From an optimization exercise on the open Yosys and OpenROAD flow, aimed at small area, a short achievable clock period and few clock cycles per item; shortcuts taken in it are not production practice.
The RTL was checked by simulation tests, not by an equivalence proof against the original design.
Not every run is shown, and edits may drop behaviour that the tests do not exercise.

==> flow/design.v <==
`timescale 1ns / 1ps
module gp1(input wire a, b,
           output wire g, p);
   assign g = a & b;
   assign p = a | b;
endmodule
module gp4(input wire [3:0] gin, pin,
           input wire cin,
           output wire gout, pout,
           output wire [2:0] cout);
   wire [3:0] c;
   assign c[0] = cin;
   assign c[1] = gin[0] | (pin[0] & c[0]);
   assign c[2] = gin[1] | (pin[1] & gin[0]) | (pin[1] & pin[0] & c[0]);
   assign c[3] = gin[2] | (pin[2] & gin[1]) | (pin[2] & pin[1] & gin[0]) | (pin[2] & pin[1] & pin[0] & c[0]);
   assign gout = gin[3] | (pin[3] & gin[2]) | (pin[3] & pin[2] & gin[1]) | (pin[3] & pin[2] & pin[1] & gin[0]);
   assign pout = &pin;
   assign cout = c[3:1];
endmodule
module gp8(input wire [7:0] gin, pin,
           input wire cin,
           output wire gout, pout,
           output wire [6:0] cout);
   wire gout_lo, pout_lo;
   wire gout_hi, pout_hi;
   wire c4;
   wire [2:0] cout_lo, cout_hi;
   gp4 gpa_lo (
      .gin(gin[3:0]),
      .pin(pin[3:0]),
      .cin(cin),
      .gout(gout_lo),
      .pout(pout_lo),
      .cout(cout_lo)
   );
   assign c4 = gout_lo | (pout_lo & cin);
   gp4 gpa_hi (
      .gin(gin[7:4]),
      .pin(pin[7:4]),
      .cin(c4),
      .gout(gout_hi),
      .pout(pout_hi),
      .cout(cout_hi)
   );
   assign gout = gout_hi | (pout_hi & gout_lo);
   assign pout = pout_hi & pout_lo;
   assign cout = {cout_hi, c4, cout_lo};
endmodule
module cla
  (input wire [31:0]  a, b,
   input wire         cin,
   output wire [31:0] sum);
   wire [31:0] g, p;
   genvar i;
   generate
      for(i = 0; i < 32; i = i + 1) begin : gp1_loop
         gp1 u_gp1 (
            .a(a[i]),
            .b(b[i]),
            .g(g[i]),
            .p(p[i])
         );
      end
   endgenerate
   wire [7:0] gout, pout;
   wire [7:0] c_in;
   wire [23:0] c_out;
   wire unused_gout, unused_pout;
   assign c_in[0] = cin;
   gp8 u_gp8 (
      .gin(gout),
      .pin(pout),
      .cin(cin),
      .gout(unused_gout),
      .pout(unused_pout),
      .cout(c_in[7:1])
   );
   generate
      for(i = 0; i < 8; i = i + 1) begin : gp4_loop
         gp4 u_gp4 (
            .gin(g[4*i + 3 : 4*i]),
            .pin(p[4*i + 3 : 4*i]),
            .cin(c_in[i]),
            .gout(gout[i]),
            .pout(pout[i]),
            .cout(c_out[3*i + 2 : 3*i])
         );
      end
   endgenerate
   wire [31:0] full_cout;
   generate
      for(i = 0; i < 8; i = i + 1) begin : cout_loop
         assign full_cout[4*i] = c_in[i];
         assign full_cout[4*i + 3 : 4*i + 1] = c_out[3*i + 2 : 3*i];
      end
   endgenerate
   assign sum = a ^ b ^ full_cout;
endmodule
`timescale 1ns / 1ns
module DividerUnsignedPipelined (
    input             clk, rst, stall,
    input      [31:0] i_dividend,
    input      [31:0] i_divisor,
    output reg [31:0] o_remainder,
    output reg [31:0] o_quotient
);
reg [31:0] r_dividend [0:6];
reg [31:0] r_divisor [0:6];
reg [31:0] r_quotient [0:6];
reg [31:0] r_remainder [0:6];
wire [31:0] s0_dividend [0:4];
wire [31:0] s0_quotient [0:4];
wire [31:0] s0_remainder [0:4];
assign s0_dividend[0] = i_dividend;
assign s0_quotient[0] = 32'b0;
assign s0_remainder[0] = 32'b0;
genvar i, j;
generate 
    for (j = 0; j < 4; j = j + 1) begin : stage0_loop
        divu_1iter u_div0 (
            .i_dividend  (s0_dividend[j]),
            .i_divisor   (i_divisor),
            .i_remainder (s0_remainder[j]),
            .i_quotient  (s0_quotient[j]),
            .o_dividend  (s0_dividend[j + 1]),
            .o_remainder (s0_remainder[j + 1]),
            .o_quotient  (s0_quotient[j + 1])
        );
    end
endgenerate
always @(posedge clk) begin
    if (rst) begin
        r_dividend[0] <= 32'b0;
        r_divisor[0] <= 32'b0;
        r_quotient[0] <= 32'b0;
        r_remainder[0] <= 32'b0;
    end else if (!stall) begin
        r_dividend[0] <= s0_dividend[4];
        r_divisor[0] <= i_divisor;
        r_quotient[0] <= s0_quotient[4];
        r_remainder[0] <= s0_remainder[4];
    end
end
generate
    for (i = 1; i < 7; i = i + 1) begin : pipe_loop
        wire [31:0] chain_dividend [0:4];
        wire [31:0] chain_quotient [0:4];
        wire [31:0] chain_remainder [0:4];
        wire [31:0] stage_divisor;
        assign chain_dividend[0] = r_dividend[i - 1];
        assign chain_quotient[0] = r_quotient[i - 1];
        assign chain_remainder[0] = r_remainder[i - 1];
        assign stage_divisor = r_divisor[i - 1];
        for (j = 0; j < 4; j = j + 1) begin : iter_loop
            divu_1iter u_div (
                .i_dividend  (chain_dividend[j]),
                .i_divisor   (stage_divisor),
                .i_remainder (chain_remainder[j]),
                .i_quotient  (chain_quotient[j]),
                .o_dividend  (chain_dividend[j + 1]),
                .o_remainder (chain_remainder[j + 1]),
                .o_quotient  (chain_quotient[j + 1])
            );
        end
        always @(posedge clk) begin
            if (rst) begin
                r_dividend[i] <= 32'b0;
                r_divisor[i] <= 32'b0;
                r_quotient[i] <= 32'b0;
                r_remainder[i] <= 32'b0;
            end else if (!stall) begin
                r_dividend[i] <= chain_dividend[4];
                r_divisor[i] <= stage_divisor;
                r_quotient[i] <= chain_quotient[4];
                r_remainder[i] <= chain_remainder[4];
            end
        end
    end
endgenerate
wire [31:0] s7_dividend [0:4];
wire [31:0] s7_quotient [0:4];
wire [31:0] s7_remainder [0:4];
assign s7_dividend[0] = r_dividend[6];
assign s7_quotient[0] = r_quotient[6];
assign s7_remainder[0] = r_remainder[6];
generate
    for (j = 0; j < 4; j = j + 1) begin : stage7_loop
        divu_1iter u_div7 (
            .i_dividend  (s7_dividend[j]),
            .i_divisor   (r_divisor[6]),
            .i_remainder (s7_remainder[j]),
            .i_quotient  (s7_quotient[j]),
            .o_dividend  (s7_dividend[j + 1]),
            .o_remainder (s7_remainder[j + 1]),
            .o_quotient  (s7_quotient[j + 1])
        );
    end
endgenerate
always @(posedge clk) begin
    if (rst) begin
        o_quotient <= 32'b0;
        o_remainder <= 32'b0;
    end else if (!stall) begin
        o_quotient <= s7_quotient[4];
        o_remainder <= s7_remainder[4];
    end
end
endmodule
module divu_1iter (
    input      [31:0] i_dividend,
    input      [31:0] i_divisor,
    input      [31:0] i_remainder,
    input      [31:0] i_quotient,
    output reg [31:0] o_dividend,
    output reg [31:0] o_remainder,
    output reg [31:0] o_quotient
);
wire [31:0] new_remainder, subtract;
assign new_remainder = {i_remainder[30:0], i_dividend[31]};
assign subtract = new_remainder - i_divisor;
always @(*) begin
  o_dividend = i_dividend << 1;
  if (new_remainder >= i_divisor) begin
    o_remainder = subtract;
    o_quotient = {i_quotient[30:0], 1'b1};
  end else begin
    o_remainder = new_remainder;
    o_quotient = {i_quotient[30:0], 1'b0};
  end
end
endmodule
`timescale 1ns / 1ns
module RegFile (
  input      [        4:0] rd,
  input      [31:0] rd_data,
  input      [        4:0] rs1,
  output reg [31:0] rs1_data,
  input      [        4:0] rs2,
  output reg [31:0] rs2_data,
  input                    clk,
  input                    we,
  input                    rst
);
  localparam NumRegs = 32;
  reg [31:0] regs[0:NumRegs-1];
  integer i;
  always @(negedge clk) begin
    if (rst) 
        for (i = 0; i < NumRegs; i = i + 1) regs[i] <= 0;
    else if (we && (rd != 0)) 
        regs[rd] <= rd_data;
  end
  always @(*) begin
    rs1_data = (rs1 == 0) ? 32'd0 : regs[rs1];
    rs2_data = (rs2 == 0) ? 32'd0 : regs[rs2];
  end
endmodule
module DatapathPipelined (
  input                     clk,
  input                     rst,
  output     [ 31:0] pc_to_imem,
  input      [31:0] inst_from_imem,
  output reg [ 31:0] addr_to_dmem,
  input      [ 31:0] load_data_from_dmem,
  output reg [ 31:0] store_data_to_dmem,
  output reg [         3:0] store_we_to_dmem,
  output reg                halt,
  output reg [ 31:0] trace_writeback_pc,
  output reg [31:0] trace_writeback_inst
);
  localparam [6:0] OpcodeLoad    = 7'b00_000_11;
  localparam [6:0] OpcodeStore   = 7'b01_000_11;
  localparam [6:0] OpcodeBranch  = 7'b11_000_11;
  localparam [6:0] OpcodeJalr    = 7'b11_001_11;
  localparam [6:0] OpcodeMiscMem = 7'b00_011_11;
  localparam [6:0] OpcodeJal     = 7'b11_011_11;
  localparam [6:0] OpcodeRegImm  = 7'b00_100_11;
  localparam [6:0] OpcodeRegReg  = 7'b01_100_11;
  localparam [6:0] OpcodeEnviron = 7'b11_100_11;
  localparam [6:0] OpcodeAuipc   = 7'b00_101_11;
  localparam [6:0] OpcodeLui     = 7'b01_101_11;
  localparam [31:0] NOP = 32'h00000013;
  reg [31:0] cycles_current;
  always @(posedge clk) begin
    if (rst) begin
      cycles_current <= 0;
    end else begin
      cycles_current <= cycles_current + 1;
    end
  end
  reg  [31:0] f_pc;
  wire [31:0] f_pc_next;
  wire stall; 
  wire pc_src; 
  wire [31:0] x_target_pc;
  reg [31:0] d_pc;
  reg [31:0] d_inst;
  reg [31:0] x_pc, x_rs1_data, x_rs2_data, x_imm;
  reg [31:0] x_inst;
  reg [4:0] x_rd, x_rs1, x_rs2;
  reg [6:0] x_opcode, x_funct7;
  reg [2:0] x_funct3;
  reg x_reg_write, x_mem_read, x_mem_write, x_branch, x_jal, x_jalr, x_halt;
  reg [31:0] m_pc, m_alu_res, m_rs2_data;
  reg [31:0] m_inst;
  reg [4:0] m_rd;
  reg [2:0] m_funct3;
  reg m_reg_write, m_mem_read, m_mem_write, m_halt;
  reg [31:0] w_pc, w_alu_res, w_mem_read_data;
  reg [31:0] w_inst;
  reg [4:0] w_rd;
  reg [2:0] w_funct3;
  reg w_reg_write, w_mem_read, w_halt;
  wire [31:0] w_final_data;
  assign f_pc_next = pc_src ? x_target_pc : (f_pc + 4);
  assign pc_to_imem = f_pc;
  always @(posedge clk) begin
    if (rst) 
      f_pc <= 0;
    else if (pc_src || !stall) 
      f_pc <= f_pc_next;
  end
  always @(posedge clk) begin
    if (rst) begin 
        d_pc <= 0; 
        d_inst <= NOP; 
    end else if (pc_src) begin 
        d_pc <= 0; 
        d_inst <= NOP; 
    end else if (!stall) begin 
        d_pc <= f_pc; 
        d_inst <= inst_from_imem;
    end
  end
  wire [6:0] d_funct7, d_opcode;
  wire [2:0] d_funct3;
  wire [4:0] d_rs1, d_rs2, d_rd;
  wire [31:0] rf_rs1_data, rf_rs2_data;
  assign {d_funct7, d_rs2, d_rs1, d_funct3, d_rd, d_opcode} = d_inst;
  RegFile rf (
    .rd(w_rd), 
    .rd_data(w_final_data), 
    .we(w_reg_write),       
    .rs1(d_rs1), 
    .rs1_data(rf_rs1_data),
    .rs2(d_rs2), 
    .rs2_data(rf_rs2_data),
    .clk(clk), 
    .rst(rst)
  );
  wire [31:0] d_rs1_val = (w_reg_write && w_rd != 0 && w_rd == d_rs1) ? w_final_data : rf_rs1_data;
  wire [31:0] d_rs2_val = (w_reg_write && w_rd != 0 && w_rd == d_rs2) ? w_final_data : rf_rs2_data;
  reg [31:0] d_imm;
  always @(*) begin
    case (d_opcode)
      OpcodeStore:  d_imm = { {20{d_inst[31]}}, d_inst[31:25], d_inst[11:7] };
      OpcodeBranch: d_imm = { {20{d_inst[31]}}, d_inst[7], d_inst[30:25], d_inst[11:8], 1'b0 };
      OpcodeJal:    d_imm = { {12{d_inst[31]}}, d_inst[19:12], d_inst[20], d_inst[30:21], 1'b0 };
      OpcodeLui, OpcodeAuipc: d_imm = { d_inst[31:12], 12'b0 };
      default:      d_imm = { {20{d_inst[31]}}, d_inst[31:20] };
    endcase
  end
  wire d_use_rs1 = (d_opcode != OpcodeLui && d_opcode != OpcodeAuipc && d_opcode != OpcodeJal);
  wire d_use_rs2 = (d_opcode == OpcodeRegReg || d_opcode == OpcodeStore || d_opcode == OpcodeBranch);
  wire load_use_hazard = (x_mem_read && x_rd != 0 && ((d_use_rs1 && d_rs1 == x_rd) || (d_use_rs2 && d_rs2 == x_rd)));
  reg [4:0] fifo_div_rd [0:8-1];
  reg fifo_div_valid [0:8-1];
  reg fifo_div_rem [0:8-1];
  reg [31:0] fifo_div_pc [0:8-1];
  reg [31:0] fifo_div_inst [0:8-1];
  reg fifo_div_a_neg [0:8-1];
  reg fifo_div_b_neg [0:8-1];
  reg fifo_div_by_zero [0:8-1];
  reg [31:0] fifo_div_dividend [0:8-1];
  wire x_is_div = (x_opcode == OpcodeRegReg) && (x_funct7 == 7'b0000001) && x_funct3[2];
  wire div_in_ex = x_is_div && x_reg_write && (x_rd != 0);
  wire [4:0] div_rd_in_fifo [0:7];
  assign div_rd_in_fifo[0] = fifo_div_valid[0] ? fifo_div_rd[0] : 5'b0;
  assign div_rd_in_fifo[1] = fifo_div_valid[1] ? fifo_div_rd[1] : 5'b0;
  assign div_rd_in_fifo[2] = fifo_div_valid[2] ? fifo_div_rd[2] : 5'b0;
  assign div_rd_in_fifo[3] = fifo_div_valid[3] ? fifo_div_rd[3] : 5'b0;
  assign div_rd_in_fifo[4] = fifo_div_valid[4] ? fifo_div_rd[4] : 5'b0;
  assign div_rd_in_fifo[5] = fifo_div_valid[5] ? fifo_div_rd[5] : 5'b0;
  assign div_rd_in_fifo[6] = fifo_div_valid[6] ? fifo_div_rd[6] : 5'b0;
  assign div_rd_in_fifo[7] = fifo_div_valid[7] ? fifo_div_rd[7] : 5'b0;
  wire div_raw_hazard = 
                    (d_use_rs1 && (d_rs1 != 0) && 
                      ( (div_in_ex && (d_rs1 == x_rd)) || 
                        (d_rs1 == div_rd_in_fifo[0]) ||
                        (d_rs1 == div_rd_in_fifo[1]) ||
                        (d_rs1 == div_rd_in_fifo[2]) ||
                        (d_rs1 == div_rd_in_fifo[3]) ||
                        (d_rs1 == div_rd_in_fifo[4]) ||
                        (d_rs1 == div_rd_in_fifo[5]) ||
                        (d_rs1 == div_rd_in_fifo[6]) 
                      )
                    ) ||
                    (d_use_rs2 && (d_rs2 != 0) && 
                      ( (div_in_ex && (d_rs2 == x_rd)) || 
                        (d_rs2 == div_rd_in_fifo[0]) ||
                        (d_rs2 == div_rd_in_fifo[1]) ||
                        (d_rs2 == div_rd_in_fifo[2]) ||
                        (d_rs2 == div_rd_in_fifo[3]) ||
                        (d_rs2 == div_rd_in_fifo[4]) ||
                        (d_rs2 == div_rd_in_fifo[5]) ||
                        (d_rs2 == div_rd_in_fifo[6]) 
                      )
                    );
  wire d_writes_reg = (d_opcode != OpcodeStore && d_opcode != OpcodeBranch) && (d_rd != 0);
  wire d_is_div = (d_opcode == OpcodeRegReg) && (d_funct7 == 7'b0000001) && d_funct3[2];
  wire div_busy = div_in_ex || fifo_div_valid[0] || fifo_div_valid[1] || fifo_div_valid[2] || fifo_div_valid[3] || fifo_div_valid[4] || fifo_div_valid[5] || fifo_div_valid[6];
  wire div_struct_hazard = div_busy && (d_writes_reg || d_opcode == OpcodeLoad || d_opcode == OpcodeStore) && !d_is_div;
  assign stall = load_use_hazard || div_raw_hazard || div_struct_hazard;
  always @(posedge clk) begin
    if (rst || stall || pc_src) begin 
      x_pc <= 0; 
      x_inst <= NOP; 
      x_rd <= 0; 
      x_rs1 <= 0; 
      x_rs2 <= 0;
      x_rs1_data <= 0; 
      x_rs2_data <= 0; 
      x_imm <= 0; 
      x_opcode <= 0; 
      x_funct3 <= 0; 
      x_funct7 <= 0;
      x_reg_write <= 0; 
      x_mem_read <= 0; 
      x_mem_write <= 0;
      x_branch <= 0; 
      x_jal <= 0; 
      x_jalr <= 0; 
      x_halt <= 0;
    end else begin 
      x_pc <= d_pc; 
      x_inst <= d_inst; 
      x_rd <= d_rd; 
      x_rs1 <= d_rs1; 
      x_rs2 <= d_rs2;
      x_rs1_data <= d_rs1_val; 
      x_rs2_data <= d_rs2_val;
      x_imm <= d_imm;
      x_opcode <= d_opcode; 
      x_funct3 <= d_funct3; 
      x_funct7 <= d_funct7;
      x_reg_write <= (d_opcode != OpcodeStore && d_opcode != OpcodeBranch);
      x_mem_read <= (d_opcode == OpcodeLoad); 
      x_mem_write <= (d_opcode == OpcodeStore);
      x_branch <= (d_opcode == OpcodeBranch); 
      x_jal <= (d_opcode == OpcodeJal); 
      x_jalr <= (d_opcode == OpcodeJalr);
      x_halt <= (d_inst == 32'h00000073) || (d_inst == 32'h00100073);
    end
  end
  wire match_mem_rs1 = (m_reg_write && m_rd != 0 && m_rd == x_rs1);
  wire match_wb_rs1  = (w_reg_write && w_rd != 0 && w_rd == x_rs1);
  wire match_mem_rs2 = (m_reg_write && m_rd != 0 && m_rd == x_rs2);
  wire match_wb_rs2  = (w_reg_write && w_rd != 0 && w_rd == x_rs2);
  wire [31:0] fwd_a_val = match_mem_rs1 ? m_alu_res :
                                (match_wb_rs1 ? w_final_data : x_rs1_data);
  wire [31:0] fwd_b_val = match_mem_rs2 ? m_alu_res :
                                (match_wb_rs2 ? w_final_data : x_rs2_data);
  wire x_is_imm = (x_opcode == OpcodeRegImm) || (x_opcode == OpcodeLoad) || (x_opcode == OpcodeJalr) || (x_opcode == OpcodeAuipc) || (x_opcode == OpcodeLui) || (x_opcode == OpcodeStore);
  wire [31:0] x_alu_op1 = fwd_a_val;
  wire [31:0] x_alu_op2 = x_is_imm ? x_imm : fwd_b_val;
  wire x_is_sub = (x_opcode == OpcodeRegReg) && (x_funct7[5] && x_funct3 == 3'b000);
  wire div_start = x_is_div && !pc_src; 
  wire div_signed = !x_funct3[0];
  wire current_div_a_neg = div_signed && fwd_a_val[31];
  wire current_div_b_neg = div_signed && fwd_b_val[31];
  wire current_div_by_zero = (fwd_b_val == 0);
  wire [31:0] current_div_a = current_div_a_neg ? (~fwd_a_val + 1) : fwd_a_val;
  wire [31:0] current_div_b = current_div_b_neg ? (~fwd_b_val + 1) : fwd_b_val;
  integer k;
  always @(posedge clk) begin
    if (rst) begin
      for (k = 0; k < 8; k = k + 1) begin
        fifo_div_valid[k] <= 0;
        fifo_div_rd[k] <= 0;
        fifo_div_rem[k] <= 0;
        fifo_div_pc[k] <= 0;
        fifo_div_inst[k] <= 0;
        fifo_div_a_neg[k] <= 0;
        fifo_div_b_neg[k] <= 0;
        fifo_div_by_zero[k] <= 0;
        fifo_div_dividend[k] <= 0;
      end
    end else begin
      for (k = 8-1; k > 0; k = k - 1) begin
        fifo_div_valid[k] <= fifo_div_valid[k - 1];
        fifo_div_rd[k] <= fifo_div_rd[k - 1];
        fifo_div_rem[k] <= fifo_div_rem[k - 1];
        fifo_div_pc[k] <= fifo_div_pc[k - 1];
        fifo_div_inst[k] <= fifo_div_inst[k - 1];
        fifo_div_a_neg[k] <= fifo_div_a_neg[k - 1];
        fifo_div_b_neg[k] <= fifo_div_b_neg[k - 1];
        fifo_div_by_zero[k] <= fifo_div_by_zero[k - 1];
        fifo_div_dividend[k] <= fifo_div_dividend[k - 1];
      end
      fifo_div_valid[0] <= div_start;
      fifo_div_rd[0] <= x_rd;
      fifo_div_rem[0] <= x_funct3[1];
      fifo_div_pc[0] <= x_pc;
      fifo_div_inst[0] <= x_inst;
      fifo_div_a_neg[0] <= current_div_a_neg;
      fifo_div_b_neg[0] <= current_div_b_neg;
      fifo_div_by_zero[0] <= current_div_by_zero;
      fifo_div_dividend[0] <= fwd_a_val;
    end
  end
  wire [31:0] div_quot_raw, div_rem_raw;
  DividerUnsignedPipelined u_div (
    .clk(clk),
    .rst(rst),
    .stall(1'b0),
    .i_dividend(current_div_a),
    .i_divisor(current_div_b),
    .o_quotient(div_quot_raw),
    .o_remainder(div_rem_raw)
  );
  wire [31:0] div_quot_mid = (fifo_div_a_neg[8-1] ^ fifo_div_b_neg[8-1]) ? (~div_quot_raw + 1) : div_quot_raw;
  wire [31:0] div_rem_mid = fifo_div_a_neg[8-1] ? (~div_rem_raw + 1) : div_rem_raw;
  wire [31:0] div_quot_final = fifo_div_by_zero[8-1] ? 32'hFFFFFFFF : div_quot_mid;
  wire [31:0] div_rem_final = fifo_div_by_zero[8-1] ? fifo_div_dividend[8-1] : div_rem_mid;
  wire [31:0] div_res = fifo_div_rem[8-1] ? div_rem_final : div_quot_final;
  wire div_done = fifo_div_valid[8-1];
  wire [31:0] cla_res;
  wire [31:0] cla_op_b = x_is_sub ? ~x_alu_op2 : x_alu_op2;
  wire cla_cin = x_is_sub ? 1'b1 : 1'b0;
  cla u_cla (
    .a(x_alu_op1),
    .b(cla_op_b),
    .cin(cla_cin),
    .sum(cla_res)
  );
  wire mul_a_sgn = (x_funct3[1:0] == 2'b01) || (x_funct3[1:0] == 2'b10);
  wire mul_b_sgn = (x_funct3[1:0] == 2'b01);
  wire signed [32:0] mul_a = {mul_a_sgn & x_alu_op1[31], x_alu_op1};
  wire signed [32:0] mul_b = {mul_b_sgn & x_alu_op2[31], x_alu_op2};
  wire signed [65:0] mul_p = mul_a * mul_b;
  reg [31:0] alu_res;
  always @(*) begin
    case (x_opcode)
      OpcodeLui: alu_res = x_alu_op2;
      OpcodeAuipc: alu_res = x_pc + x_alu_op2;
      OpcodeJal, OpcodeJalr: alu_res = x_pc + 4;
      OpcodeLoad, OpcodeStore: alu_res = cla_res;
      OpcodeRegImm, OpcodeRegReg:
        if ((x_opcode == OpcodeRegReg) && (x_funct7 == 7'b0000001)) begin
          case (x_funct3)
            3'b000: alu_res = mul_p[31:0];
            3'b001, 3'b010, 3'b011: alu_res = mul_p[63:32];
            default: alu_res = div_res;
          endcase
        end else begin
          case (x_funct3)
            3'b000: alu_res = cla_res; 
            3'b001: alu_res = x_alu_op1 << x_alu_op2[4:0];
            3'b010: alu_res = ($signed(x_alu_op1) < $signed(x_alu_op2)) ? 32'd1 : 32'd0;
            3'b011: alu_res = (x_alu_op1 < x_alu_op2) ? 32'd1 : 32'd0;
            3'b100: alu_res = x_alu_op1 ^ x_alu_op2;
            3'b101: begin
              if (x_funct7[5]) begin
                alu_res = $signed(x_alu_op1) >>> x_alu_op2[4:0];
              end else begin
                alu_res = x_alu_op1 >> x_alu_op2[4:0];
              end
            end
            3'b110: alu_res = x_alu_op1 | x_alu_op2;
            3'b111: alu_res = x_alu_op1 & x_alu_op2;
            default: alu_res = 32'd0;
          endcase
        end
        default: alu_res = 32'd0;
    endcase
  end
  reg taken;
  always @(*) begin
    case (x_funct3)
      3'b000: taken = (fwd_a_val == fwd_b_val);
      3'b001: taken = (fwd_a_val != fwd_b_val);
      3'b100: taken = ($signed(fwd_a_val) < $signed(fwd_b_val));
      3'b101: taken = ($signed(fwd_a_val) >= $signed(fwd_b_val));
      3'b110: taken = (fwd_a_val < fwd_b_val);
      3'b111: taken = (fwd_a_val >= fwd_b_val);
      default: taken = 0;
    endcase
  end
  assign pc_src = (x_branch && taken) || x_jal || x_jalr;
  assign x_target_pc = (x_opcode == OpcodeJalr) ? ((fwd_a_val + x_imm) & ~32'd1) : (x_pc + x_imm);
  always @(posedge clk) begin
    if (rst) begin
      m_pc <= 0;
      m_inst <= NOP;
      m_alu_res <= 0;
      m_rs2_data <= 0;
      m_rd <= 0;
      m_funct3 <= 0;
      m_reg_write <= 0;
      m_mem_read <= 0;
      m_mem_write <= 0;
      m_halt <= 0;
    end else begin
      m_pc <= x_pc;
      m_inst <= x_inst;
      m_rs2_data <= fwd_b_val;
      m_funct3 <= x_funct3;
      m_mem_read <= x_mem_read;
      m_mem_write <= x_mem_write;
      m_halt <= x_halt;
      if (div_done) begin
        m_alu_res <= div_res;
        m_rd <= fifo_div_rd[8-1];
        m_reg_write <= 1'b1;
      end else begin
        m_alu_res <= alu_res;
        m_rd <= x_rd;
        m_reg_write <= x_reg_write && !x_is_div;
      end
    end
  end
  always @(*) begin
    addr_to_dmem = m_alu_res;
    store_data_to_dmem = m_rs2_data;
    store_we_to_dmem = 4'b0000;
    if (m_mem_write) begin
      case (m_funct3)
        2'b00: begin  
            case (m_alu_res[1:0])
                2'b00: begin store_data_to_dmem = {24'b0, m_rs2_data[7:0]};       store_we_to_dmem = 4'b0001; end
                2'b01: begin store_data_to_dmem = {16'b0, m_rs2_data[7:0], 8'b0}; store_we_to_dmem = 4'b0010; end
                2'b10: begin store_data_to_dmem = {8'b0, m_rs2_data[7:0], 16'b0}; store_we_to_dmem = 4'b0100; end
                2'b11: begin store_data_to_dmem = {m_rs2_data[7:0], 24'b0};       store_we_to_dmem = 4'b1000; end
            endcase
        end
        2'b01: begin  
            case (m_alu_res[1])
                1'b0: begin store_data_to_dmem = {16'b0, m_rs2_data[15:0]}; store_we_to_dmem = 4'b0011; end
                1'b1: begin store_data_to_dmem = {m_rs2_data[15:0], 16'b0}; store_we_to_dmem = 4'b1100; end
            endcase
        end
        default: begin  
            store_data_to_dmem = m_rs2_data;
            store_we_to_dmem = 4'b1111;
        end
      endcase
    end
  end
  always @(posedge clk) begin
    if (rst) begin
      w_reg_write <= 0;
      w_rd <= 0;
      w_pc <= 0;
      w_inst <= NOP;
      w_halt <= 0;
      w_alu_res <= 0;
      w_mem_read_data <= 0;
      w_funct3 <= 0;
      w_mem_read <= 0;
    end else begin
      w_reg_write <= m_reg_write;
      w_rd <= m_rd;
      w_alu_res <= m_alu_res;
      w_mem_read_data <= load_data_from_dmem; 
      w_mem_read <= m_mem_read;
      w_funct3 <= m_funct3;
      w_pc <= m_pc; 
      w_inst <= m_inst;
      w_halt <= m_halt;
    end
  end
  wire [31:0] w_load_process;
  reg [31:0] w_load_shift;
  wire [1:0] w_byte_offset = w_alu_res[1:0];
  wire [7:0] byte0, byte1, byte2, byte3;
  assign {byte3, byte2, byte1, byte0} = w_mem_read_data;
  wire [15:0] half0, half1;
  assign {half1, half0} = w_mem_read_data;
  wire [31:0] lb0 = {{24{byte0[7]}}, byte0};
  wire [31:0] lb1 = {{24{byte1[7]}}, byte1};  
  wire [31:0] lb2 = {{24{byte2[7]}}, byte2};
  wire [31:0] lb3 = {{24{byte3[7]}}, byte3};
  wire [31:0] lh0 = {{16{half0[15]}}, half0};
  wire [31:0] lh1 = {{16{half1[15]}}, half1};
  assign w_load_process = (w_funct3 == 3'b000) ?  
                            ( w_byte_offset == 2'b00 ? lb0 :
                              w_byte_offset == 2'b01 ? lb1 :
                              w_byte_offset == 2'b10 ? lb2 : lb3) :
                          (w_funct3 == 3'b001) ?  
                            ( w_byte_offset == 2'b00 ? lh0 : lh1) :
                          (w_funct3 == 3'b100) ?  
                            (w_byte_offset == 2'b00 ? {24'd0, byte0} :
                            w_byte_offset == 2'b01 ? {24'd0, byte1} :
                            w_byte_offset == 2'b10 ? {24'd0, byte2} : {24'd0, byte3}) :
                          (w_funct3 == 3'b101) ?  
                            (w_byte_offset == 2'b00 ? {16'd0, half0} : {16'd0, half1}) :
                          w_mem_read_data;  
assign w_final_data = w_mem_read ? w_load_process : w_alu_res;
  always @(posedge clk) begin
    if (rst) begin
      halt <= 0;
      trace_writeback_pc <= 0;
      trace_writeback_inst <= NOP;
    end else begin
      halt <= w_halt;
      trace_writeback_pc <= w_pc;
      trace_writeback_inst <= w_inst;
    end
  end
endmodule
==> flow/run.sh <==
#!/bin/bash
# synth_recipe.tcl (not shown) runs the flow's synth.tcl, then flattens the netlist and writes it again
# the make line also repeats each setting of config.mk as NAME=value (left out here)
make -C /OpenROAD-flow-scripts/flow DESIGN_CONFIG=/design/flow/config.mk WORK_HOME=/design/flow/orfs CLKGATE_MAP_FILE= SYNTH_SCRIPT=/design/flow/synth_recipe.tcl finish
==> flow/config.mk <==
export PLATFORM = sky130hd
export DESIGN_NAME = DatapathPipelined
export DESIGN_NICKNAME = DatapathPipelined
export VERILOG_FILES = /design/flow/design.v
export SDC_FILE = /design/flow/constraint.sdc
export NUM_CORES = 4
export LEC_CHECK = 0
export CAP_MARGIN = 20
export CELL_PAD_IN_SITES_DETAIL_PLACEMENT = 1
export CELL_PAD_IN_SITES_GLOBAL_PLACEMENT = 2
export CORE_MARGIN = 2
export CORE_UTILIZATION = 30
export PLACE_DENSITY = 0.5
export SLEW_MARGIN = 20
==> flow/constraint.sdc <==
create_clock -name core_clock -period 20.0 [get_ports {clk}]
set_input_delay 4.0000 -clock core_clock [delete_from_list [all_inputs] [get_ports {clk}]]
set_output_delay 4.0000 -clock core_clock [all_outputs]
set_load 0.01 [all_outputs]
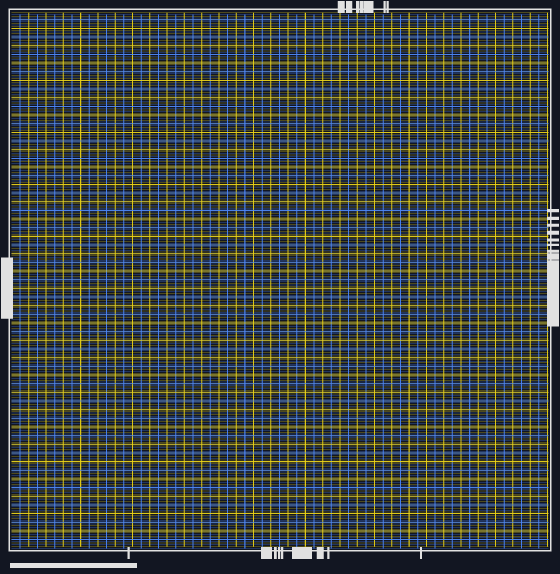
run_1/power_grid.png
Bar = 200 um. Pins as bars on the die edge.
colour	net
blue	VSS
yellow	VDD
met5 straps	61
met4 straps	62
Die W: 848 um
core area: 709000 um^2
Die H: 848 um

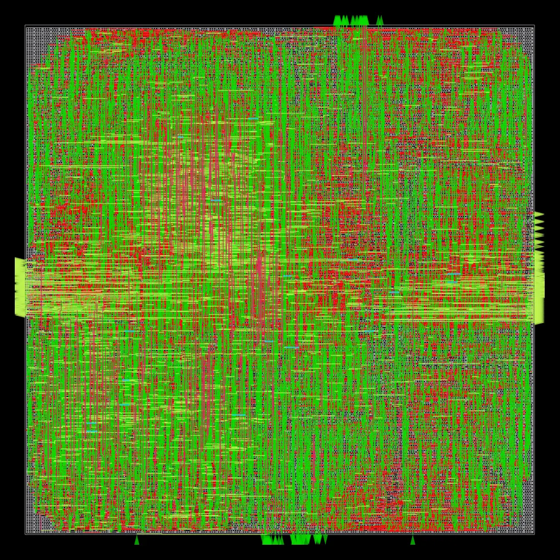
run_1/routing.png
Routed WL: 1060 mm
wire per inst: 31.8 um
via count: 179000

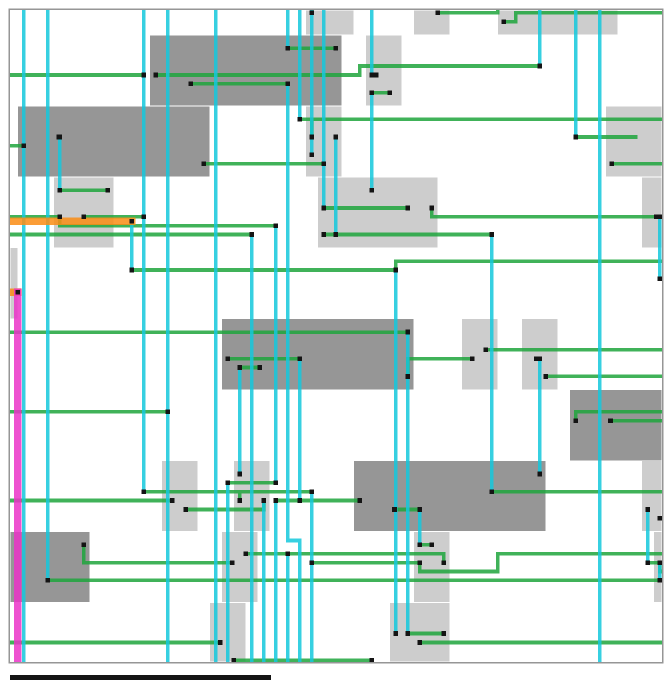
run_1/detail.png
Bar = 10 um. Region (623, 199) to (648, 224) um. Cells in grey, sequential cells in the stronger grey; small squares are vias.
colour	layer
green	metal 1
cyan	metal 2
magenta	metal 4
orange	metal 3
most frequent	inv_1 (7), dfxtp_1 (4), nor2_1 (3)
cells with their middle in the window	17
sequential cells in the window	4
netlist names of flops here include	`u_div.r_divisor` (4)

==> impl_metrics.json, run 1 <==
{
  "synth-seq-cells": 2666,
  "synthAdderAreaFrac_pct": 19.7,
  "path_max_fanout": 42,
  "hold_ws_ps": 409,
  "setup_viol": 0,
  "post-dp-hpwl_mm": 833,
  "start_kind": "flop",
  "crit_arrival_ps": 19970,
  "layout_common_cells": "2845 x inv_1, 2704 x nor2_1, 1871 x nand2_1",
  "outcome": "no timing/DRC/antenna violations",
  "largest_reg_flops": 1024,
  "cp_common_cell": "o21ai_0",
  "r2r_end": "u_div.r_remainder[0][23]",
  "initial_core_util_pct": 30.1,
  "cts_tree": "built",
  "clkbuf_count": 444,
  "dpl_cell_area_um2": 228000,
  "synth_top_area_share_pct": 15.4,
  "finalSetupTns_ps": 0,
  "fillers": 80600,
  "drc": 0,
  "clkTransAtPathRegs_ps": 60,
  "end_kind": "flop",
  "m1WireLength_mm": 480,
  "die_area_um2": 719000,
  "met2WireLength_mm": 490,
  "buffers": 748,
  "rows": 309,
  "grtUsageMet2_pct": 47.0,
  "cpPeakStageDelay_ps": 640,
  "syn_area_per_cell_um2": 9.40,
  "seq_area_um2": 63700,
  "holdPathEnd": "m_inst[1]",
  "gp_congestion": 0.929,
  "design_area_um2": 244000,
  "dr.pass1.iters": 9,
  "critPathLaunch": "w_alu_res[1]",
  "r2r_cells": 65,
  "n_sequential_cell": 2666,
  "synthArstFlopShare_pct": 0,
  "synthCells": 22700,
  "vias_per_cell": 5.36,
  "seq_share_pct": 26.1,
  "hold_viol": 0,
  "multi_input_area_um2": 140000,
  "io_buffers": 230,
  "fmax_ghz": 0.0524,
  "synth_ff_type": "dfxtp_1",
  "reg_top3": "rf.regs: 1024 flops, fifo_div_dividend: 256 flops, u_div.r_divisor: 223 flops",
  "largest_register": "rf.regs",
  "worstHoldStart": "x_inst[1]",
  "num_io_pins": 231,
  "synthXorXnorAreaFrac_pct": 5.10
}
Testbench counts for the RTL of run 1, summed over its fixed seeds: cycles 255,390, instrs 148,298.
==> run 2: a larger rewrite; changed files in full <==
removed: flow/run.sh
==> flow/design.v <==
`timescale 1ns / 1ns
module RegFile (
  input             clk,
  input             we,
  input      [ 4:0] wa,
  input      [31:0] wd,
  input      [ 4:0] ra1,
  input      [ 4:0] ra2,
  output reg [31:0] rd1,
  output reg [31:0] rd2
);
  reg [31:0] regs [1:31];
  integer i;
  always @(posedge clk) begin
    for (i = 1; i < 32; i = i + 1)
      if (we && wa == i) regs[i] <= wd;
  end
  always @(*) begin
    rd1 = 32'd0;
    rd2 = 32'd0;
    for (i = 1; i < 32; i = i + 1) begin
      rd1 = rd1 | (regs[i] & {32{ra1 == i}});
      rd2 = rd2 | (regs[i] & {32{ra2 == i}});
    end
  end
endmodule
`timescale 1ns / 1ns
module MulDiv (
  input         clk,
  input         rst,
  input         go,      
  input  [ 2:0] f3,
  input  [31:0] a,
  input  [31:0] b,
  input         load,    
  input  [12:0] d_bsel,  
  output        done,
  input  [ 2:0] m_f3,
  output [31:0] res
);
  reg  [ 1:0] ph;    
  reg  [ 4:0] cnt;
  reg  [ 1:0] mk;    
  reg  [33:0] acc;   
  reg  [31:0] lo;    
  reg  [32:0] dv;    
  reg         an, qn;
  wire is_div = f3[2];
  wire a_sg = ~(f3[1] & f3[0]);    
  wire b_sg = ~f3[1];              
  wire [32:0] ma = {a_sg & a[31], a};
  wire [32:0] mb = {b_sg & b[31], b};
  wire last0 = (&mb[32:7])  | ~(|mb[32:7]);
  wire last1 = (&mb[32:15]) | ~(|mb[32:15]);
  wire last2 = (&mb[32:23]) | ~(|mb[32:23]);
  wire mlast = (cnt[1:0] == 2'd0) ? last0 :
               (cnt[1:0] == 2'd1) ? last1 :
               (cnt[1:0] == 2'd2) ? last2 : 1'b1;
  reg [12:0] bsel;
  reg [7:0] by;
  reg       sb, pv;
  always @(*) begin
    case (cnt[1:0])
      2'd0: begin by = mb[15:8];  sb = mb[15]; pv = mb[7];  end
      2'd1: begin by = mb[23:16]; sb = mb[23]; pv = mb[15]; end
      default: begin by = mb[31:24]; sb = mb[32]; pv = mb[23]; end
    endcase
  end
  wire [12:0] n_bsel;
  BoothSel nb (.by(by), .sb(sb), .pv(pv), .sel(n_bsel));
  always @(posedge clk) begin
    if (load)
      bsel <= d_bsel;
    else if (go && !is_div)
      bsel <= n_bsel;
  end
  wire [41:0] row [0:4];
  wire [3:0]  neg;
  wire [41:0] ma42 = {{9{ma[32]}}, ma};
  genvar k;
  generate
    for (k = 0; k < 4; k = k + 1) begin : booth
      wire one = bsel[3*k], two = bsel[3*k+1];
      assign neg[k] = bsel[3*k+2];
      wire [41:0] mag = ({42{one}} & ma42) | ({42{two}} & {ma42[40:0], 1'b0});
      wire [41:0] sgn = mag ^ {42{neg[k]}};
      assign row[k] = sgn << (2 * k);
    end
  endgenerate
  assign row[4] = {({42{bsel[12]}} & ma42)} << 8;
  wire [41:0] c1 = row[1] | {41'd0, neg[0]};
  wire [41:0] c2 = row[2] | {39'd0, neg[1], 2'd0};
  wire [41:0] c3 = row[3] | {37'd0, neg[2], 4'd0};
  wire [41:0] c4 = row[4] | {35'd0, neg[3], 6'd0};
  wire [41:0] c0 = row[0];
  wire [41:0] ca = (ph == 2'd0) ? 42'd0 : {{8{acc[33]}}, acc};
  wire [41:0] s1a = c0 ^ c1 ^ c2;
  wire [41:0] k1a = ((c0 & c1) | (c0 & c2) | (c1 & c2)) << 1;
  wire [41:0] s1b = c3 ^ c4 ^ ca;
  wire [41:0] k1b = ((c3 & c4) | (c3 & ca) | (c4 & ca)) << 1;
  wire [41:0] s2  = s1a ^ k1a ^ s1b;
  wire [41:0] k2  = ((s1a & k1a) | (s1a & s1b) | (k1a & s1b)) << 1;
  wire [41:0] s3  = s2 ^ k2 ^ k1b;
  wire [41:0] k3  = ((s2 & k2) | (s2 & k1b) | (k2 & k1b)) << 1;
  wire [41:0] t   = s3 + k3;
  wire sg    = ~f3[0];
  wire a_neg = sg & a[31];
  wire b_neg = sg & b[31];
  wire [31:0] aa = a_neg ? (~a + 32'd1) : a;
  wire [31:0] ba = b_neg ? (~b + 32'd1) : b;
  wire bz   = ~(|b);
  wire [31:0] ax = a ^ {32{a_neg}};
  wire [31:0] bx = b ^ {32{b_neg}};
  wire [1:0]  cc = {a_neg & ~b_neg, ~(a_neg ^ b_neg)};
  wire [33:0] cmp = {2'b00, ax} + {2'b00, ~bx} + {32'd0, cc};
  wire triv = bz | ~(cmp[33] | cmp[32]);
  function [4:0] msb;
    input [31:0] v;
    integer j;
    begin
      msb = 5'd0;
      for (j = 0; j < 32; j = j + 1)
        if (v[j]) msb = j;
    end
  endfunction
  wire [4:0] sh = msb(acc[31:0]) - msb(dv[31:0]);
  wire [33:0] d1  = {2'b00, acc[31:0]} - {1'b0, dv};
  wire        ge1 = ~d1[33];
  wire [31:0] r1  = ge1 ? d1[31:0] : acc[31:0];
  wire [33:0] d2  = {2'b00, r1} - {2'b00, dv[32:1]};
  wire        ge2 = ~d2[33];
  wire [31:0] r2  = ge2 ? d2[31:0] : r1;
  wire [1:0]  qd  = {ge1, ge2};
  wire [32:0] dvs = dv << {sh[4:1], 1'b1};
  assign done = is_div ? ((ph == 2'd0) ? triv : (ph == 2'd2) & (cnt == 5'd0)) : mlast;
  always @(posedge clk) begin
    if (rst) begin
      ph  <= 2'd0;
      cnt <= 5'd0;
    end else if (go) begin
      if (!is_div) begin
        acc <= t[41:8];
        lo  <= {t[7:0], lo[31:8]};
        if (mlast) begin
          ph  <= 2'd0;
          cnt <= 5'd0;
          mk  <= cnt[1:0];
        end else begin
          ph  <= 2'd2;
          cnt <= cnt + 5'd1;
        end
      end else begin
        case (ph)
          2'd0: begin
            acc <= {2'b00, aa};
            dv  <= {1'b0, ba};
            lo  <= {32{bz}};
            an  <= a_neg;
            qn  <= (a_neg ^ b_neg) & ~bz;
            if (!triv) ph <= 2'd1;
          end
          2'd1: begin
            dv  <= dvs;
            cnt <= {1'b0, sh[4:1]};
            ph  <= 2'd2;
          end
          default: begin
            acc[31:0] <= r2;
            lo <= {lo[29:0], qd};
            dv <= dv >> 2;
            if (cnt == 5'd0) ph <= 2'd0;
            else cnt <= cnt - 5'd1;
          end
        endcase
      end
    end
  end
  reg [31:0] mlo, mhi;
  always @(*) begin
    case (mk)
      2'd0: begin mlo = {acc[23:0], lo[31:24]}; mhi = {{22{acc[33]}}, acc[33:24]}; end
      2'd1: begin mlo = {acc[15:0], lo[31:16]}; mhi = {{14{acc[33]}}, acc[33:16]}; end
      2'd2: begin mlo = {acc[7:0],  lo[31:8]};  mhi = {{6{acc[33]}},  acc[33:8]};  end
      default: begin mlo = lo; mhi = acc[31:0]; end
    endcase
  end
  wire        nsel = m_f3[1] ? an : qn;
  wire [31:0] nin  = m_f3[1] ? acc[31:0] : lo;
  wire [31:0] dres = (nin ^ {32{nsel}}) + {31'd0, nsel};
  assign res = m_f3[2] ? dres : (m_f3[1:0] == 2'b00) ? mlo : mhi;
endmodule
module BoothSel (
  input  [ 7:0] by,
  input         sb,
  input         pv,
  output [12:0] sel
);
  wire [8:0] bb = {by, pv};
  genvar k;
  generate
    for (k = 0; k < 4; k = k + 1) begin : enc
      wire b0 = bb[2*k], b1 = bb[2*k+1], b2 = bb[2*k+2];
      assign sel[3*k]   = b0 ^ b1;
      assign sel[3*k+1] = (b2 & ~b1 & ~b0) | (~b2 & b1 & b0);
      assign sel[3*k+2] = b2 & ~(b1 & b0);
    end
  endgenerate
  assign sel[12] = by[7] & ~sb;
endmodule
`timescale 1ns / 1ns
module DatapathPipelined (
  input         clk,
  input         rst,
  output [31:0] pc_to_imem,
  input  [31:0] inst_from_imem,
  output [31:0] addr_to_dmem,
  input  [31:0] load_data_from_dmem,
  output [31:0] store_data_to_dmem,
  output [ 3:0] store_we_to_dmem,
  output        halt,
  output [31:0] trace_writeback_pc,
  output [31:0] trace_writeback_inst
);
  reg         rst_r;
  always @(posedge clk) rst_r <= rst;
  reg  [31:2] f_pc;
  reg         d_valid;
  reg  [31:2] d_pc;
  reg  [31:0] d_inst;
  reg         x_valid;
  reg  [31:2] x_pc;
  reg  [31:0] x_inst;
  reg  [31:0] x_a, x_b, x_sd;
  reg         x_cin;
  reg  [ 4:0] x_rd;
  reg  [ 2:0] x_f3;
  reg         x_wr, x_load, x_store, x_br, x_pred, x_jalr, x_halt, x_md;
  reg         x_sel_add, x_sel_slt, x_sel_xor, x_sel_or, x_sel_and;
  reg         x_sel_sll, x_sel_sr, x_sel_link, x_sra;
  reg         m_wr, m_load, m_md;
  reg  [ 4:0] m_rd;
  reg  [ 2:0] m_f3;
  reg  [31:0] m_res, m_sd;
  reg  [ 3:0] m_we;
  reg         w_wr;
  reg  [ 4:0] w_rd;
  reg  [31:0] w_reg;
  wire [31:0] md_res;
  reg  [31:0] m_ld;
  always @(*) begin
    case (m_f3[1:0])
      2'b00: begin
        case (m_res[1:0])
          2'd0: m_ld[7:0] = load_data_from_dmem[7:0];
          2'd1: m_ld[7:0] = load_data_from_dmem[15:8];
          2'd2: m_ld[7:0] = load_data_from_dmem[23:16];
          default: m_ld[7:0] = load_data_from_dmem[31:24];
        endcase
        m_ld[31:8] = {24{~m_f3[2] & m_ld[7]}};
      end
      2'b01: begin
        m_ld[15:0] = m_res[1] ? load_data_from_dmem[31:16] : load_data_from_dmem[15:0];
        m_ld[31:16] = {16{~m_f3[2] & m_ld[15]}};
      end
      default: m_ld = load_data_from_dmem;
    endcase
  end
  wire [31:0] m_fwd = m_load ? m_ld : m_md ? md_res : m_res;
  wire [31:0] w_data = w_reg;
  wire [4:0] d_op  = d_inst[6:2];
  wire [2:0] d_f3  = d_inst[14:12];
  wire [4:0] d_rd  = d_inst[11:7];
  wire [4:0] d_rs1 = d_inst[19:15];
  wire [4:0] d_rs2 = d_inst[24:20];
  wire d_lui   = (d_op == 5'b01101);
  wire d_auipc = (d_op == 5'b00101);
  wire d_jal   = (d_op == 5'b11011);
  wire d_jalr  = (d_op == 5'b11001);
  wire d_br    = (d_op == 5'b11000);
  wire d_load  = (d_op == 5'b00000);
  wire d_store = (d_op == 5'b01000);
  wire d_opimm = (d_op == 5'b00100);
  wire d_oprr  = (d_op == 5'b01100);
  wire d_sys   = (d_op == 5'b11100);
  wire d_md    = d_oprr & d_inst[25];
  wire d_alu   = d_opimm | (d_oprr & ~d_inst[25]);
  wire d_pred  = d_br & d_inst[31];      
  wire d_wr   = ~(d_br | d_store | d_sys) & (d_rd != 5'd0);
  wire d_use1 = ~(d_lui | d_auipc | d_jal);
  wire d_use2 = d_oprr | d_store | d_br;
  wire [31:0] imm_i = {{20{d_inst[31]}}, d_inst[31:20]};
  wire [31:0] imm_s = {{20{d_inst[31]}}, d_inst[31:25], d_inst[11:7]};
  wire [31:0] imm_u = {d_inst[31:12], 12'b0};
  wire [31:2] imm_b = {{19{d_inst[31]}}, d_inst[31], d_inst[7], d_inst[30:25], d_inst[11:9]};
  wire [31:2] imm_j = {{11{d_inst[31]}}, d_inst[31], d_inst[19:12], d_inst[20], d_inst[30:22]};
  wire [31:0] d_imm = d_store ? imm_s : (d_lui | d_auipc) ? imm_u : imm_i;
  wire [31:2] d_tgt = d_pc + (d_jal ? imm_j : imm_b);
  wire d_slt = d_alu & (d_f3 == 3'b010 || d_f3 == 3'b011);
  wire d_sub = d_br | d_slt | (d_oprr & ~d_inst[25] & d_inst[30] & d_f3 == 3'b000);
  wire [31:0] rf1, rf2;
  RegFile rf (
    .clk(clk), .we(w_wr), .wa(w_rd), .wd(w_data),
    .ra1(d_rs1), .ra2(d_rs2), .rd1(rf1), .rd2(rf2)
  );
  wire [31:0] x_res;
  wire        x_busy;
  wire x_hit1 = x_valid & x_wr & (x_rd == d_rs1);
  wire m_hit1 = m_wr & (m_rd == d_rs1);
  wire w_hit1 = w_wr & (w_rd == d_rs1);
  wire x_hit2 = x_valid & x_wr & (x_rd == d_rs2);
  wire m_hit2 = m_wr & (m_rd == d_rs2);
  wire w_hit2 = w_wr & (w_rd == d_rs2);
  wire [31:0] rs1v = x_hit1 ? x_res : m_hit1 ? m_fwd : w_hit1 ? w_data : rf1;
  wire [31:0] rs2v = x_hit2 ? x_res : m_hit2 ? m_fwd : w_hit2 ? w_data : rf2;
  wire x_late = x_load | x_md;
  wire hazard = d_valid & x_late & ((d_use1 & x_hit1) | (d_use2 & x_hit2));
  wire [12:0] d_bsel;
  BoothSel db (.by(rs2v[7:0]), .sb(rs2v[7]), .pv(1'b0), .sel(d_bsel));
  wire x_fire = x_valid & ~x_busy;
  wire x_taken;
  wire redirect_x = x_fire & (x_jalr | (x_br & (x_taken ^ x_pred)));
  wire d_hold = x_busy | hazard;
  wire redirect_d = d_valid & (d_jal | d_pred) & ~d_hold & ~redirect_x;
  wire [31:0] x_sum;
  assign pc_to_imem = {f_pc, 2'b00};
  always @(posedge clk) begin
    if (rst_r)
      f_pc <= 30'd0;
    else if (redirect_x)
      f_pc <= x_jalr ? x_sum[31:2] : x_sd[31:2];
    else if (redirect_d)
      f_pc <= d_tgt;
    else if (!d_hold)
      f_pc <= f_pc + 30'd1;
  end
  always @(posedge clk) begin
    if (rst_r)
      d_valid <= 1'b0;
    else if (redirect_x || redirect_d)
      d_valid <= 1'b0;
    else if (!d_hold)
      d_valid <= 1'b1;
  end
  always @(posedge clk) begin
    if (!d_hold) begin
      d_pc   <= f_pc;
      d_inst <= inst_from_imem;
    end
  end
  wire x_new = ~x_busy & d_valid & ~hazard & ~redirect_x;
  always @(posedge clk) begin
    if (rst_r)
      x_valid <= 1'b0;
    else if (!x_busy)
      x_valid <= x_new;
  end
  always @(posedge clk) begin
    if (rst_r) begin
      x_inst <= 32'd0;
      x_halt <= 1'b0;
    end else begin
      x_inst <= x_new ? d_inst : 32'd0;
      x_halt <= x_new & d_sys;
    end
    x_pc <= d_pc;
  end
  always @(posedge clk) begin
    if (!x_busy) begin
      x_a     <= d_lui ? 32'd0 : d_auipc ? {d_pc, 2'b00} : rs1v;
      x_b     <= (d_oprr | d_br ? rs2v : d_imm) ^ {32{d_sub}};
      x_sd    <= d_store ? rs2v : (d_br & ~d_pred) ? {d_tgt, 2'b00} : {f_pc, 2'b00};
      x_cin   <= d_sub;
      x_rd    <= d_rd;
      x_f3    <= d_f3;
      x_wr    <= d_wr;
      x_load  <= d_load;
      x_store <= d_store;
      x_br    <= d_br;
      x_pred  <= d_pred;
      x_jalr  <= d_jalr;
      x_md    <= d_md;
      x_sel_add  <= d_lui | d_auipc | d_load | d_store | (d_alu & d_f3 == 3'b000);
      x_sel_slt  <= d_slt;
      x_sel_xor  <= d_alu & d_f3 == 3'b100;
      x_sel_or   <= d_alu & d_f3 == 3'b110;
      x_sel_and  <= d_alu & d_f3 == 3'b111;
      x_sel_sll  <= d_alu & d_f3 == 3'b001;
      x_sel_sr   <= d_alu & d_f3 == 3'b101;
      x_sel_link <= d_jal | d_jalr;
      x_sra      <= d_inst[30];
    end
  end
  wire [32:0] sum33 = {1'b0, x_a} + {1'b0, x_b} + {32'd0, x_cin};
  assign x_sum = sum33[31:0];
  wire lt_u = ~sum33[32];
  wire lt_s = (x_a[31] == x_b[31]) ? x_a[31] : x_sum[31];    
  wire eq   = &(x_a ^ x_b);
  assign x_taken = x_f3[2] ? ((x_f3[1] ? lt_u : lt_s) ^ x_f3[0]) : (eq ^ x_f3[0]);
  wire [31:0] sll = x_a << x_b[4:0];
  wire signed [32:0] sra_in = {x_sra & x_a[31], x_a};
  wire [32:0] srx = sra_in >>> x_b[4:0];
  wire md_done;
  MulDiv md (
    .clk(clk), .rst(rst_r), .go(x_valid & x_md), .f3(x_f3),
    .a(x_a), .b(x_b), .load(~x_busy), .d_bsel(d_bsel),
    .done(md_done), .m_f3(m_f3), .res(md_res)
  );
  assign x_busy = x_valid & x_md & ~md_done;
  assign x_res = ({32{x_sel_add}}  & x_sum)
               | ({32{x_sel_slt}}  & {31'd0, x_f3[0] ? lt_u : lt_s})
               | ({32{x_sel_xor}}  & (x_a ^ x_b))
               | ({32{x_sel_or}}   & (x_a | x_b))
               | ({32{x_sel_and}}  & (x_a & x_b))
               | ({32{x_sel_sll}}  & sll)
               | ({32{x_sel_sr}}   & srx[31:0])
               | ({32{x_sel_link}} & x_sd);
  reg [3:0] x_we;
  always @(*) begin
    case (x_f3[1:0])
      2'b00:   x_we = 4'b0001 << x_sum[1:0];
      2'b01:   x_we = x_sum[1] ? 4'b1100 : 4'b0011;
      default: x_we = 4'b1111;
    endcase
  end
  always @(posedge clk) begin
    if (rst_r) begin
      m_wr <= 1'b0;
      m_we <= 4'd0;
    end else begin
      m_wr <= x_fire & x_wr;
      m_we <= (x_fire & x_store) ? x_we : 4'd0;
    end
    m_load <= x_load;
    m_md   <= x_md;
    m_rd   <= x_rd;
    m_f3   <= x_f3;
    m_res  <= x_res;
    m_sd   <= (x_f3[1:0] == 2'b00) ? {4{x_sd[7:0]}} :
              (x_f3[1:0] == 2'b01) ? {2{x_sd[15:0]}} : x_sd;
  end
  assign addr_to_dmem       = m_res;
  assign store_data_to_dmem = m_sd;
  assign store_we_to_dmem   = m_we;
  always @(posedge clk) begin
    if (rst_r)
      w_wr <= 1'b0;
    else
      w_wr <= m_wr;
    w_rd   <= m_rd;
    w_reg  <= m_fwd;
  end
  assign trace_writeback_pc   = {x_pc, 2'b00};
  assign trace_writeback_inst = x_inst;
  assign halt                 = x_halt;
endmodule
==> flow/flow/run.sh <==
#!/bin/bash
# Standard ORFS layout (standard.sh, standard synthesis), with the
# timing repair steps asked for extra setup slack so that they also shorten
# the achieved clock period. Constraints and clock period are unchanged.
# Gate cloning is skipped: a cloned driver was left over its slew limit.
# Ports are buffered with buf_2 cells; the clock tree uses small clock buffers.
set -euo pipefail
bash standard.sh SETUP_SLACK_MARGIN=14 SKIP_GATE_CLONING=1 TNS_END_PERCENT=100 \
  "BUFFER_PORTS_ARGS=-buffer_cell sky130_fd_sc_hd__buf_2" \
  "CTS_BUF_LIST=sky130_fd_sc_hd__clkbuf_4 sky130_fd_sc_hd__clkbuf_8" finish > flow_make.log 2>&1
==> flow/standard.sh <==
#!/bin/bash
# synth_recipe.tcl (not shown) runs the flow's synth.tcl, then flattens the netlist and writes it again
# the make line also repeats each setting of config.mk as NAME=value (left out here)
make -C /OpenROAD-flow-scripts/flow DESIGN_CONFIG=/design/flow/config.mk WORK_HOME=/design/flow/orfs CLKGATE_MAP_FILE= SYNTH_SCRIPT=/design/flow/synth_recipe.tcl "${@:-finish}"
==> flow/config.mk <==
export PLATFORM = sky130hd
export DESIGN_NAME = DatapathPipelined
export DESIGN_NICKNAME = DatapathPipelined
export VERILOG_FILES = /design/flow/design.v
export SDC_FILE = /design/flow/constraint.sdc
export NUM_CORES = 4
export LEC_CHECK = 0
export CAP_MARGIN = 20
export CELL_PAD_IN_SITES_DETAIL_PLACEMENT = 1
export CELL_PAD_IN_SITES_GLOBAL_PLACEMENT = 2
export CORE_MARGIN = 2
export CORE_UTILIZATION = 40
export PLACE_DENSITY = 0.55
export SLEW_MARGIN = 20
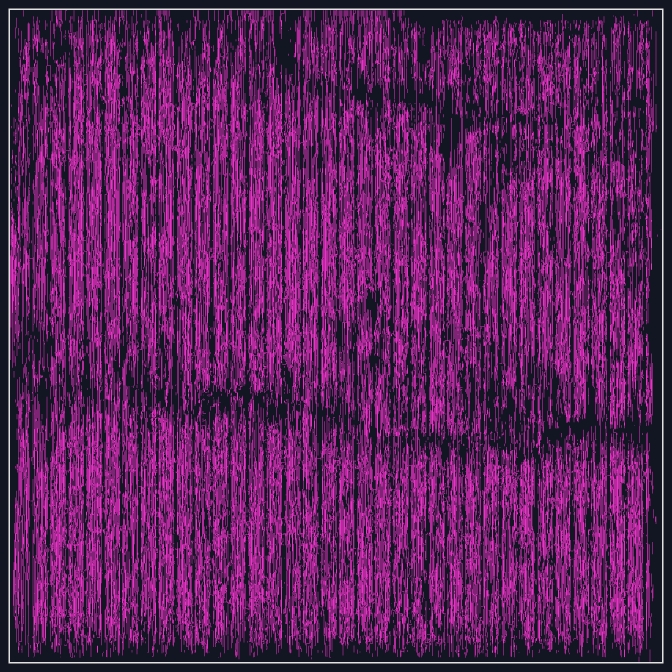
run_2/layer_met2.png
nets with wire on the layer	8999
wire length on this layer	234 mm
longest straight run	169 um
main direction	vertical
met2 usage: 64.1%
Routed WL: 577 mm
via count: 93500

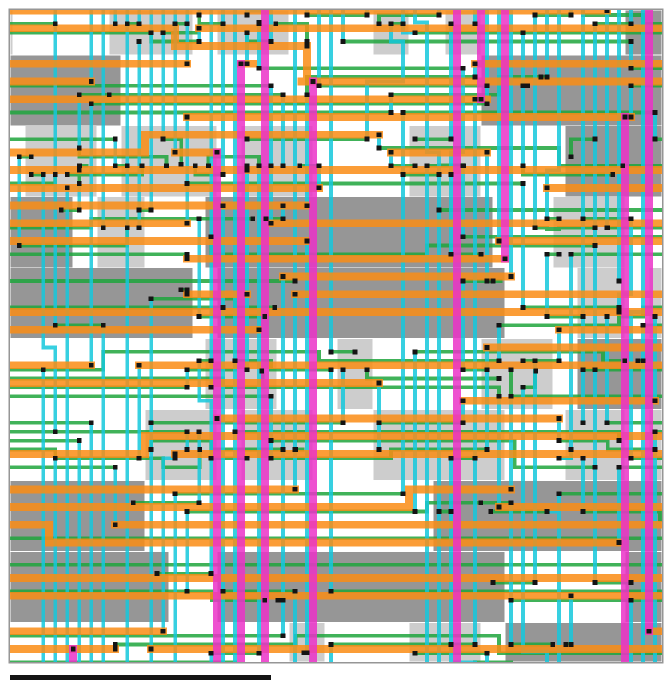
run_2/detail.png
Bar = 10 um. Region (355, 110) to (380, 135) um. Cells in grey, sequential cells in the stronger grey; small squares are vias.
colour	layer
magenta	metal 4
green	metal 1
cyan	metal 2
orange	metal 3
cells with their middle in the window	28
sequential cells in the window	8
most frequent	a22oi_1 (9), edfxtp_1 (8), nand2_1 (3)
netlist names of flops here include	`rf.regs` (8)

==> impl_metrics.json, run 2 <==
{
  "outcome": "no timing/DRC/antenna violations",
  "end_kind": "flop",
  "largest_register": "rf.regs",
  "routedWlPerCell_um": 44.0,
  "largest_reg_flops": 992,
  "clkTransAtPathRegs_ps": 60,
  "setup_viol": 0,
  "met2WireLength_mm": 234,
  "m1WireLength_mm": 219,
  "fillers": 25700,
  "rows": 178,
  "die_area_um2": 241000,
  "hold_viol": 0,
  "holdPathEnd": "w_rd[4]",
  "io_buffers": 226,
  "dr.pass1.iters": 7,
  "cts_tree": "built",
  "reg_top3": "rf.regs: 992 flops, md.acc: 34 flops, md.dv: 33 flops",
  "worstHoldStart": "m_rd[4]",
  "start_kind": "input pin",
  "synth_ff_type": "edfxtp_1",
  "cpPeakStageDelay_ps": 1040,
  "post-dp-hpwl_mm": 386,
  "fmax_ghz": 0.161,
  "path_max_fanout": 6,
  "critPathLaunch": "load_data_from_dmem[25]",
  "dpl_cell_area_um2": 101000,
  "multi_input_area_um2": 49800,
  "hold_ws_ps": 376,
  "cp_common_cell": "a21oi_1",
  "synth_top_area_share_pct": 40.9,
  "clkbuf_count": 413,
  "drc": 0,
  "buffers": 811,
  "layout_common_cells": "1290 x edfxtp_1, 995 x a22oi_1, 869 x nand2_1",
  "seq_area_um2": 43200,
  "vias_per_cell": 7.13,
  "design_area_um2": 111000,
  "synthArstFlopShare_pct": 0
}
Testbench counts for the RTL of run 2, summed over its fixed seeds: cycles 215,663, instrs 148,298.
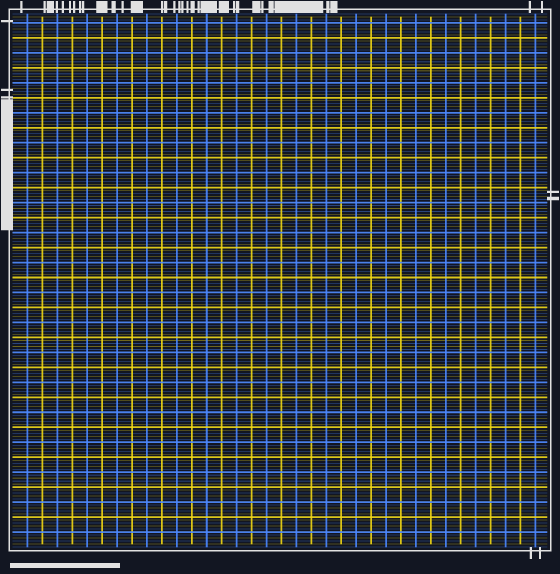
run_2/power_grid.png
Bar = 100 um. Pins as bars on the die edge.
colour	net
yellow	VDD
blue	VSS
met5 straps	35
met1 rails	179
signal pins	231
rows	178
met4 straps	35
core area: 235000 um^2
Die H: 490 um
Die W: 490 um

==> run 2 -> run 3 <==
--- a/flow/config.mk
+++ b/flow/config.mk
@@ -9,6 +9,6 @@
 export CELL_PAD_IN_SITES_DETAIL_PLACEMENT = 1
 export CELL_PAD_IN_SITES_GLOBAL_PLACEMENT = 2
 export CORE_MARGIN = 2
-export CORE_UTILIZATION = 40
-export PLACE_DENSITY = 0.55
+export CORE_UTILIZATION = 30
+export PLACE_DENSITY = 0.5
 export SLEW_MARGIN = 20
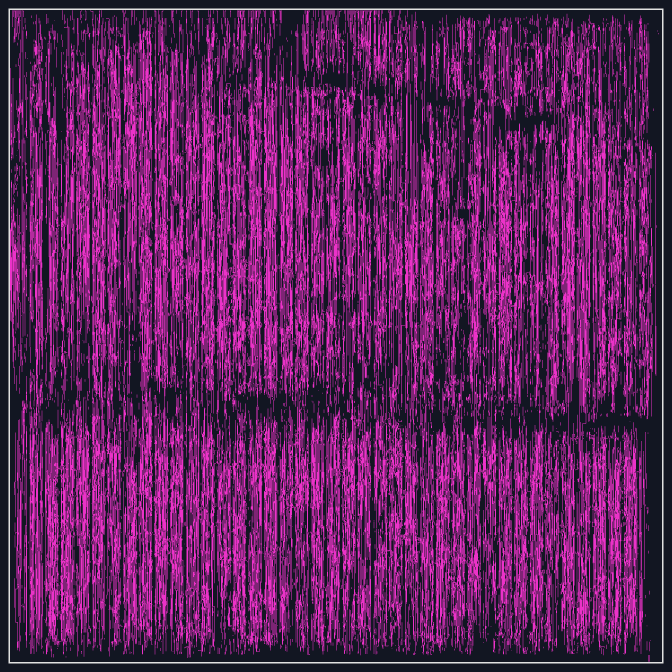
run_3/layer_met2.png
nets with wire on the layer	8973
main direction	vertical
wire length on this layer	275 mm
share of all routed wire	42%
longest straight run	266 um
met2 usage: 57.9%
via count: 91800
Routed WL: 656 mm

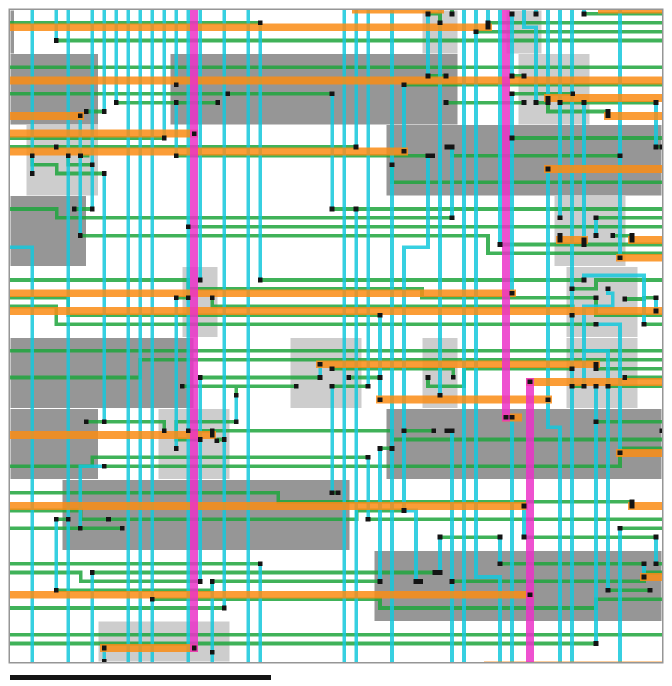
run_3/detail.png
Bar = 10 um. Region (412, 129) to (437, 154) um. Cells in grey, sequential cells in the stronger grey; small squares are vias.
colour	layer
orange	metal 3
cyan	metal 2
magenta	metal 4
green	metal 1
most frequent	a22oi_1 (7), edfxtp_1 (6), nand2_1 (3)
cells with their middle in the window	18
netlist names of flops here include	`rf.regs` (6)
sequential cells in the window	6

==> impl_metrics.json, run 3 <==
{
  "outcome": "no timing/DRC/antenna violations",
  "path_max_fanout": 9,
  "worstReg2RegStart": "md.dv[4]",
  "critPathLaunch": "md.dv[4]",
  "clkbuf_count": 428,
  "fp.dieW_um": 566,
  "die_h_um": 566,
  "largest_register": "rf.regs",
  "hold_ws_ps": 388,
  "synth-compound-area-share_pct": 21.4,
  "ys_seq_area_share_pct": 45.6,
  "design_area_um2": 114000,
  "r2r_cells": 30,
  "cp_common_cell": "buf_12",
  "start_kind": "flop",
  "core_region_area_um2": 314000,
  "cpPeakStageDelay_ps": 580,
  "die_area_um2": 320000,
  "synth_ff_type": "edfxtp_1",
  "holdPathEnd": "m_load",
  "worst_path_max_delay_cell": "or4b_4",
  "clkTransAtPathRegs_ps": 60,
  "dpl_cell_area_um2": 103000,
  "end_kind": "flop",
  "seq_area_um2": 43200,
  "clock-sinks": 1511,
  "layout_common_cells": "1290 x edfxtp_1, 988 x a22oi_1, 860 x nand2_1",
  "worstHoldStart": "x_load",
  "crit_arrival_ps": 6990,
  "cap_violations": 0,
  "multi_input_area_um2": 50500,
  "hold_viol": 0,
  "io_buffers": 226,
  "fmax_ghz": 0.160,
  "ant_nets": 0,
  "largest_reg_flops": 992,
  "use_met1_pct": 54.7,
  "grt_overflow": 0,
  "post-dp-hpwl_mm": 440,
  "final.min_clock_period_ps": 6230,
  "synthArstFlopShare_pct": 0,
  "buffers": 911,
  "drc": 0,
  "hold_path.class": "reg -> reg",
  "synth_top_area_share_pct": 40.9,
  "setup_viol": 0,
  "vias_per_cell": 6.42,
  "cts_tree": "built"
}
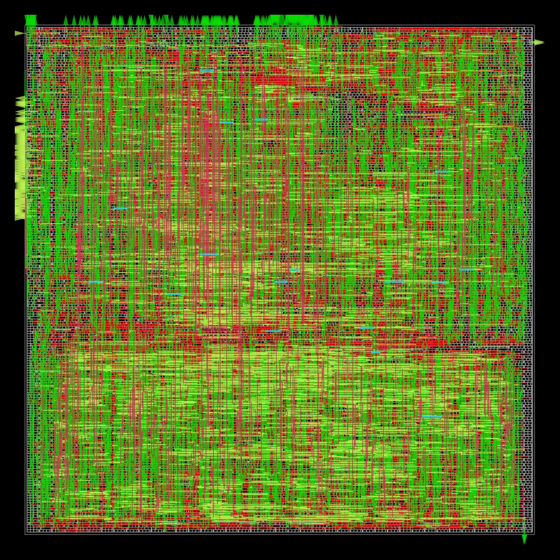
run_3/routing.png
WL met2: 275 mm
met1 WL: 276 mm
wire per inst: 45.9 um
uppermost layer routed: met5

==> run 3 -> run 4 <==
--- a/flow/design.v
+++ b/flow/design.v
@@ -242,9 +242,6 @@
   reg  [ 2:0] m_f3;
   reg  [31:0] m_res, m_sd;
   reg  [ 3:0] m_we;
-  reg         w_wr;
-  reg  [ 4:0] w_rd;
-  reg  [31:0] w_reg;
   wire [31:0] md_res;
   reg  [31:0] m_ld;
   always @(*) begin
@@ -266,7 +263,6 @@
     endcase
   end
   wire [31:0] m_fwd = m_load ? m_ld : m_md ? md_res : m_res;
-  wire [31:0] w_data = w_reg;
   wire [4:0] d_op  = d_inst[6:2];
   wire [2:0] d_f3  = d_inst[14:12];
   wire [4:0] d_rd  = d_inst[11:7];
@@ -299,19 +295,17 @@
   wire d_sub = d_br | d_slt | (d_oprr & ~d_inst[25] & d_inst[30] & d_f3 == 3'b000);
   wire [31:0] rf1, rf2;
   RegFile rf (
-    .clk(clk), .we(w_wr), .wa(w_rd), .wd(w_data),
+    .clk(clk), .we(m_wr), .wa(m_rd), .wd(m_fwd),
     .ra1(d_rs1), .ra2(d_rs2), .rd1(rf1), .rd2(rf2)
   );
   wire [31:0] x_res;
   wire        x_busy;
   wire x_hit1 = x_valid & x_wr & (x_rd == d_rs1);
   wire m_hit1 = m_wr & (m_rd == d_rs1);
-  wire w_hit1 = w_wr & (w_rd == d_rs1);
   wire x_hit2 = x_valid & x_wr & (x_rd == d_rs2);
   wire m_hit2 = m_wr & (m_rd == d_rs2);
-  wire w_hit2 = w_wr & (w_rd == d_rs2);
-  wire [31:0] rs1v = x_hit1 ? x_res : m_hit1 ? m_fwd : w_hit1 ? w_data : rf1;
-  wire [31:0] rs2v = x_hit2 ? x_res : m_hit2 ? m_fwd : w_hit2 ? w_data : rf2;
+  wire [31:0] rs1v = x_hit1 ? x_res : m_hit1 ? m_fwd : rf1;
+  wire [31:0] rs2v = x_hit2 ? x_res : m_hit2 ? m_fwd : rf2;
   wire x_late = x_load | x_md;
   wire hazard = d_valid & x_late & ((d_use1 & x_hit1) | (d_use2 & x_hit2));
   wire [12:0] d_bsel;
@@ -441,14 +435,6 @@
   assign addr_to_dmem       = m_res;
   assign store_data_to_dmem = m_sd;
   assign store_we_to_dmem   = m_we;
-  always @(posedge clk) begin
-    if (rst_r)
-      w_wr <= 1'b0;
-    else
-      w_wr <= m_wr;
-    w_rd   <= m_rd;
-    w_reg  <= m_fwd;
-  end
   assign trace_writeback_pc   = {x_pc, 2'b00};
   assign trace_writeback_inst = x_inst;
   assign halt                 = x_halt;
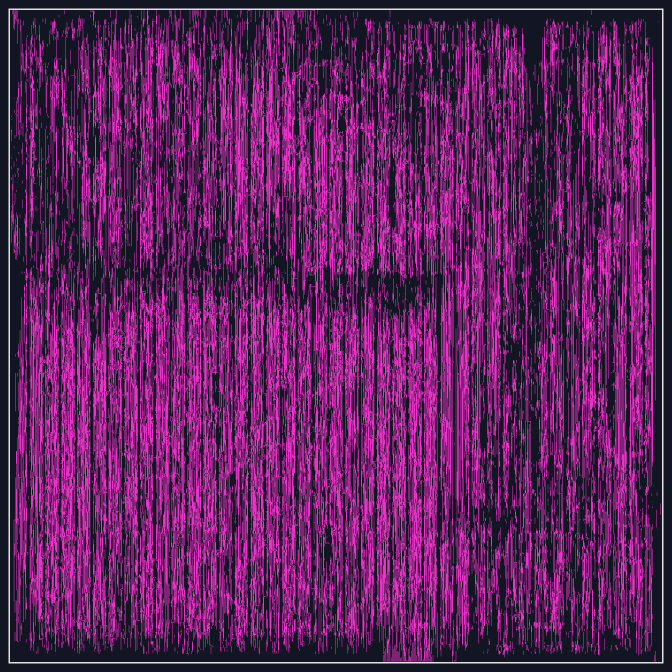
run_4/layer_met2.png
main direction	vertical
longest straight run	356 um
wire length on this layer	269 mm
nets with wire on the layer	8647
share of all routed wire	43%
met2 usage: 57.4%
Routed WL: 621 mm
via count: 89200

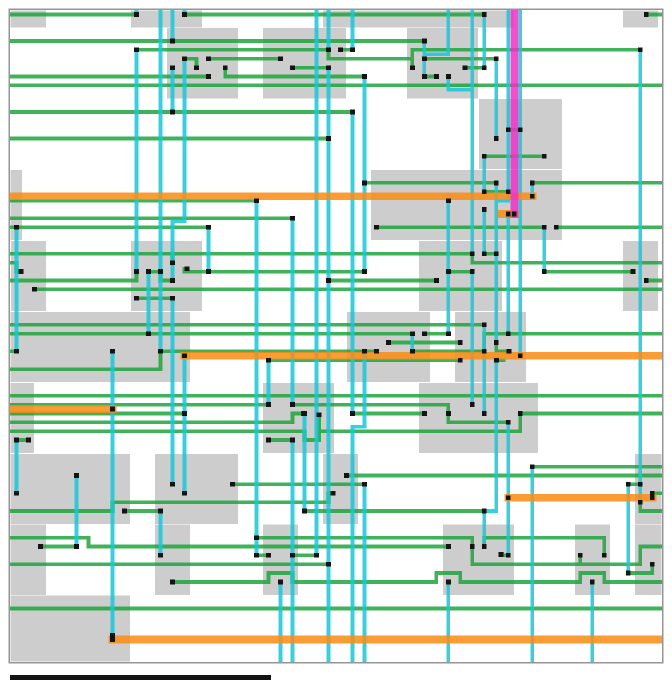
run_4/detail.png
Bar = 10 um. Region (408, 128) to (433, 153) um. Cells in grey, sequential cells in the stronger grey; small squares are vias.
colour	layer
cyan	metal 2
magenta	metal 4
green	metal 1
orange	metal 3
cells with their middle in the window	22
most frequent	a22oi_1 (6), xnor2_1 (4), inv_1 (3)
sequential cells in the window	0

==> impl_metrics.json, run 4 <==
{
  "outcome": "no timing/DRC/antenna violations",
  "critPathLaunch": "load_data_from_dmem[7]",
  "start_kind": "input pin",
  "routedWlPerCell_um": 44.8,
  "dr.pass1.iters": 7,
  "synthArstFlopShare_pct": 0,
  "hold_ws_ps": 442,
  "fmax_ghz": 0.161,
  "synth-compound-area-share_pct": 21.6,
  "setup_viol": 0,
  "ant_nets": 0,
  "m1WireLength_mm": 257,
  "path_max_fanout": 4,
  "end_kind": "flop",
  "seq_area_um2": 42400,
  "highest_layer": "met5",
  "final.min_clock_period_ps": 6210,
  "post-dp-hpwl_mm": 409,
  "holdPathEnd": "x_inst[0]",
  "multi_input_area_um2": 49300,
  "hold_viol": 0,
  "clock-sinks": 1473,
  "die_h_um": 561,
  "drc": 0,
  "vias_per_cell": 6.43,
  "io_buffers": 226,
  "crit_arrival_ps": 6950,
  "buffers": 888,
  "die_area_um2": 314000,
  "worstHoldStart": "d_inst[0]",
  "worstReg2RegStart": "md.dv[1]",
  "clkbuf_count": 416,
  "hold_path.class": "reg -> reg",
  "layout_common_cells": "1290 x edfxtp_1, 774 x a22oi_1, 670 x nand2_1",
  "dpl_cell_area_um2": 101000,
  "worst_path_max_delay_cell": "mux4_2",
  "synth_ff_type": "edfxtp_1",
  "cap_violations": 0,
  "largest_register": "rf.regs",
  "design_area_um2": 112000,
  "synth_top_area_share_pct": 41.7,
  "grt_overflow": 0,
  "use_met1_pct": 51.1,
  "core_region_area_um2": 309000,
  "cpPeakStageDelay_ps": 480,
  "ys_seq_area_share_pct": 45.6
}
Testbench counts for the RTL of run 4, summed over its fixed seeds: cycles 215,663, instrs 148,298.
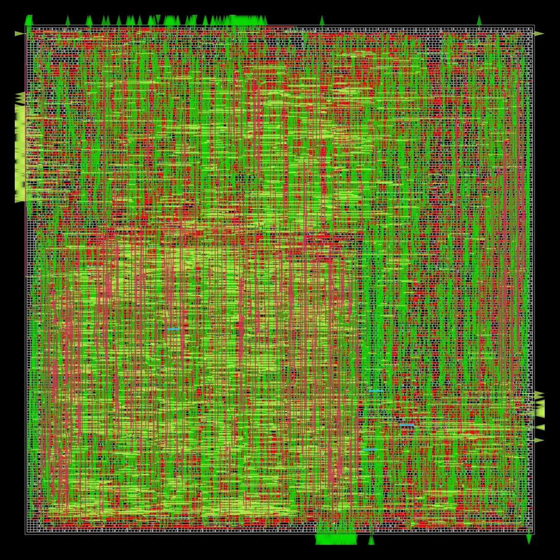
run_4/routing.png
routed wire length on met3: 53.6 mm
WL met2: 269 mm
GRT Resource Usage Total: 37.8%

==> run 4 -> run 5 <==
--- a/flow/design.v
+++ b/flow/design.v
@@ -109,11 +109,7 @@
   wire [31:0] aa = a_neg ? (~a + 32'd1) : a;
   wire [31:0] ba = b_neg ? (~b + 32'd1) : b;
   wire bz   = ~(|b);
-  wire [31:0] ax = a ^ {32{a_neg}};
-  wire [31:0] bx = b ^ {32{b_neg}};
-  wire [1:0]  cc = {a_neg & ~b_neg, ~(a_neg ^ b_neg)};
-  wire [33:0] cmp = {2'b00, ax} + {2'b00, ~bx} + {32'd0, cc};
-  wire triv = bz | ~(cmp[33] | cmp[32]);
+  wire triv = bz | (aa < ba);
   function [4:0] msb;
     input [31:0] v;
     integer j;
@@ -130,8 +126,6 @@
   wire [33:0] d2  = {2'b00, r1} - {2'b00, dv[32:1]};
   wire        ge2 = ~d2[33];
   wire [31:0] r2  = ge2 ? d2[31:0] : r1;
-  wire [1:0]  qd  = {ge1, ge2};
-  wire [32:0] dvs = dv << {sh[4:1], 1'b1};
   assign done = is_div ? ((ph == 2'd0) ? triv : (ph == 2'd2) & (cnt == 5'd0)) : mlast;
   always @(posedge clk) begin
     if (rst) begin
@@ -160,13 +154,13 @@
             if (!triv) ph <= 2'd1;
           end
           2'd1: begin
-            dv  <= dvs;
+            dv  <= dv << {sh[4:1], 1'b1};
             cnt <= {1'b0, sh[4:1]};
             ph  <= 2'd2;
           end
           default: begin
             acc[31:0] <= r2;
-            lo <= {lo[29:0], qd};
+            lo <= {lo[29:0], ge1, ge2};
             dv <= dv >> 2;
             if (cnt == 5'd0) ph <= 2'd0;
             else cnt <= cnt - 5'd1;
@@ -221,8 +215,6 @@
   output [31:0] trace_writeback_pc,
   output [31:0] trace_writeback_inst
 );
-  reg         rst_r;
-  always @(posedge clk) rst_r <= rst;
   reg  [31:2] f_pc;
   reg         d_valid;
   reg  [31:2] d_pc;
@@ -242,27 +234,33 @@
   reg  [ 2:0] m_f3;
   reg  [31:0] m_res, m_sd;
   reg  [ 3:0] m_we;
+  reg         w_wr, w_load;
+  reg  [ 4:0] w_rd;
+  reg  [ 2:0] w_f3;
+  reg  [ 1:0] w_off;
+  reg  [31:0] w_reg;
   wire [31:0] md_res;
-  reg  [31:0] m_ld;
+  wire [31:0] m_fwd = m_md ? md_res : m_res;
+  reg  [31:0] w_ld;
   always @(*) begin
-    case (m_f3[1:0])
+    case (w_f3[1:0])
       2'b00: begin
-        case (m_res[1:0])
-          2'd0: m_ld[7:0] = load_data_from_dmem[7:0];
-          2'd1: m_ld[7:0] = load_data_from_dmem[15:8];
-          2'd2: m_ld[7:0] = load_data_from_dmem[23:16];
-          default: m_ld[7:0] = load_data_from_dmem[31:24];
+        case (w_off)
+          2'd0: w_ld[7:0] = w_reg[7:0];
+          2'd1: w_ld[7:0] = w_reg[15:8];
+          2'd2: w_ld[7:0] = w_reg[23:16];
+          default: w_ld[7:0] = w_reg[31:24];
         endcase
-        m_ld[31:8] = {24{~m_f3[2] & m_ld[7]}};
+        w_ld[31:8] = {24{~w_f3[2] & w_ld[7]}};
       end
       2'b01: begin
-        m_ld[15:0] = m_res[1] ? load_data_from_dmem[31:16] : load_data_from_dmem[15:0];
-        m_ld[31:16] = {16{~m_f3[2] & m_ld[15]}};
+        w_ld[15:0] = w_off[1] ? w_reg[31:16] : w_reg[15:0];
+        w_ld[31:16] = {16{~w_f3[2] & w_ld[15]}};
       end
-      default: m_ld = load_data_from_dmem;
+      default: w_ld = w_reg;
     endcase
   end
-  wire [31:0] m_fwd = m_load ? m_ld : m_md ? md_res : m_res;
+  wire [31:0] w_data = w_load ? w_ld : w_reg;
   wire [4:0] d_op  = d_inst[6:2];
   wire [2:0] d_f3  = d_inst[14:12];
   wire [4:0] d_rd  = d_inst[11:7];
@@ -295,19 +293,23 @@
   wire d_sub = d_br | d_slt | (d_oprr & ~d_inst[25] & d_inst[30] & d_f3 == 3'b000);
   wire [31:0] rf1, rf2;
   RegFile rf (
-    .clk(clk), .we(m_wr), .wa(m_rd), .wd(m_fwd),
+    .clk(clk), .we(w_wr), .wa(w_rd), .wd(w_data),
     .ra1(d_rs1), .ra2(d_rs2), .rd1(rf1), .rd2(rf2)
   );
   wire [31:0] x_res;
   wire        x_busy;
   wire x_hit1 = x_valid & x_wr & (x_rd == d_rs1);
   wire m_hit1 = m_wr & (m_rd == d_rs1);
+  wire w_hit1 = w_wr & (w_rd == d_rs1);
   wire x_hit2 = x_valid & x_wr & (x_rd == d_rs2);
   wire m_hit2 = m_wr & (m_rd == d_rs2);
-  wire [31:0] rs1v = x_hit1 ? x_res : m_hit1 ? m_fwd : rf1;
-  wire [31:0] rs2v = x_hit2 ? x_res : m_hit2 ? m_fwd : rf2;
+  wire w_hit2 = w_wr & (w_rd == d_rs2);
+  wire [31:0] rs1v = x_hit1 ? x_res : m_hit1 ? m_fwd : w_hit1 ? w_data : rf1;
+  wire [31:0] rs2v = x_hit2 ? x_res : m_hit2 ? m_fwd : w_hit2 ? w_data : rf2;
   wire x_late = x_load | x_md;
-  wire hazard = d_valid & x_late & ((d_use1 & x_hit1) | (d_use2 & x_hit2));
+  wire hazard = d_valid & (
+                (d_use1 & ((x_hit1 & x_late) | (m_hit1 & m_load))) |
+                (d_use2 & ((x_hit2 & x_late) | (m_hit2 & m_load))));
   wire [12:0] d_bsel;
   BoothSel db (.by(rs2v[7:0]), .sb(rs2v[7]), .pv(1'b0), .sel(d_bsel));
   wire x_fire = x_valid & ~x_busy;
@@ -318,7 +320,7 @@
   wire [31:0] x_sum;
   assign pc_to_imem = {f_pc, 2'b00};
   always @(posedge clk) begin
-    if (rst_r)
+    if (rst)
       f_pc <= 30'd0;
     else if (redirect_x)
       f_pc <= x_jalr ? x_sum[31:2] : x_sd[31:2];
@@ -328,7 +330,7 @@
       f_pc <= f_pc + 30'd1;
   end
   always @(posedge clk) begin
-    if (rst_r)
+    if (rst)
       d_valid <= 1'b0;
     else if (redirect_x || redirect_d)
       d_valid <= 1'b0;
@@ -343,13 +345,13 @@
   end
   wire x_new = ~x_busy & d_valid & ~hazard & ~redirect_x;
   always @(posedge clk) begin
-    if (rst_r)
+    if (rst)
       x_valid <= 1'b0;
     else if (!x_busy)
       x_valid <= x_new;
   end
   always @(posedge clk) begin
-    if (rst_r) begin
+    if (rst) begin
       x_inst <= 32'd0;
       x_halt <= 1'b0;
     end else begin
@@ -395,7 +397,7 @@
   wire [32:0] srx = sra_in >>> x_b[4:0];
   wire md_done;
   MulDiv md (
-    .clk(clk), .rst(rst_r), .go(x_valid & x_md), .f3(x_f3),
+    .clk(clk), .rst(rst), .go(x_valid & x_md), .f3(x_f3),
     .a(x_a), .b(x_b), .load(~x_busy), .d_bsel(d_bsel),
     .done(md_done), .m_f3(m_f3), .res(md_res)
   );
@@ -417,7 +419,7 @@
     endcase
   end
   always @(posedge clk) begin
-    if (rst_r) begin
+    if (rst) begin
       m_wr <= 1'b0;
       m_we <= 4'd0;
     end else begin
@@ -435,6 +437,17 @@
   assign addr_to_dmem       = m_res;
   assign store_data_to_dmem = m_sd;
   assign store_we_to_dmem   = m_we;
+  always @(posedge clk) begin
+    if (rst)
+      w_wr <= 1'b0;
+    else
+      w_wr <= m_wr;
+    w_load <= m_load;
+    w_rd   <= m_rd;
+    w_f3   <= m_f3;
+    w_off  <= m_res[1:0];
+    w_reg  <= m_load ? load_data_from_dmem : m_fwd;
+  end
   assign trace_writeback_pc   = {x_pc, 2'b00};
   assign trace_writeback_inst = x_inst;
   assign halt                 = x_halt;
==> flow/flow/run.sh (replaced) <==
#!/bin/bash
# Standard ORFS layout (standard.sh, standard synthesis), with the
# timing repair steps asked for extra setup slack so that they also shorten
# the achieved clock period. Constraints and clock period are unchanged.
# Gate cloning is skipped: a cloned driver was left over its slew limit.
set -euo pipefail
MARGIN=15
bash standard.sh SETUP_SLACK_MARGIN=$MARGIN SKIP_GATE_CLONING=1 finish > flow_make.log 2>&1
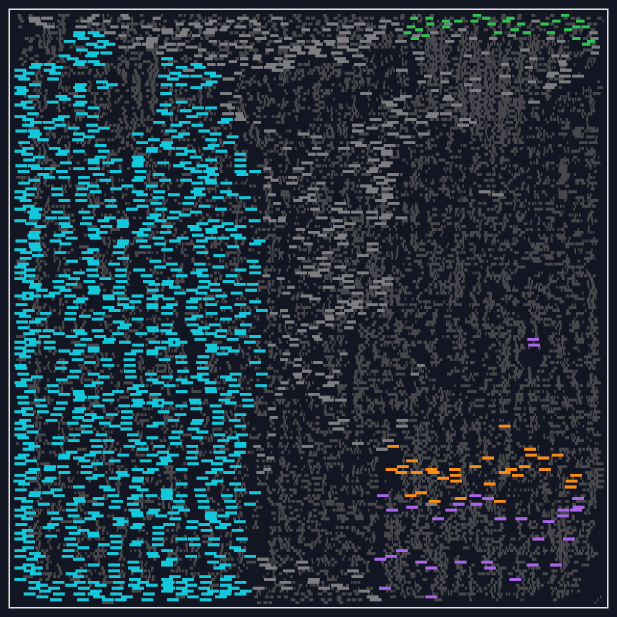
run_5/flops_by_reg.png
Other sequential cells in the stronger grey, the rest of the logic in the fainter grey.
colour	signal	sequential cells
orange	`md.dv`	33
purple	`md.acc`	34
green	`m_sd`	32
cyan	`rf.regs`	992
not coloured	425
Seq area share: 36.7%
final core occ: 38.4%

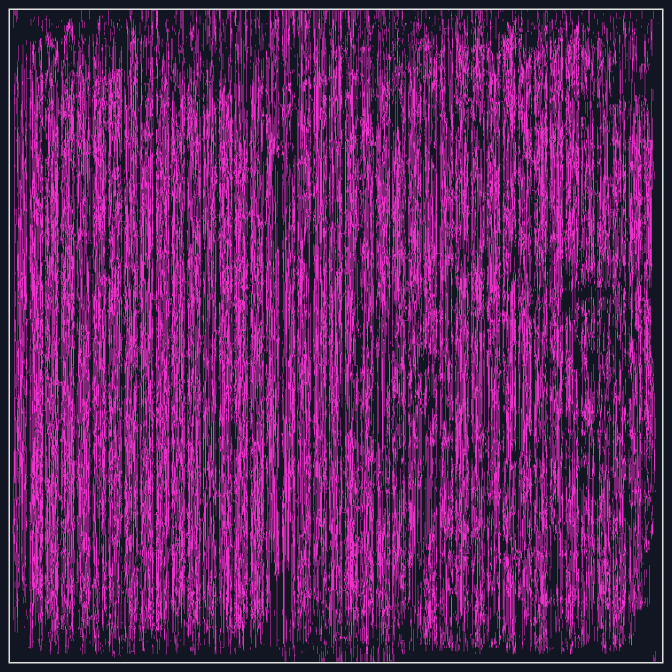
run_5/layer_met2.png
share of all routed wire	47%
nets with wire on the layer	8900
main direction	vertical
longest straight run	343 um
met2 usage: 63.6%
via count: 88500
Routed WL: 634 mm

==> impl_metrics.json, run 5 <==
{
  "outcome": "no timing/DRC/antenna violations",
  "drc": 0,
  "synth-edff-count": 1290,
  "ant_nets": 0,
  "core_region_area_um2": 309000,
  "io_buffers": 226,
  "worstHoldStart": "x_md",
  "dr_wl_met3_mm": 46.3,
  "fmax_ghz": 0.171,
  "end_kind": "flop",
  "holdPathEnd": "m_md",
  "clock-sinks": 1516,
  "path_max_fanout": 6,
  "highest_layer": "met5",
  "seq_area_um2": 43500,
  "critPathLaunch": "md.dv[16]",
  "worst_path_max_delay_cell": "edfxtp_1",
  "crit_arrival_ps": 6450,
  "hold_ws_ps": 431,
  "m1WireLength_mm": 247,
  "worstReg2RegStart": "md.dv[16]",
  "start_kind": "flop",
  "path_buf_inv": 8,
  "post-dp-hpwl_mm": 419,
  "use_met1_pct": 47.9,
  "die_h_um": 561,
  "routedWlPerCell_um": 45.7,
  "clkbuf_count": 244,
  "design_area_um2": 118000,
  "synthArstFlopShare_pct": 0,
  "dpl_cell_area_um2": 102000,
  "layout_common_cells": "1290 x edfxtp_1, 1019 x a22oi_1, 701 x nand2_1",
  "buffers": 1131,
  "hold_path.class": "reg -> reg",
  "die_area_um2": 315000,
  "largest_register": "rf.regs",
  "cpPeakStageDelay_ps": 450,
  "r2r_cells": 26,
  "vias_per_cell": 6.38,
  "grt_overflow": 0,
  "synth_top_area_share_pct": 41.6,
  "grt_usage_pct": 38.6,
  "synth-compound-area-share_pct": 21.0,
  "hold_viol": 0
}
Testbench counts for the RTL of run 5, summed over its fixed seeds: cycles 218,843, instrs 148,298.
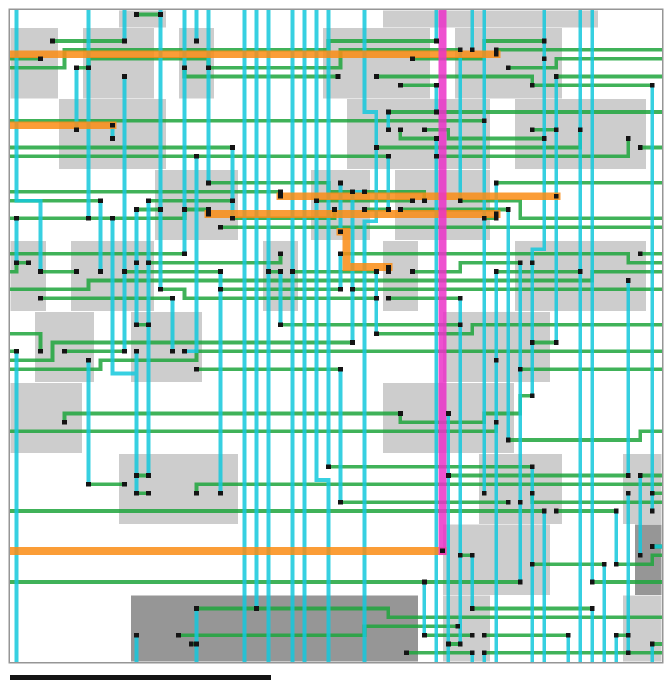
run_5/detail.png
Bar = 10 um. Region (408, 128) to (433, 153) um. Cells in grey, sequential cells in the stronger grey; small squares are vias.
colour	layer
green	metal 1
magenta	metal 4
orange	metal 3
cyan	metal 2
sequential cells in the window	1
netlist names of flops here include	`md.dv` (1)
most frequent	mux2i_2 (3), mux2_2 (3)
cells with their middle in the window	25

==> run 5 -> run 6 <==
--- a/flow/flow/run.sh
+++ b/flow/flow/run.sh
@@ -4,5 +4,5 @@
 # the achieved clock period. Constraints and clock period are unchanged.
 # Gate cloning is skipped: a cloned driver was left over its slew limit.
 set -euo pipefail
-MARGIN=15
+MARGIN=14
 bash standard.sh SETUP_SLACK_MARGIN=$MARGIN SKIP_GATE_CLONING=1 finish > flow_make.log 2>&1
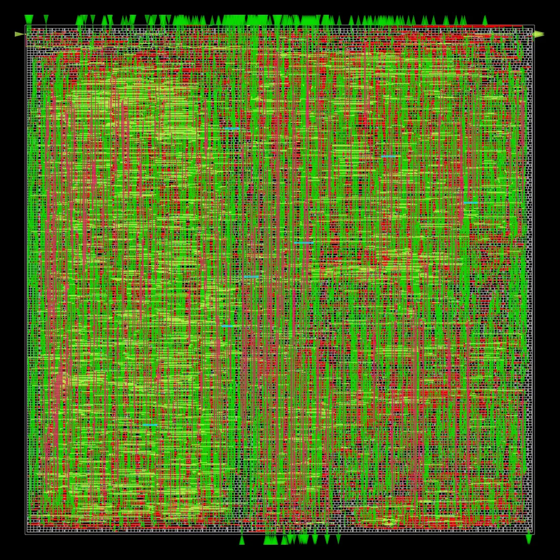
run_6/routing.png
GRT Resource Usage Total: 37.4%
routed wire length on met3: 39.6 mm
met1 WL: 239 mm

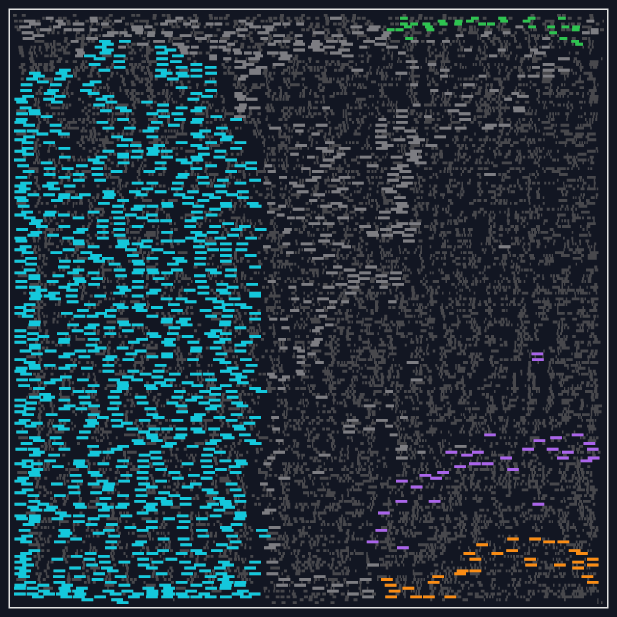
run_6/flops_by_reg.png
Other sequential cells in the stronger grey, the rest of the logic in the fainter grey.
colour	signal	sequential cells
green	`m_sd`	32
orange	`md.dv`	33
cyan	`rf.regs`	992
purple	`md.acc`	34
not coloured	425
FF+latch area: 43300 um^2
final core occ: 35.8%

==> impl_metrics.json, run 6 <==
{
  "outcome": "no timing/DRC/antenna violations",
  "cpPeakStageDelay_ps": 490,
  "die_h_um": 561,
  "ant_nets": 0,
  "crit_arrival_ps": 6620,
  "largest_register": "rf.regs",
  "vias": 85400,
  "clock-sinks": 1516,
  "grt_overflow": 0,
  "die_area_um2": 315000,
  "fmax_ghz": 0.166,
  "end_kind": "flop",
  "hold_ws_ps": 459,
  "hold_viol": 0,
  "synth-edff-count": 1290,
  "io_buffers": 226,
  "synth-compound-area-share_pct": 21.0,
  "path_max_fanout": 21,
  "highest_layer": "met5",
  "vias_per_cell": 6.33,
  "synthArstFlopShare_pct": 0,
  "core_region_area_um2": 309000,
  "worstHoldStart": "d_inst[0]",
  "worstReg2RegStart": "x_a[8]"
}
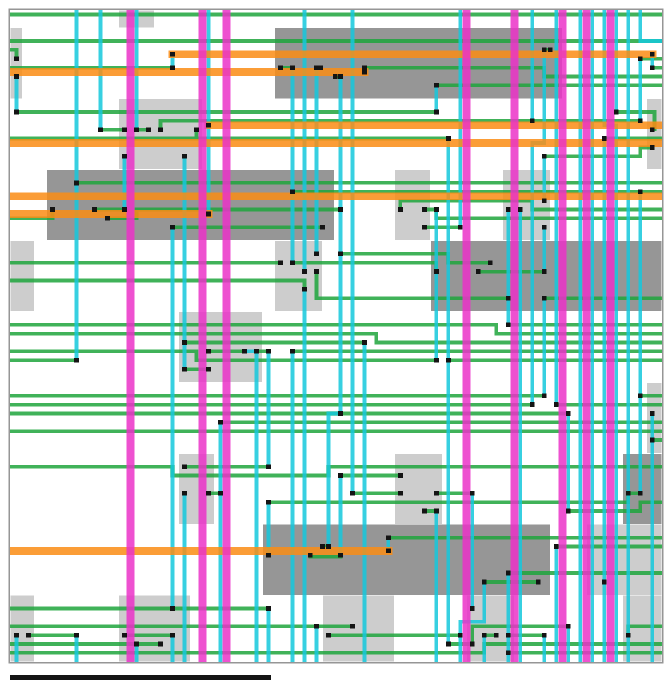
run_6/detail.png
Bar = 10 um. Region (408, 128) to (433, 153) um. Cells in grey, sequential cells in the stronger grey; small squares are vias.
colour	layer
green	metal 1
orange	metal 3
magenta	metal 4
cyan	metal 2
netlist names of flops here include	`md.acc` (3), `md.lo` (1)
cells with their middle in the window	17
sequential cells in the window	4
most frequent	edfxtp_1 (4), a21oi_1 (3), buf_4 (3)

==> run 6 -> run 7 <==
==> flow/flow/run.sh (replaced) <==
#!/bin/bash
# Standard ORFS layout (standard.sh, standard synthesis), with the
# timing repair steps asked for extra setup slack so that they also shorten
# the achieved clock period. Constraints and clock period are unchanged.
# Gate cloning is skipped: a cloned driver was left over its slew limit.
# Ports are buffered with buf_2 cells; the clock tree uses small clock buffers.
set -euo pipefail
bash standard.sh SETUP_SLACK_MARGIN=14 SKIP_GATE_CLONING=1 TNS_END_PERCENT=100 \
  "BUFFER_PORTS_ARGS=-buffer_cell sky130_fd_sc_hd__buf_2" \
  "CTS_BUF_LIST=sky130_fd_sc_hd__clkbuf_4 sky130_fd_sc_hd__clkbuf_8" finish > flow_make.log 2>&1
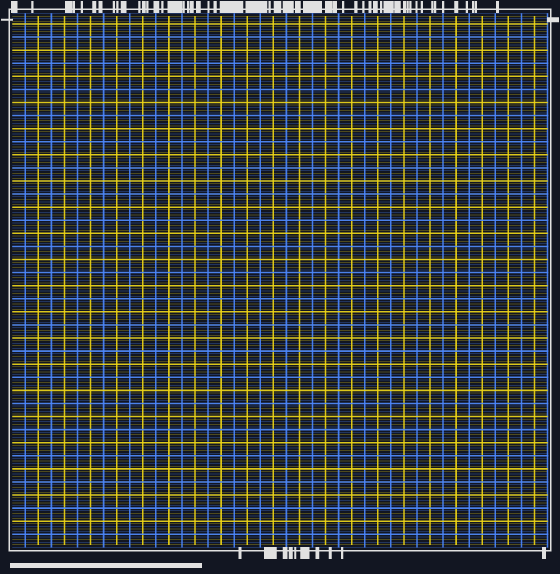
run_7/power_grid.png
Bar = 200 um. Pins as bars on the die edge.
colour	net
yellow	VDD
blue	VSS
rows	204
signal pins	231
met5 straps	40
met4 straps	41
met1 rails	205
Die H: 561 um
core area: 309000 um^2
Die W: 561 um

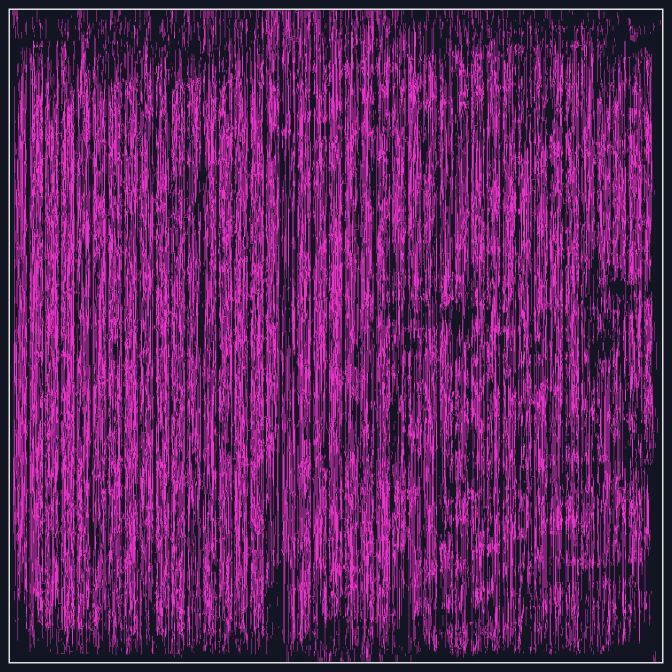
run_7/layer_met2.png
main direction	vertical
nets with wire on the layer	8536
longest straight run	288 um
wire length on this layer	288 mm
met2 usage: 62.2%
via count: 86400
Routed WL: 608 mm

==> impl_metrics.json, run 7 <==
{
  "synthTopCellsByArea": "edfxtp_1 42%, a22oi_1 8.4%, dfxtp_1 4.9%",
  "cpPeakStageDelay_ps": 450,
  "clock-sinks": 1516,
  "end_kind": "flop",
  "worstHoldStart": "m_res[1]",
  "hold_ws_ps": 403,
  "busiest_layer": "met2",
  "outcome": "no timing/DRC/antenna violations",
  "fmax_ghz": 0.168,
  "path_max_fanout": 4,
  "critPathLaunch": "md.acc[7]",
  "highest_layer": "met5",
  "relSlewSlack_pct": 10.3,
  "largest_register": "rf.regs",
  "die_area_um2": 315000,
  "ant_nets": 0,
  "maxSlewViolCount": 0,
  "grt_usage_pct": 37.3,
  "start_kind": "flop",
  "finClkSkew_ps": 85.6,
  "synth-edff-count": 1290,
  "min_path_cells": 0,
  "synthArstFlopShare_pct": 0,
  "m1WireLength_mm": 237,
  "synthXorXnorAreaFrac_pct": 4.57,
  "hold_viol": 0,
  "vias_per_cell": 6.32,
  "worstReg2RegStart": "md.acc[7]",
  "grt_overflow": 0,
  "crit_arrival_ps": 6710,
  "synth-compound-area-share_pct": 21.0,
  "path_cells": "ha_4 -> a21oi_2 -> o211ai_1 -> a2111oi_4 -> a21oi_4 -> o21ai_4 -> o211ai_1 -> buf_4 -> o21ai_4 -> buf_12 -> and2_4 -> mux2_4 -> fa_2 -> a211oi_2 -> o211ai_1 -> a21oi_2 -> o31ai_2 -> buf_4 -> o221ai_4 -> o31ai_4 -> o22a_2 -> buf_4 -> mux2_2 -> a221o_1"
}
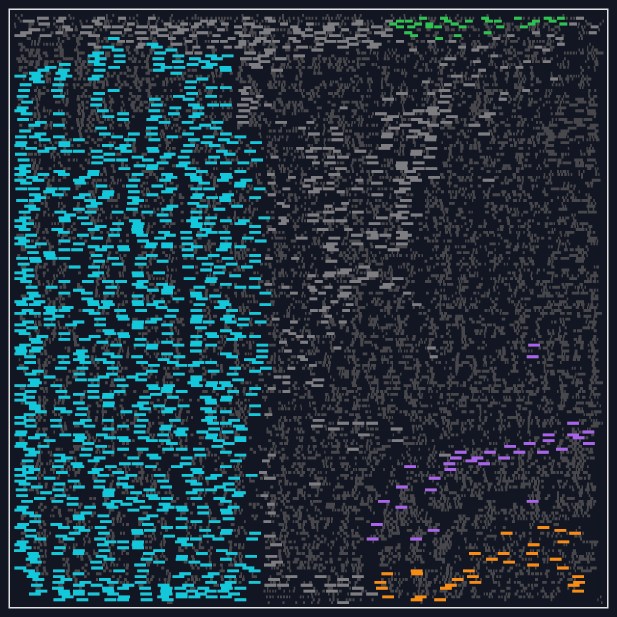
run_7/flops_by_reg.png
Other sequential cells in the stronger grey, the rest of the logic in the fainter grey.
colour	signal	sequential cells
orange	`md.dv`	33
purple	`md.acc`	34
cyan	`rf.regs`	992
green	`m_sd`	32
final core occ: 35.3%
Seq area share: 39.7%

==> run 7 -> run 8 <==
--- a/flow/flow/run.sh
+++ b/flow/flow/run.sh
@@ -7,4 +7,4 @@
 set -euo pipefail
 bash standard.sh SETUP_SLACK_MARGIN=14 SKIP_GATE_CLONING=1 TNS_END_PERCENT=100 \
   "BUFFER_PORTS_ARGS=-buffer_cell sky130_fd_sc_hd__buf_2" \
-  "CTS_BUF_LIST=sky130_fd_sc_hd__clkbuf_4 sky130_fd_sc_hd__clkbuf_8" finish > flow_make.log 2>&1
+  "CTS_BUF_LIST=sky130_fd_sc_hd__clkbuf_8 sky130_fd_sc_hd__clkbuf_16" finish > flow_make.log 2>&1
==> flow/config.mk (replaced) <==
export PLATFORM = sky130hd
export DESIGN_NAME = DatapathPipelined
export DESIGN_NICKNAME = DatapathPipelined
export VERILOG_FILES = /design/flow/design.v
export SDC_FILE = /design/flow/constraint.sdc
export NUM_CORES = 4
export LEC_CHECK = 0
export CAP_MARGIN = 30
export CELL_PAD_IN_SITES_DETAIL_PLACEMENT = 1
export CELL_PAD_IN_SITES_GLOBAL_PLACEMENT = 2
export CORE_MARGIN = 2
export CORE_UTILIZATION = 40
export CTS_CLUSTER_DIAMETER = 80
export CTS_CLUSTER_SIZE = 24
export PLACE_DENSITY = 0.55
export SLEW_MARGIN = 30
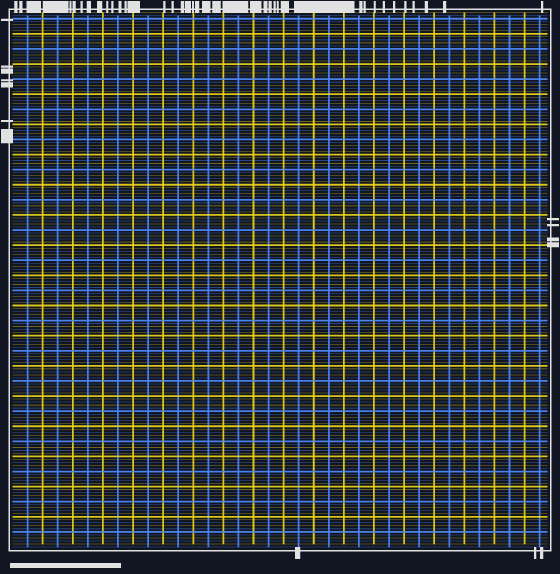
run_8/power_grid.png
Bar = 100 um. Pins as bars on the die edge.
colour	net
blue	VSS
yellow	VDD
rows	177
met1 rails	178
met4 straps	35
core area: 232000 um^2
Die H: 487 um
Die W: 487 um

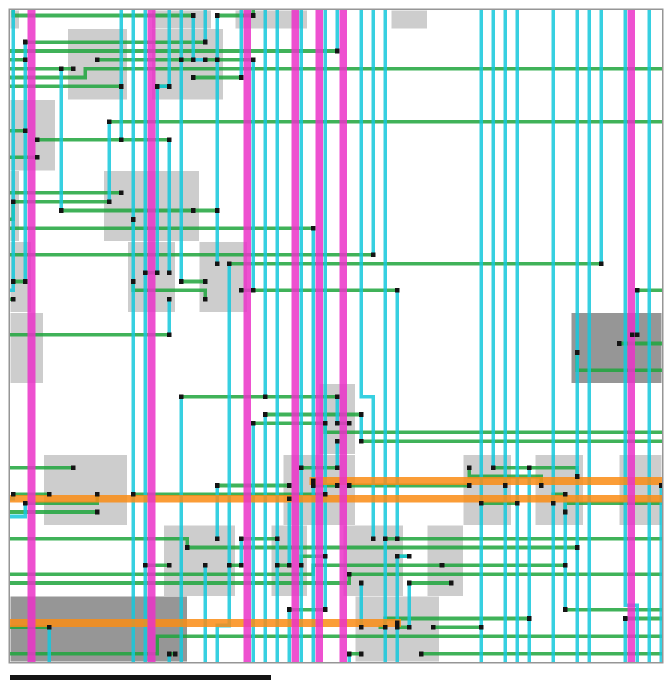
run_8/detail.png
Bar = 10 um. Region (352, 109) to (377, 134) um. Cells in grey, sequential cells in the stronger grey; small squares are vias.
colour	layer
magenta	metal 4
orange	metal 3
green	metal 1
cyan	metal 2
cells with their middle in the window	17
most frequent	nor3_1 (3), nor2_1 (2)
netlist names of flops here include	`md.acc` (1)
sequential cells in the window	1

==> impl_metrics.json, run 8 <==
{
  "relSlewSlack_pct": 17.0,
  "num_io_pins": 231,
  "busiest_layer": "met2",
  "fmax_ghz": 0.165,
  "ant_nets": 0,
  "final_common_cell": "edfxtp_1",
  "cts_tree": "built",
  "highest_layer": "met5",
  "clock-sinks": 1516,
  "dr_wl_met3_mm": 65.5,
  "syn_area_per_cell_um2": 10.4,
  "io_buffers": 226,
  "crit_arrival_ps": 6590,
  "hold_viol": 0,
  "synthTopCellsByArea": "edfxtp_1 42%, a22oi_1 8.4%, dfxtp_1 4.9%",
  "worstReg2RegStart": "md.acc[7]",
  "layout_setup_ws_ps": 13950,
  "crit_family": "compound AO/OA/AOI/OAI gates",
  "start_kind": "flop",
  "maxSlewViolCount": 0,
  "n_sequential_cell": 1516,
  "synthArstFlopShare_pct": 0,
  "cts_resized": 162,
  "vias_per_cell": 7.20,
  "synth-edff-count": 1290,
  "grt_overflow": 0,
  "outcome": "no timing/DRC/antenna violations",
  "path_max_fanout": 7,
  "numCtsBuffers": 100,
  "die_area_um2": 237000,
  "synth-compound-area-share_pct": 21.0,
  "grt_usage_pct": 45.5,
  "worst_ep_required_time_ps": 20540,
  "cpPeakStageDelay_ps": 420,
  "synth_warnings": 4,
  "synthXorXnorAreaFrac_pct": 4.57,
  "min_path_cells": 0,
  "hold_ws_ps": 383,
  "worstHoldStart": "x_load",
  "antenna_found_initial": 55,
  "holdPathEnd": "m_load",
  "largest_register": "rf.regs",
  "end_kind": "flop",
  "critPathLaunch": "md.acc[7]",
  "grtUsageMet2_pct": 67.0,
  "vias": 88200,
  "grt_util_met3_pct": 11.9,
  "wl_mm": 556,
  "yosys.area_share.simple_pct": 11.9,
  "finClkSkew_ps": 75.1,
  "m1WireLength_mm": 203,
  "syn_to_final_growth_pct": 13.2
}
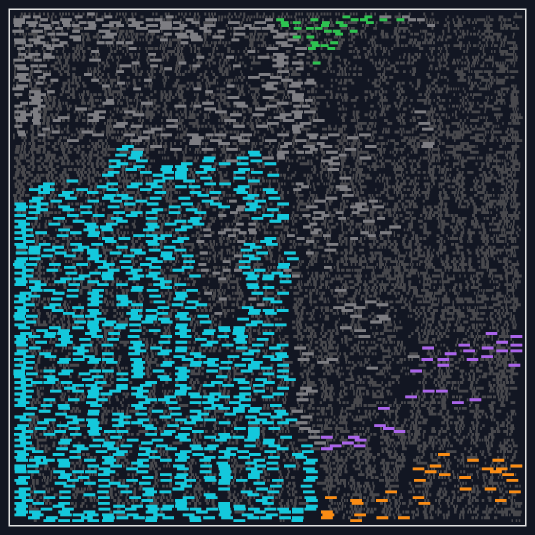
run_8/flops_by_reg.png
Other sequential cells in the stronger grey, the rest of the logic in the fainter grey.
colour	signal	sequential cells
orange	`md.dv`	33
cyan	`rf.regs`	992
purple	`md.acc`	34
green	`m_sd`	32
Seq area share: 41.0%
final core occ: 45.4%
FF+latch area: 43300 um^2

==> run 8 -> run 9 <==
--- a/flow/config.mk
+++ b/flow/config.mk
@@ -5,6 +5,7 @@
 export SDC_FILE = /design/flow/constraint.sdc
 export NUM_CORES = 4
 export LEC_CHECK = 0
+export ABC_AREA = 1
 export CAP_MARGIN = 30
 export CELL_PAD_IN_SITES_DETAIL_PLACEMENT = 1
 export CELL_PAD_IN_SITES_GLOBAL_PLACEMENT = 2
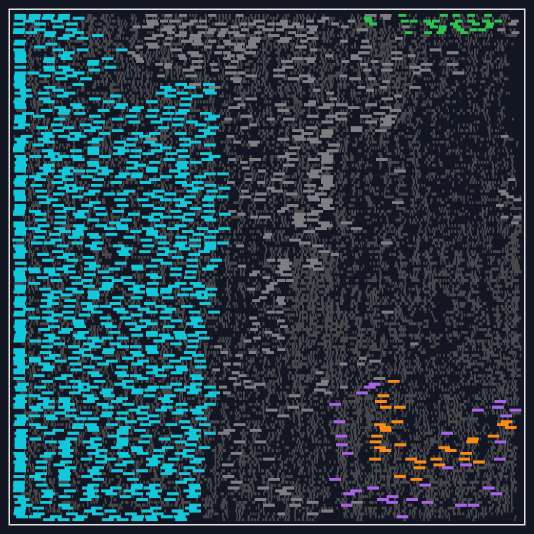
run_9/flops_by_reg.png
Other sequential cells in the stronger grey, the rest of the logic in the fainter grey.
colour	signal	sequential cells
purple	`md.acc`	34
green	`m_sd`	32
cyan	`rf.regs`	992
orange	`md.dv`	33
FF+latch area: 43300 um^2
final core occ: 46.3%
Seq area share: 40.6%

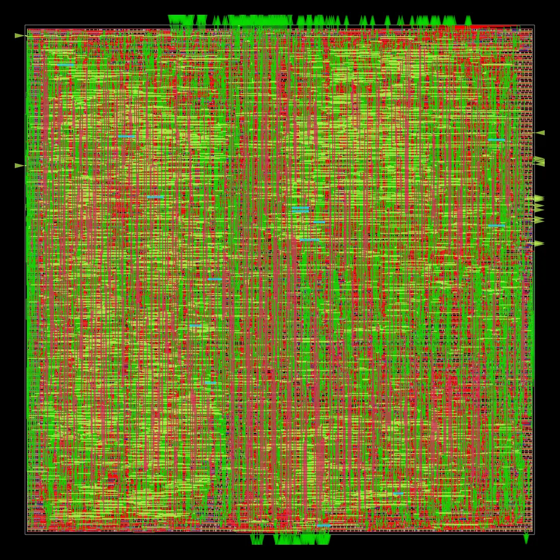
run_9/routing.png
Routed WL: 548 mm
via count: 91900
GRT Resource Usage Total: 45.1%
wire per inst: 39.3 um

==> impl_metrics.json, run 9 <==
{
  "worstHoldStart": "x_load",
  "m1WireLength_mm": 197,
  "cpPeakStageDelay_ps": 620,
  "synth-compound-area-share_pct": 19.6,
  "fmax_ghz": 0.165,
  "holdPathEnd": "m_load",
  "io_buffers": 226,
  "critPathLaunch": "d_inst[20]",
  "grt_overflow": 0,
  "cts_tree": "built",
  "antenna_found_initial": 46,
  "yosys.area_share.simple_pct": 14.9,
  "outcome": "no timing/DRC/antenna violations",
  "highest_layer": "met5",
  "dr_wl_met3_mm": 53.8,
  "synth_warnings": 4,
  "start_kind": "flop",
  "hold_ws_ps": 409,
  "num_io_pins": 231,
  "vias_per_cell": 6.58,
  "numCtsBuffers": 105,
  "cts_resized": 249,
  "grt_util_met3_pct": 9.33,
  "synthTopCellsByArea": "edfxtp_1 42%, nand2_1 8.1%, inv_1 5.3%"
}
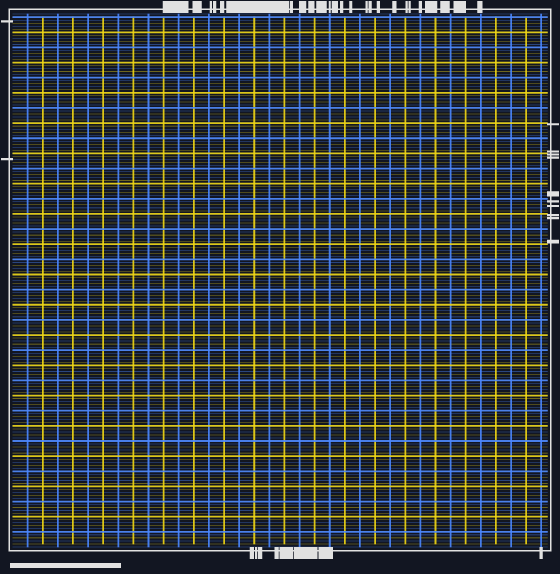
run_9/power_grid.png
Bar = 100 um. Pins as bars on the die edge.
colour	net
blue	VSS
yellow	VDD
met1 rails	177
rows	176
core area: 230000 um^2
Die W: 485 um
Die H: 485 um

==> run 9 -> run 10 <==
==> flow/config.mk (replaced) <==
export PLATFORM = sky130hd
export DESIGN_NAME = DatapathPipelined
export DESIGN_NICKNAME = DatapathPipelined
export VERILOG_FILES = /design/flow/design.v
export SDC_FILE = /design/flow/constraint.sdc
export NUM_CORES = 4
export LEC_CHECK = 0
export CAP_MARGIN = 30
export CELL_PAD_IN_SITES_DETAIL_PLACEMENT = 1
export CELL_PAD_IN_SITES_GLOBAL_PLACEMENT = 2
export CORE_MARGIN = 2
export CORE_UTILIZATION = 40
export PLACE_DENSITY = 0.55
export SLEW_MARGIN = 30
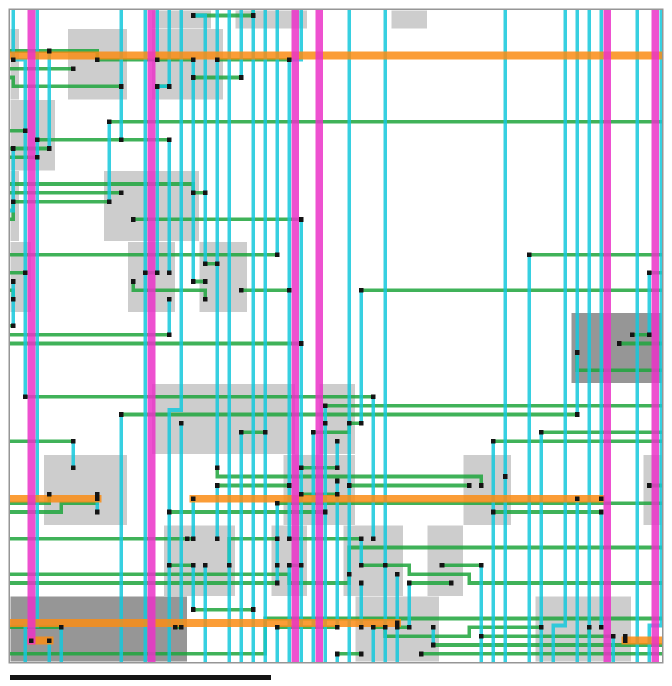
run_10/detail.png
Bar = 10 um. Region (352, 109) to (377, 134) um. Cells in grey, sequential cells in the stronger grey; small squares are vias.
colour	layer
green	metal 1
orange	metal 3
cyan	metal 2
magenta	metal 4
most frequent	nor3_1 (2), nor2_1 (2)
cells with their middle in the window	18
sequential cells in the window	1
netlist names of flops here include	`md.acc` (1)

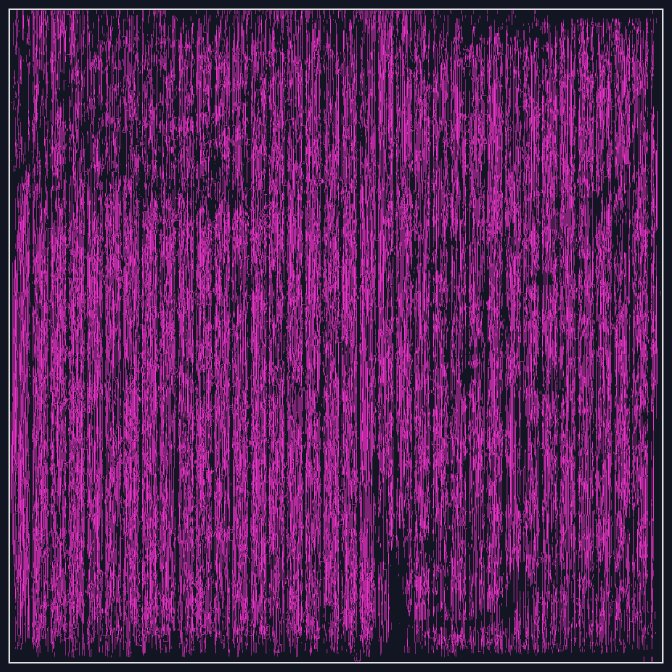
run_10/layer_met2.png
share of all routed wire	42%
wire length on this layer	237 mm
met2 usage: 67.2%
Routed WL: 558 mm

==> impl_metrics.json, run 10 <==
{
  "outcome": "no timing/DRC/antenna violations",
  "final.min_clock_period_ps": 6040,
  "path_max_fanout": 6,
  "die_h_um": 487,
  "fp.dieW_um": 487,
  "antenna_found_initial": 63,
  "grt_usage_pct": 45.7,
  "cts_tree": "built",
  "cpPeakStageDelay_ps": 420,
  "highest_layer": "met5",
  "rsz0062_at_grt": "true",
  "core_region_area_um2": 232000,
  "crit_family": "compound AO/OA/AOI/OAI gates",
  "ff2ff_setup_slack_ps": 13960,
  "synthTopCellsByArea": "edfxtp_1 42%, a22oi_1 8.4%, dfxtp_1 4.9%",
  "critPathLaunch": "md.acc[7]",
  "seq_share_pct": 40.1,
  "fin_util_pct": 46.5,
  "num_io_pins": 231,
  "hold_ws_ps": 391,
  "bufAreaShareNonClock_pct": 5.25,
  "synthArstFlopShare_pct": 0,
  "vias": 88900,
  "cts_max_level": 4,
  "start_kind": "flop",
  "dr_wl_met3_mm": 67.9,
  "worst_path_max_delay_cell": "a2111oi_4",
  "yosys.area_share.simple_pct": 11.9,
  "grt_util_met3_pct": 12.6,
  "fmax_ghz": 0.166,
  "dr.pass1.iters": 10,
  "io_buffers": 226,
  "largest_register": "rf.regs",
  "cts_resized": 179,
  "numCtsBuffers": 171,
  "synth-compound-area-share_pct": 21.0,
  "finalNonFillerCells": 12400,
  "holdPathEnd": "m_load",
  "synth_warnings": 4,
  "seq_area_um2": 43300,
  "worstHoldStart": "x_load",
  "grt_overflow": 0,
  "vias_per_cell": 7.18
}
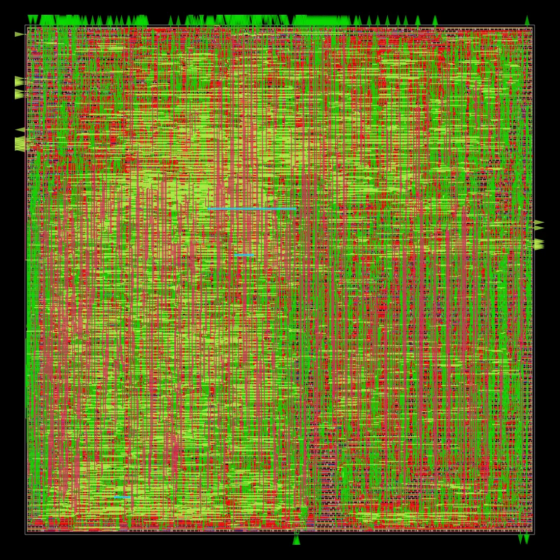
run_10/routing.png
met1 WL: 203 mm
wire per inst: 45.1 um


==> layout pictures side by side <==
Routing view.
panel A
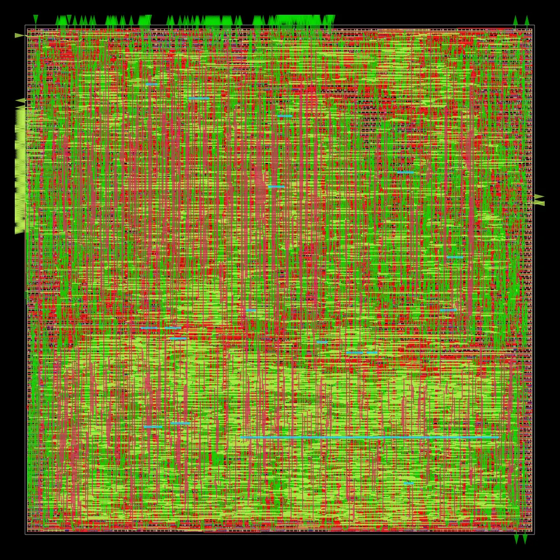
panel B
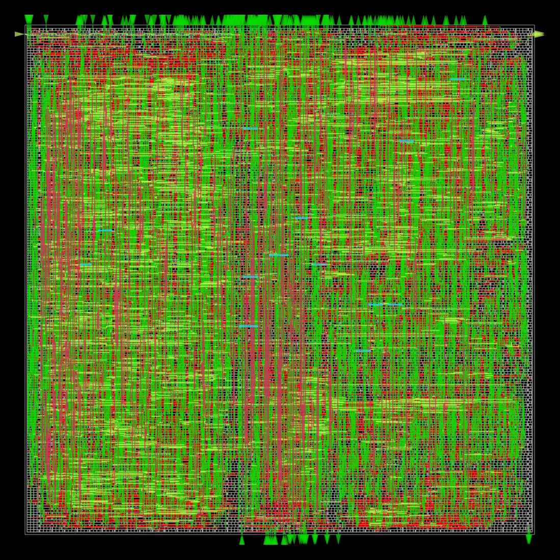
panel C
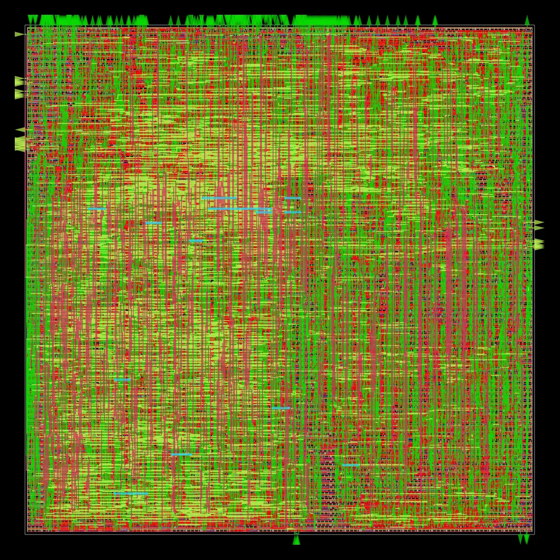
- lowest track usage: panel B
Panel A comes from run 2.
Panel C comes from run 8.
Panel B comes from run 7.

-- static timing again, ports no longer ideal --
The results above use ideal ports. As a check the final layouts listed here were re-extracted and re-timed, cells and wires unchanged. Step 1 sets driving cells, clkbuf_16 on the clock port and buf_2 on the other inputs (assumed; they add their load-dependent delay and slew). Step 2 also shifts input and output timing later by t, the mid clock arrival at the registers, as if the neighbouring blocks saw the same clock. Slacks: no drivers / after step 1 / after step 2; pairs: no drivers / after step 1.
| run | t (ns) | setup slack, ns | hold slack, ns | clock arrival spread, ns |
|---|---|---|---|---|
| run 2 | 1.155 | 13.803 / 13.815 / 12.737 | 0.376 / 0.376 / 0.376 | 0.198 / 0.197 |
| run 3 | 1.167 | 13.765 / 13.765 / 12.882 | 0.388 / 0.388 / 0.388 | 0.087 / 0.087 |
| run 4 | 1.107 | 13.792 / 13.799 / 12.693 | 0.442 / 0.442 / 0.442 | 0.157 / 0.157 |
| run 5 | 0.981 | 14.138 / 14.138 / 13.747 | 0.431 / 0.431 / 0.431 | 0.078 / 0.078 |
| run 6 | 0.994 | 13.983 / 13.898 / 13.863 | 0.459 / 0.459 / 0.459 | 0.128 / 0.129 |
| run 7 | 1.118 | 14.058 / 13.952 / 13.825 | 0.403 / 0.403 / 0.403 | 0.087 / 0.087 |
| run 8 | 0.893 | 13.951 / 13.951 / 13.951 | 0.383 / 0.383 / 0.383 | 0.085 / 0.085 |
| run 9 | 0.912 | 13.922 / 13.922 / 13.889 | 0.409 / 0.409 / 0.409 | 0.146 / 0.146 |
| run 10 | 0.967 | 13.959 / 13.959 / 13.959 | 0.391 / 0.391 / 0.391 | 0.098 / 0.099 |
After both steps every run listed still meets setup and hold. The setup slack of run 4, which loses most, moves by +0.007 ns with the drivers and by -1.099 ns with both steps.
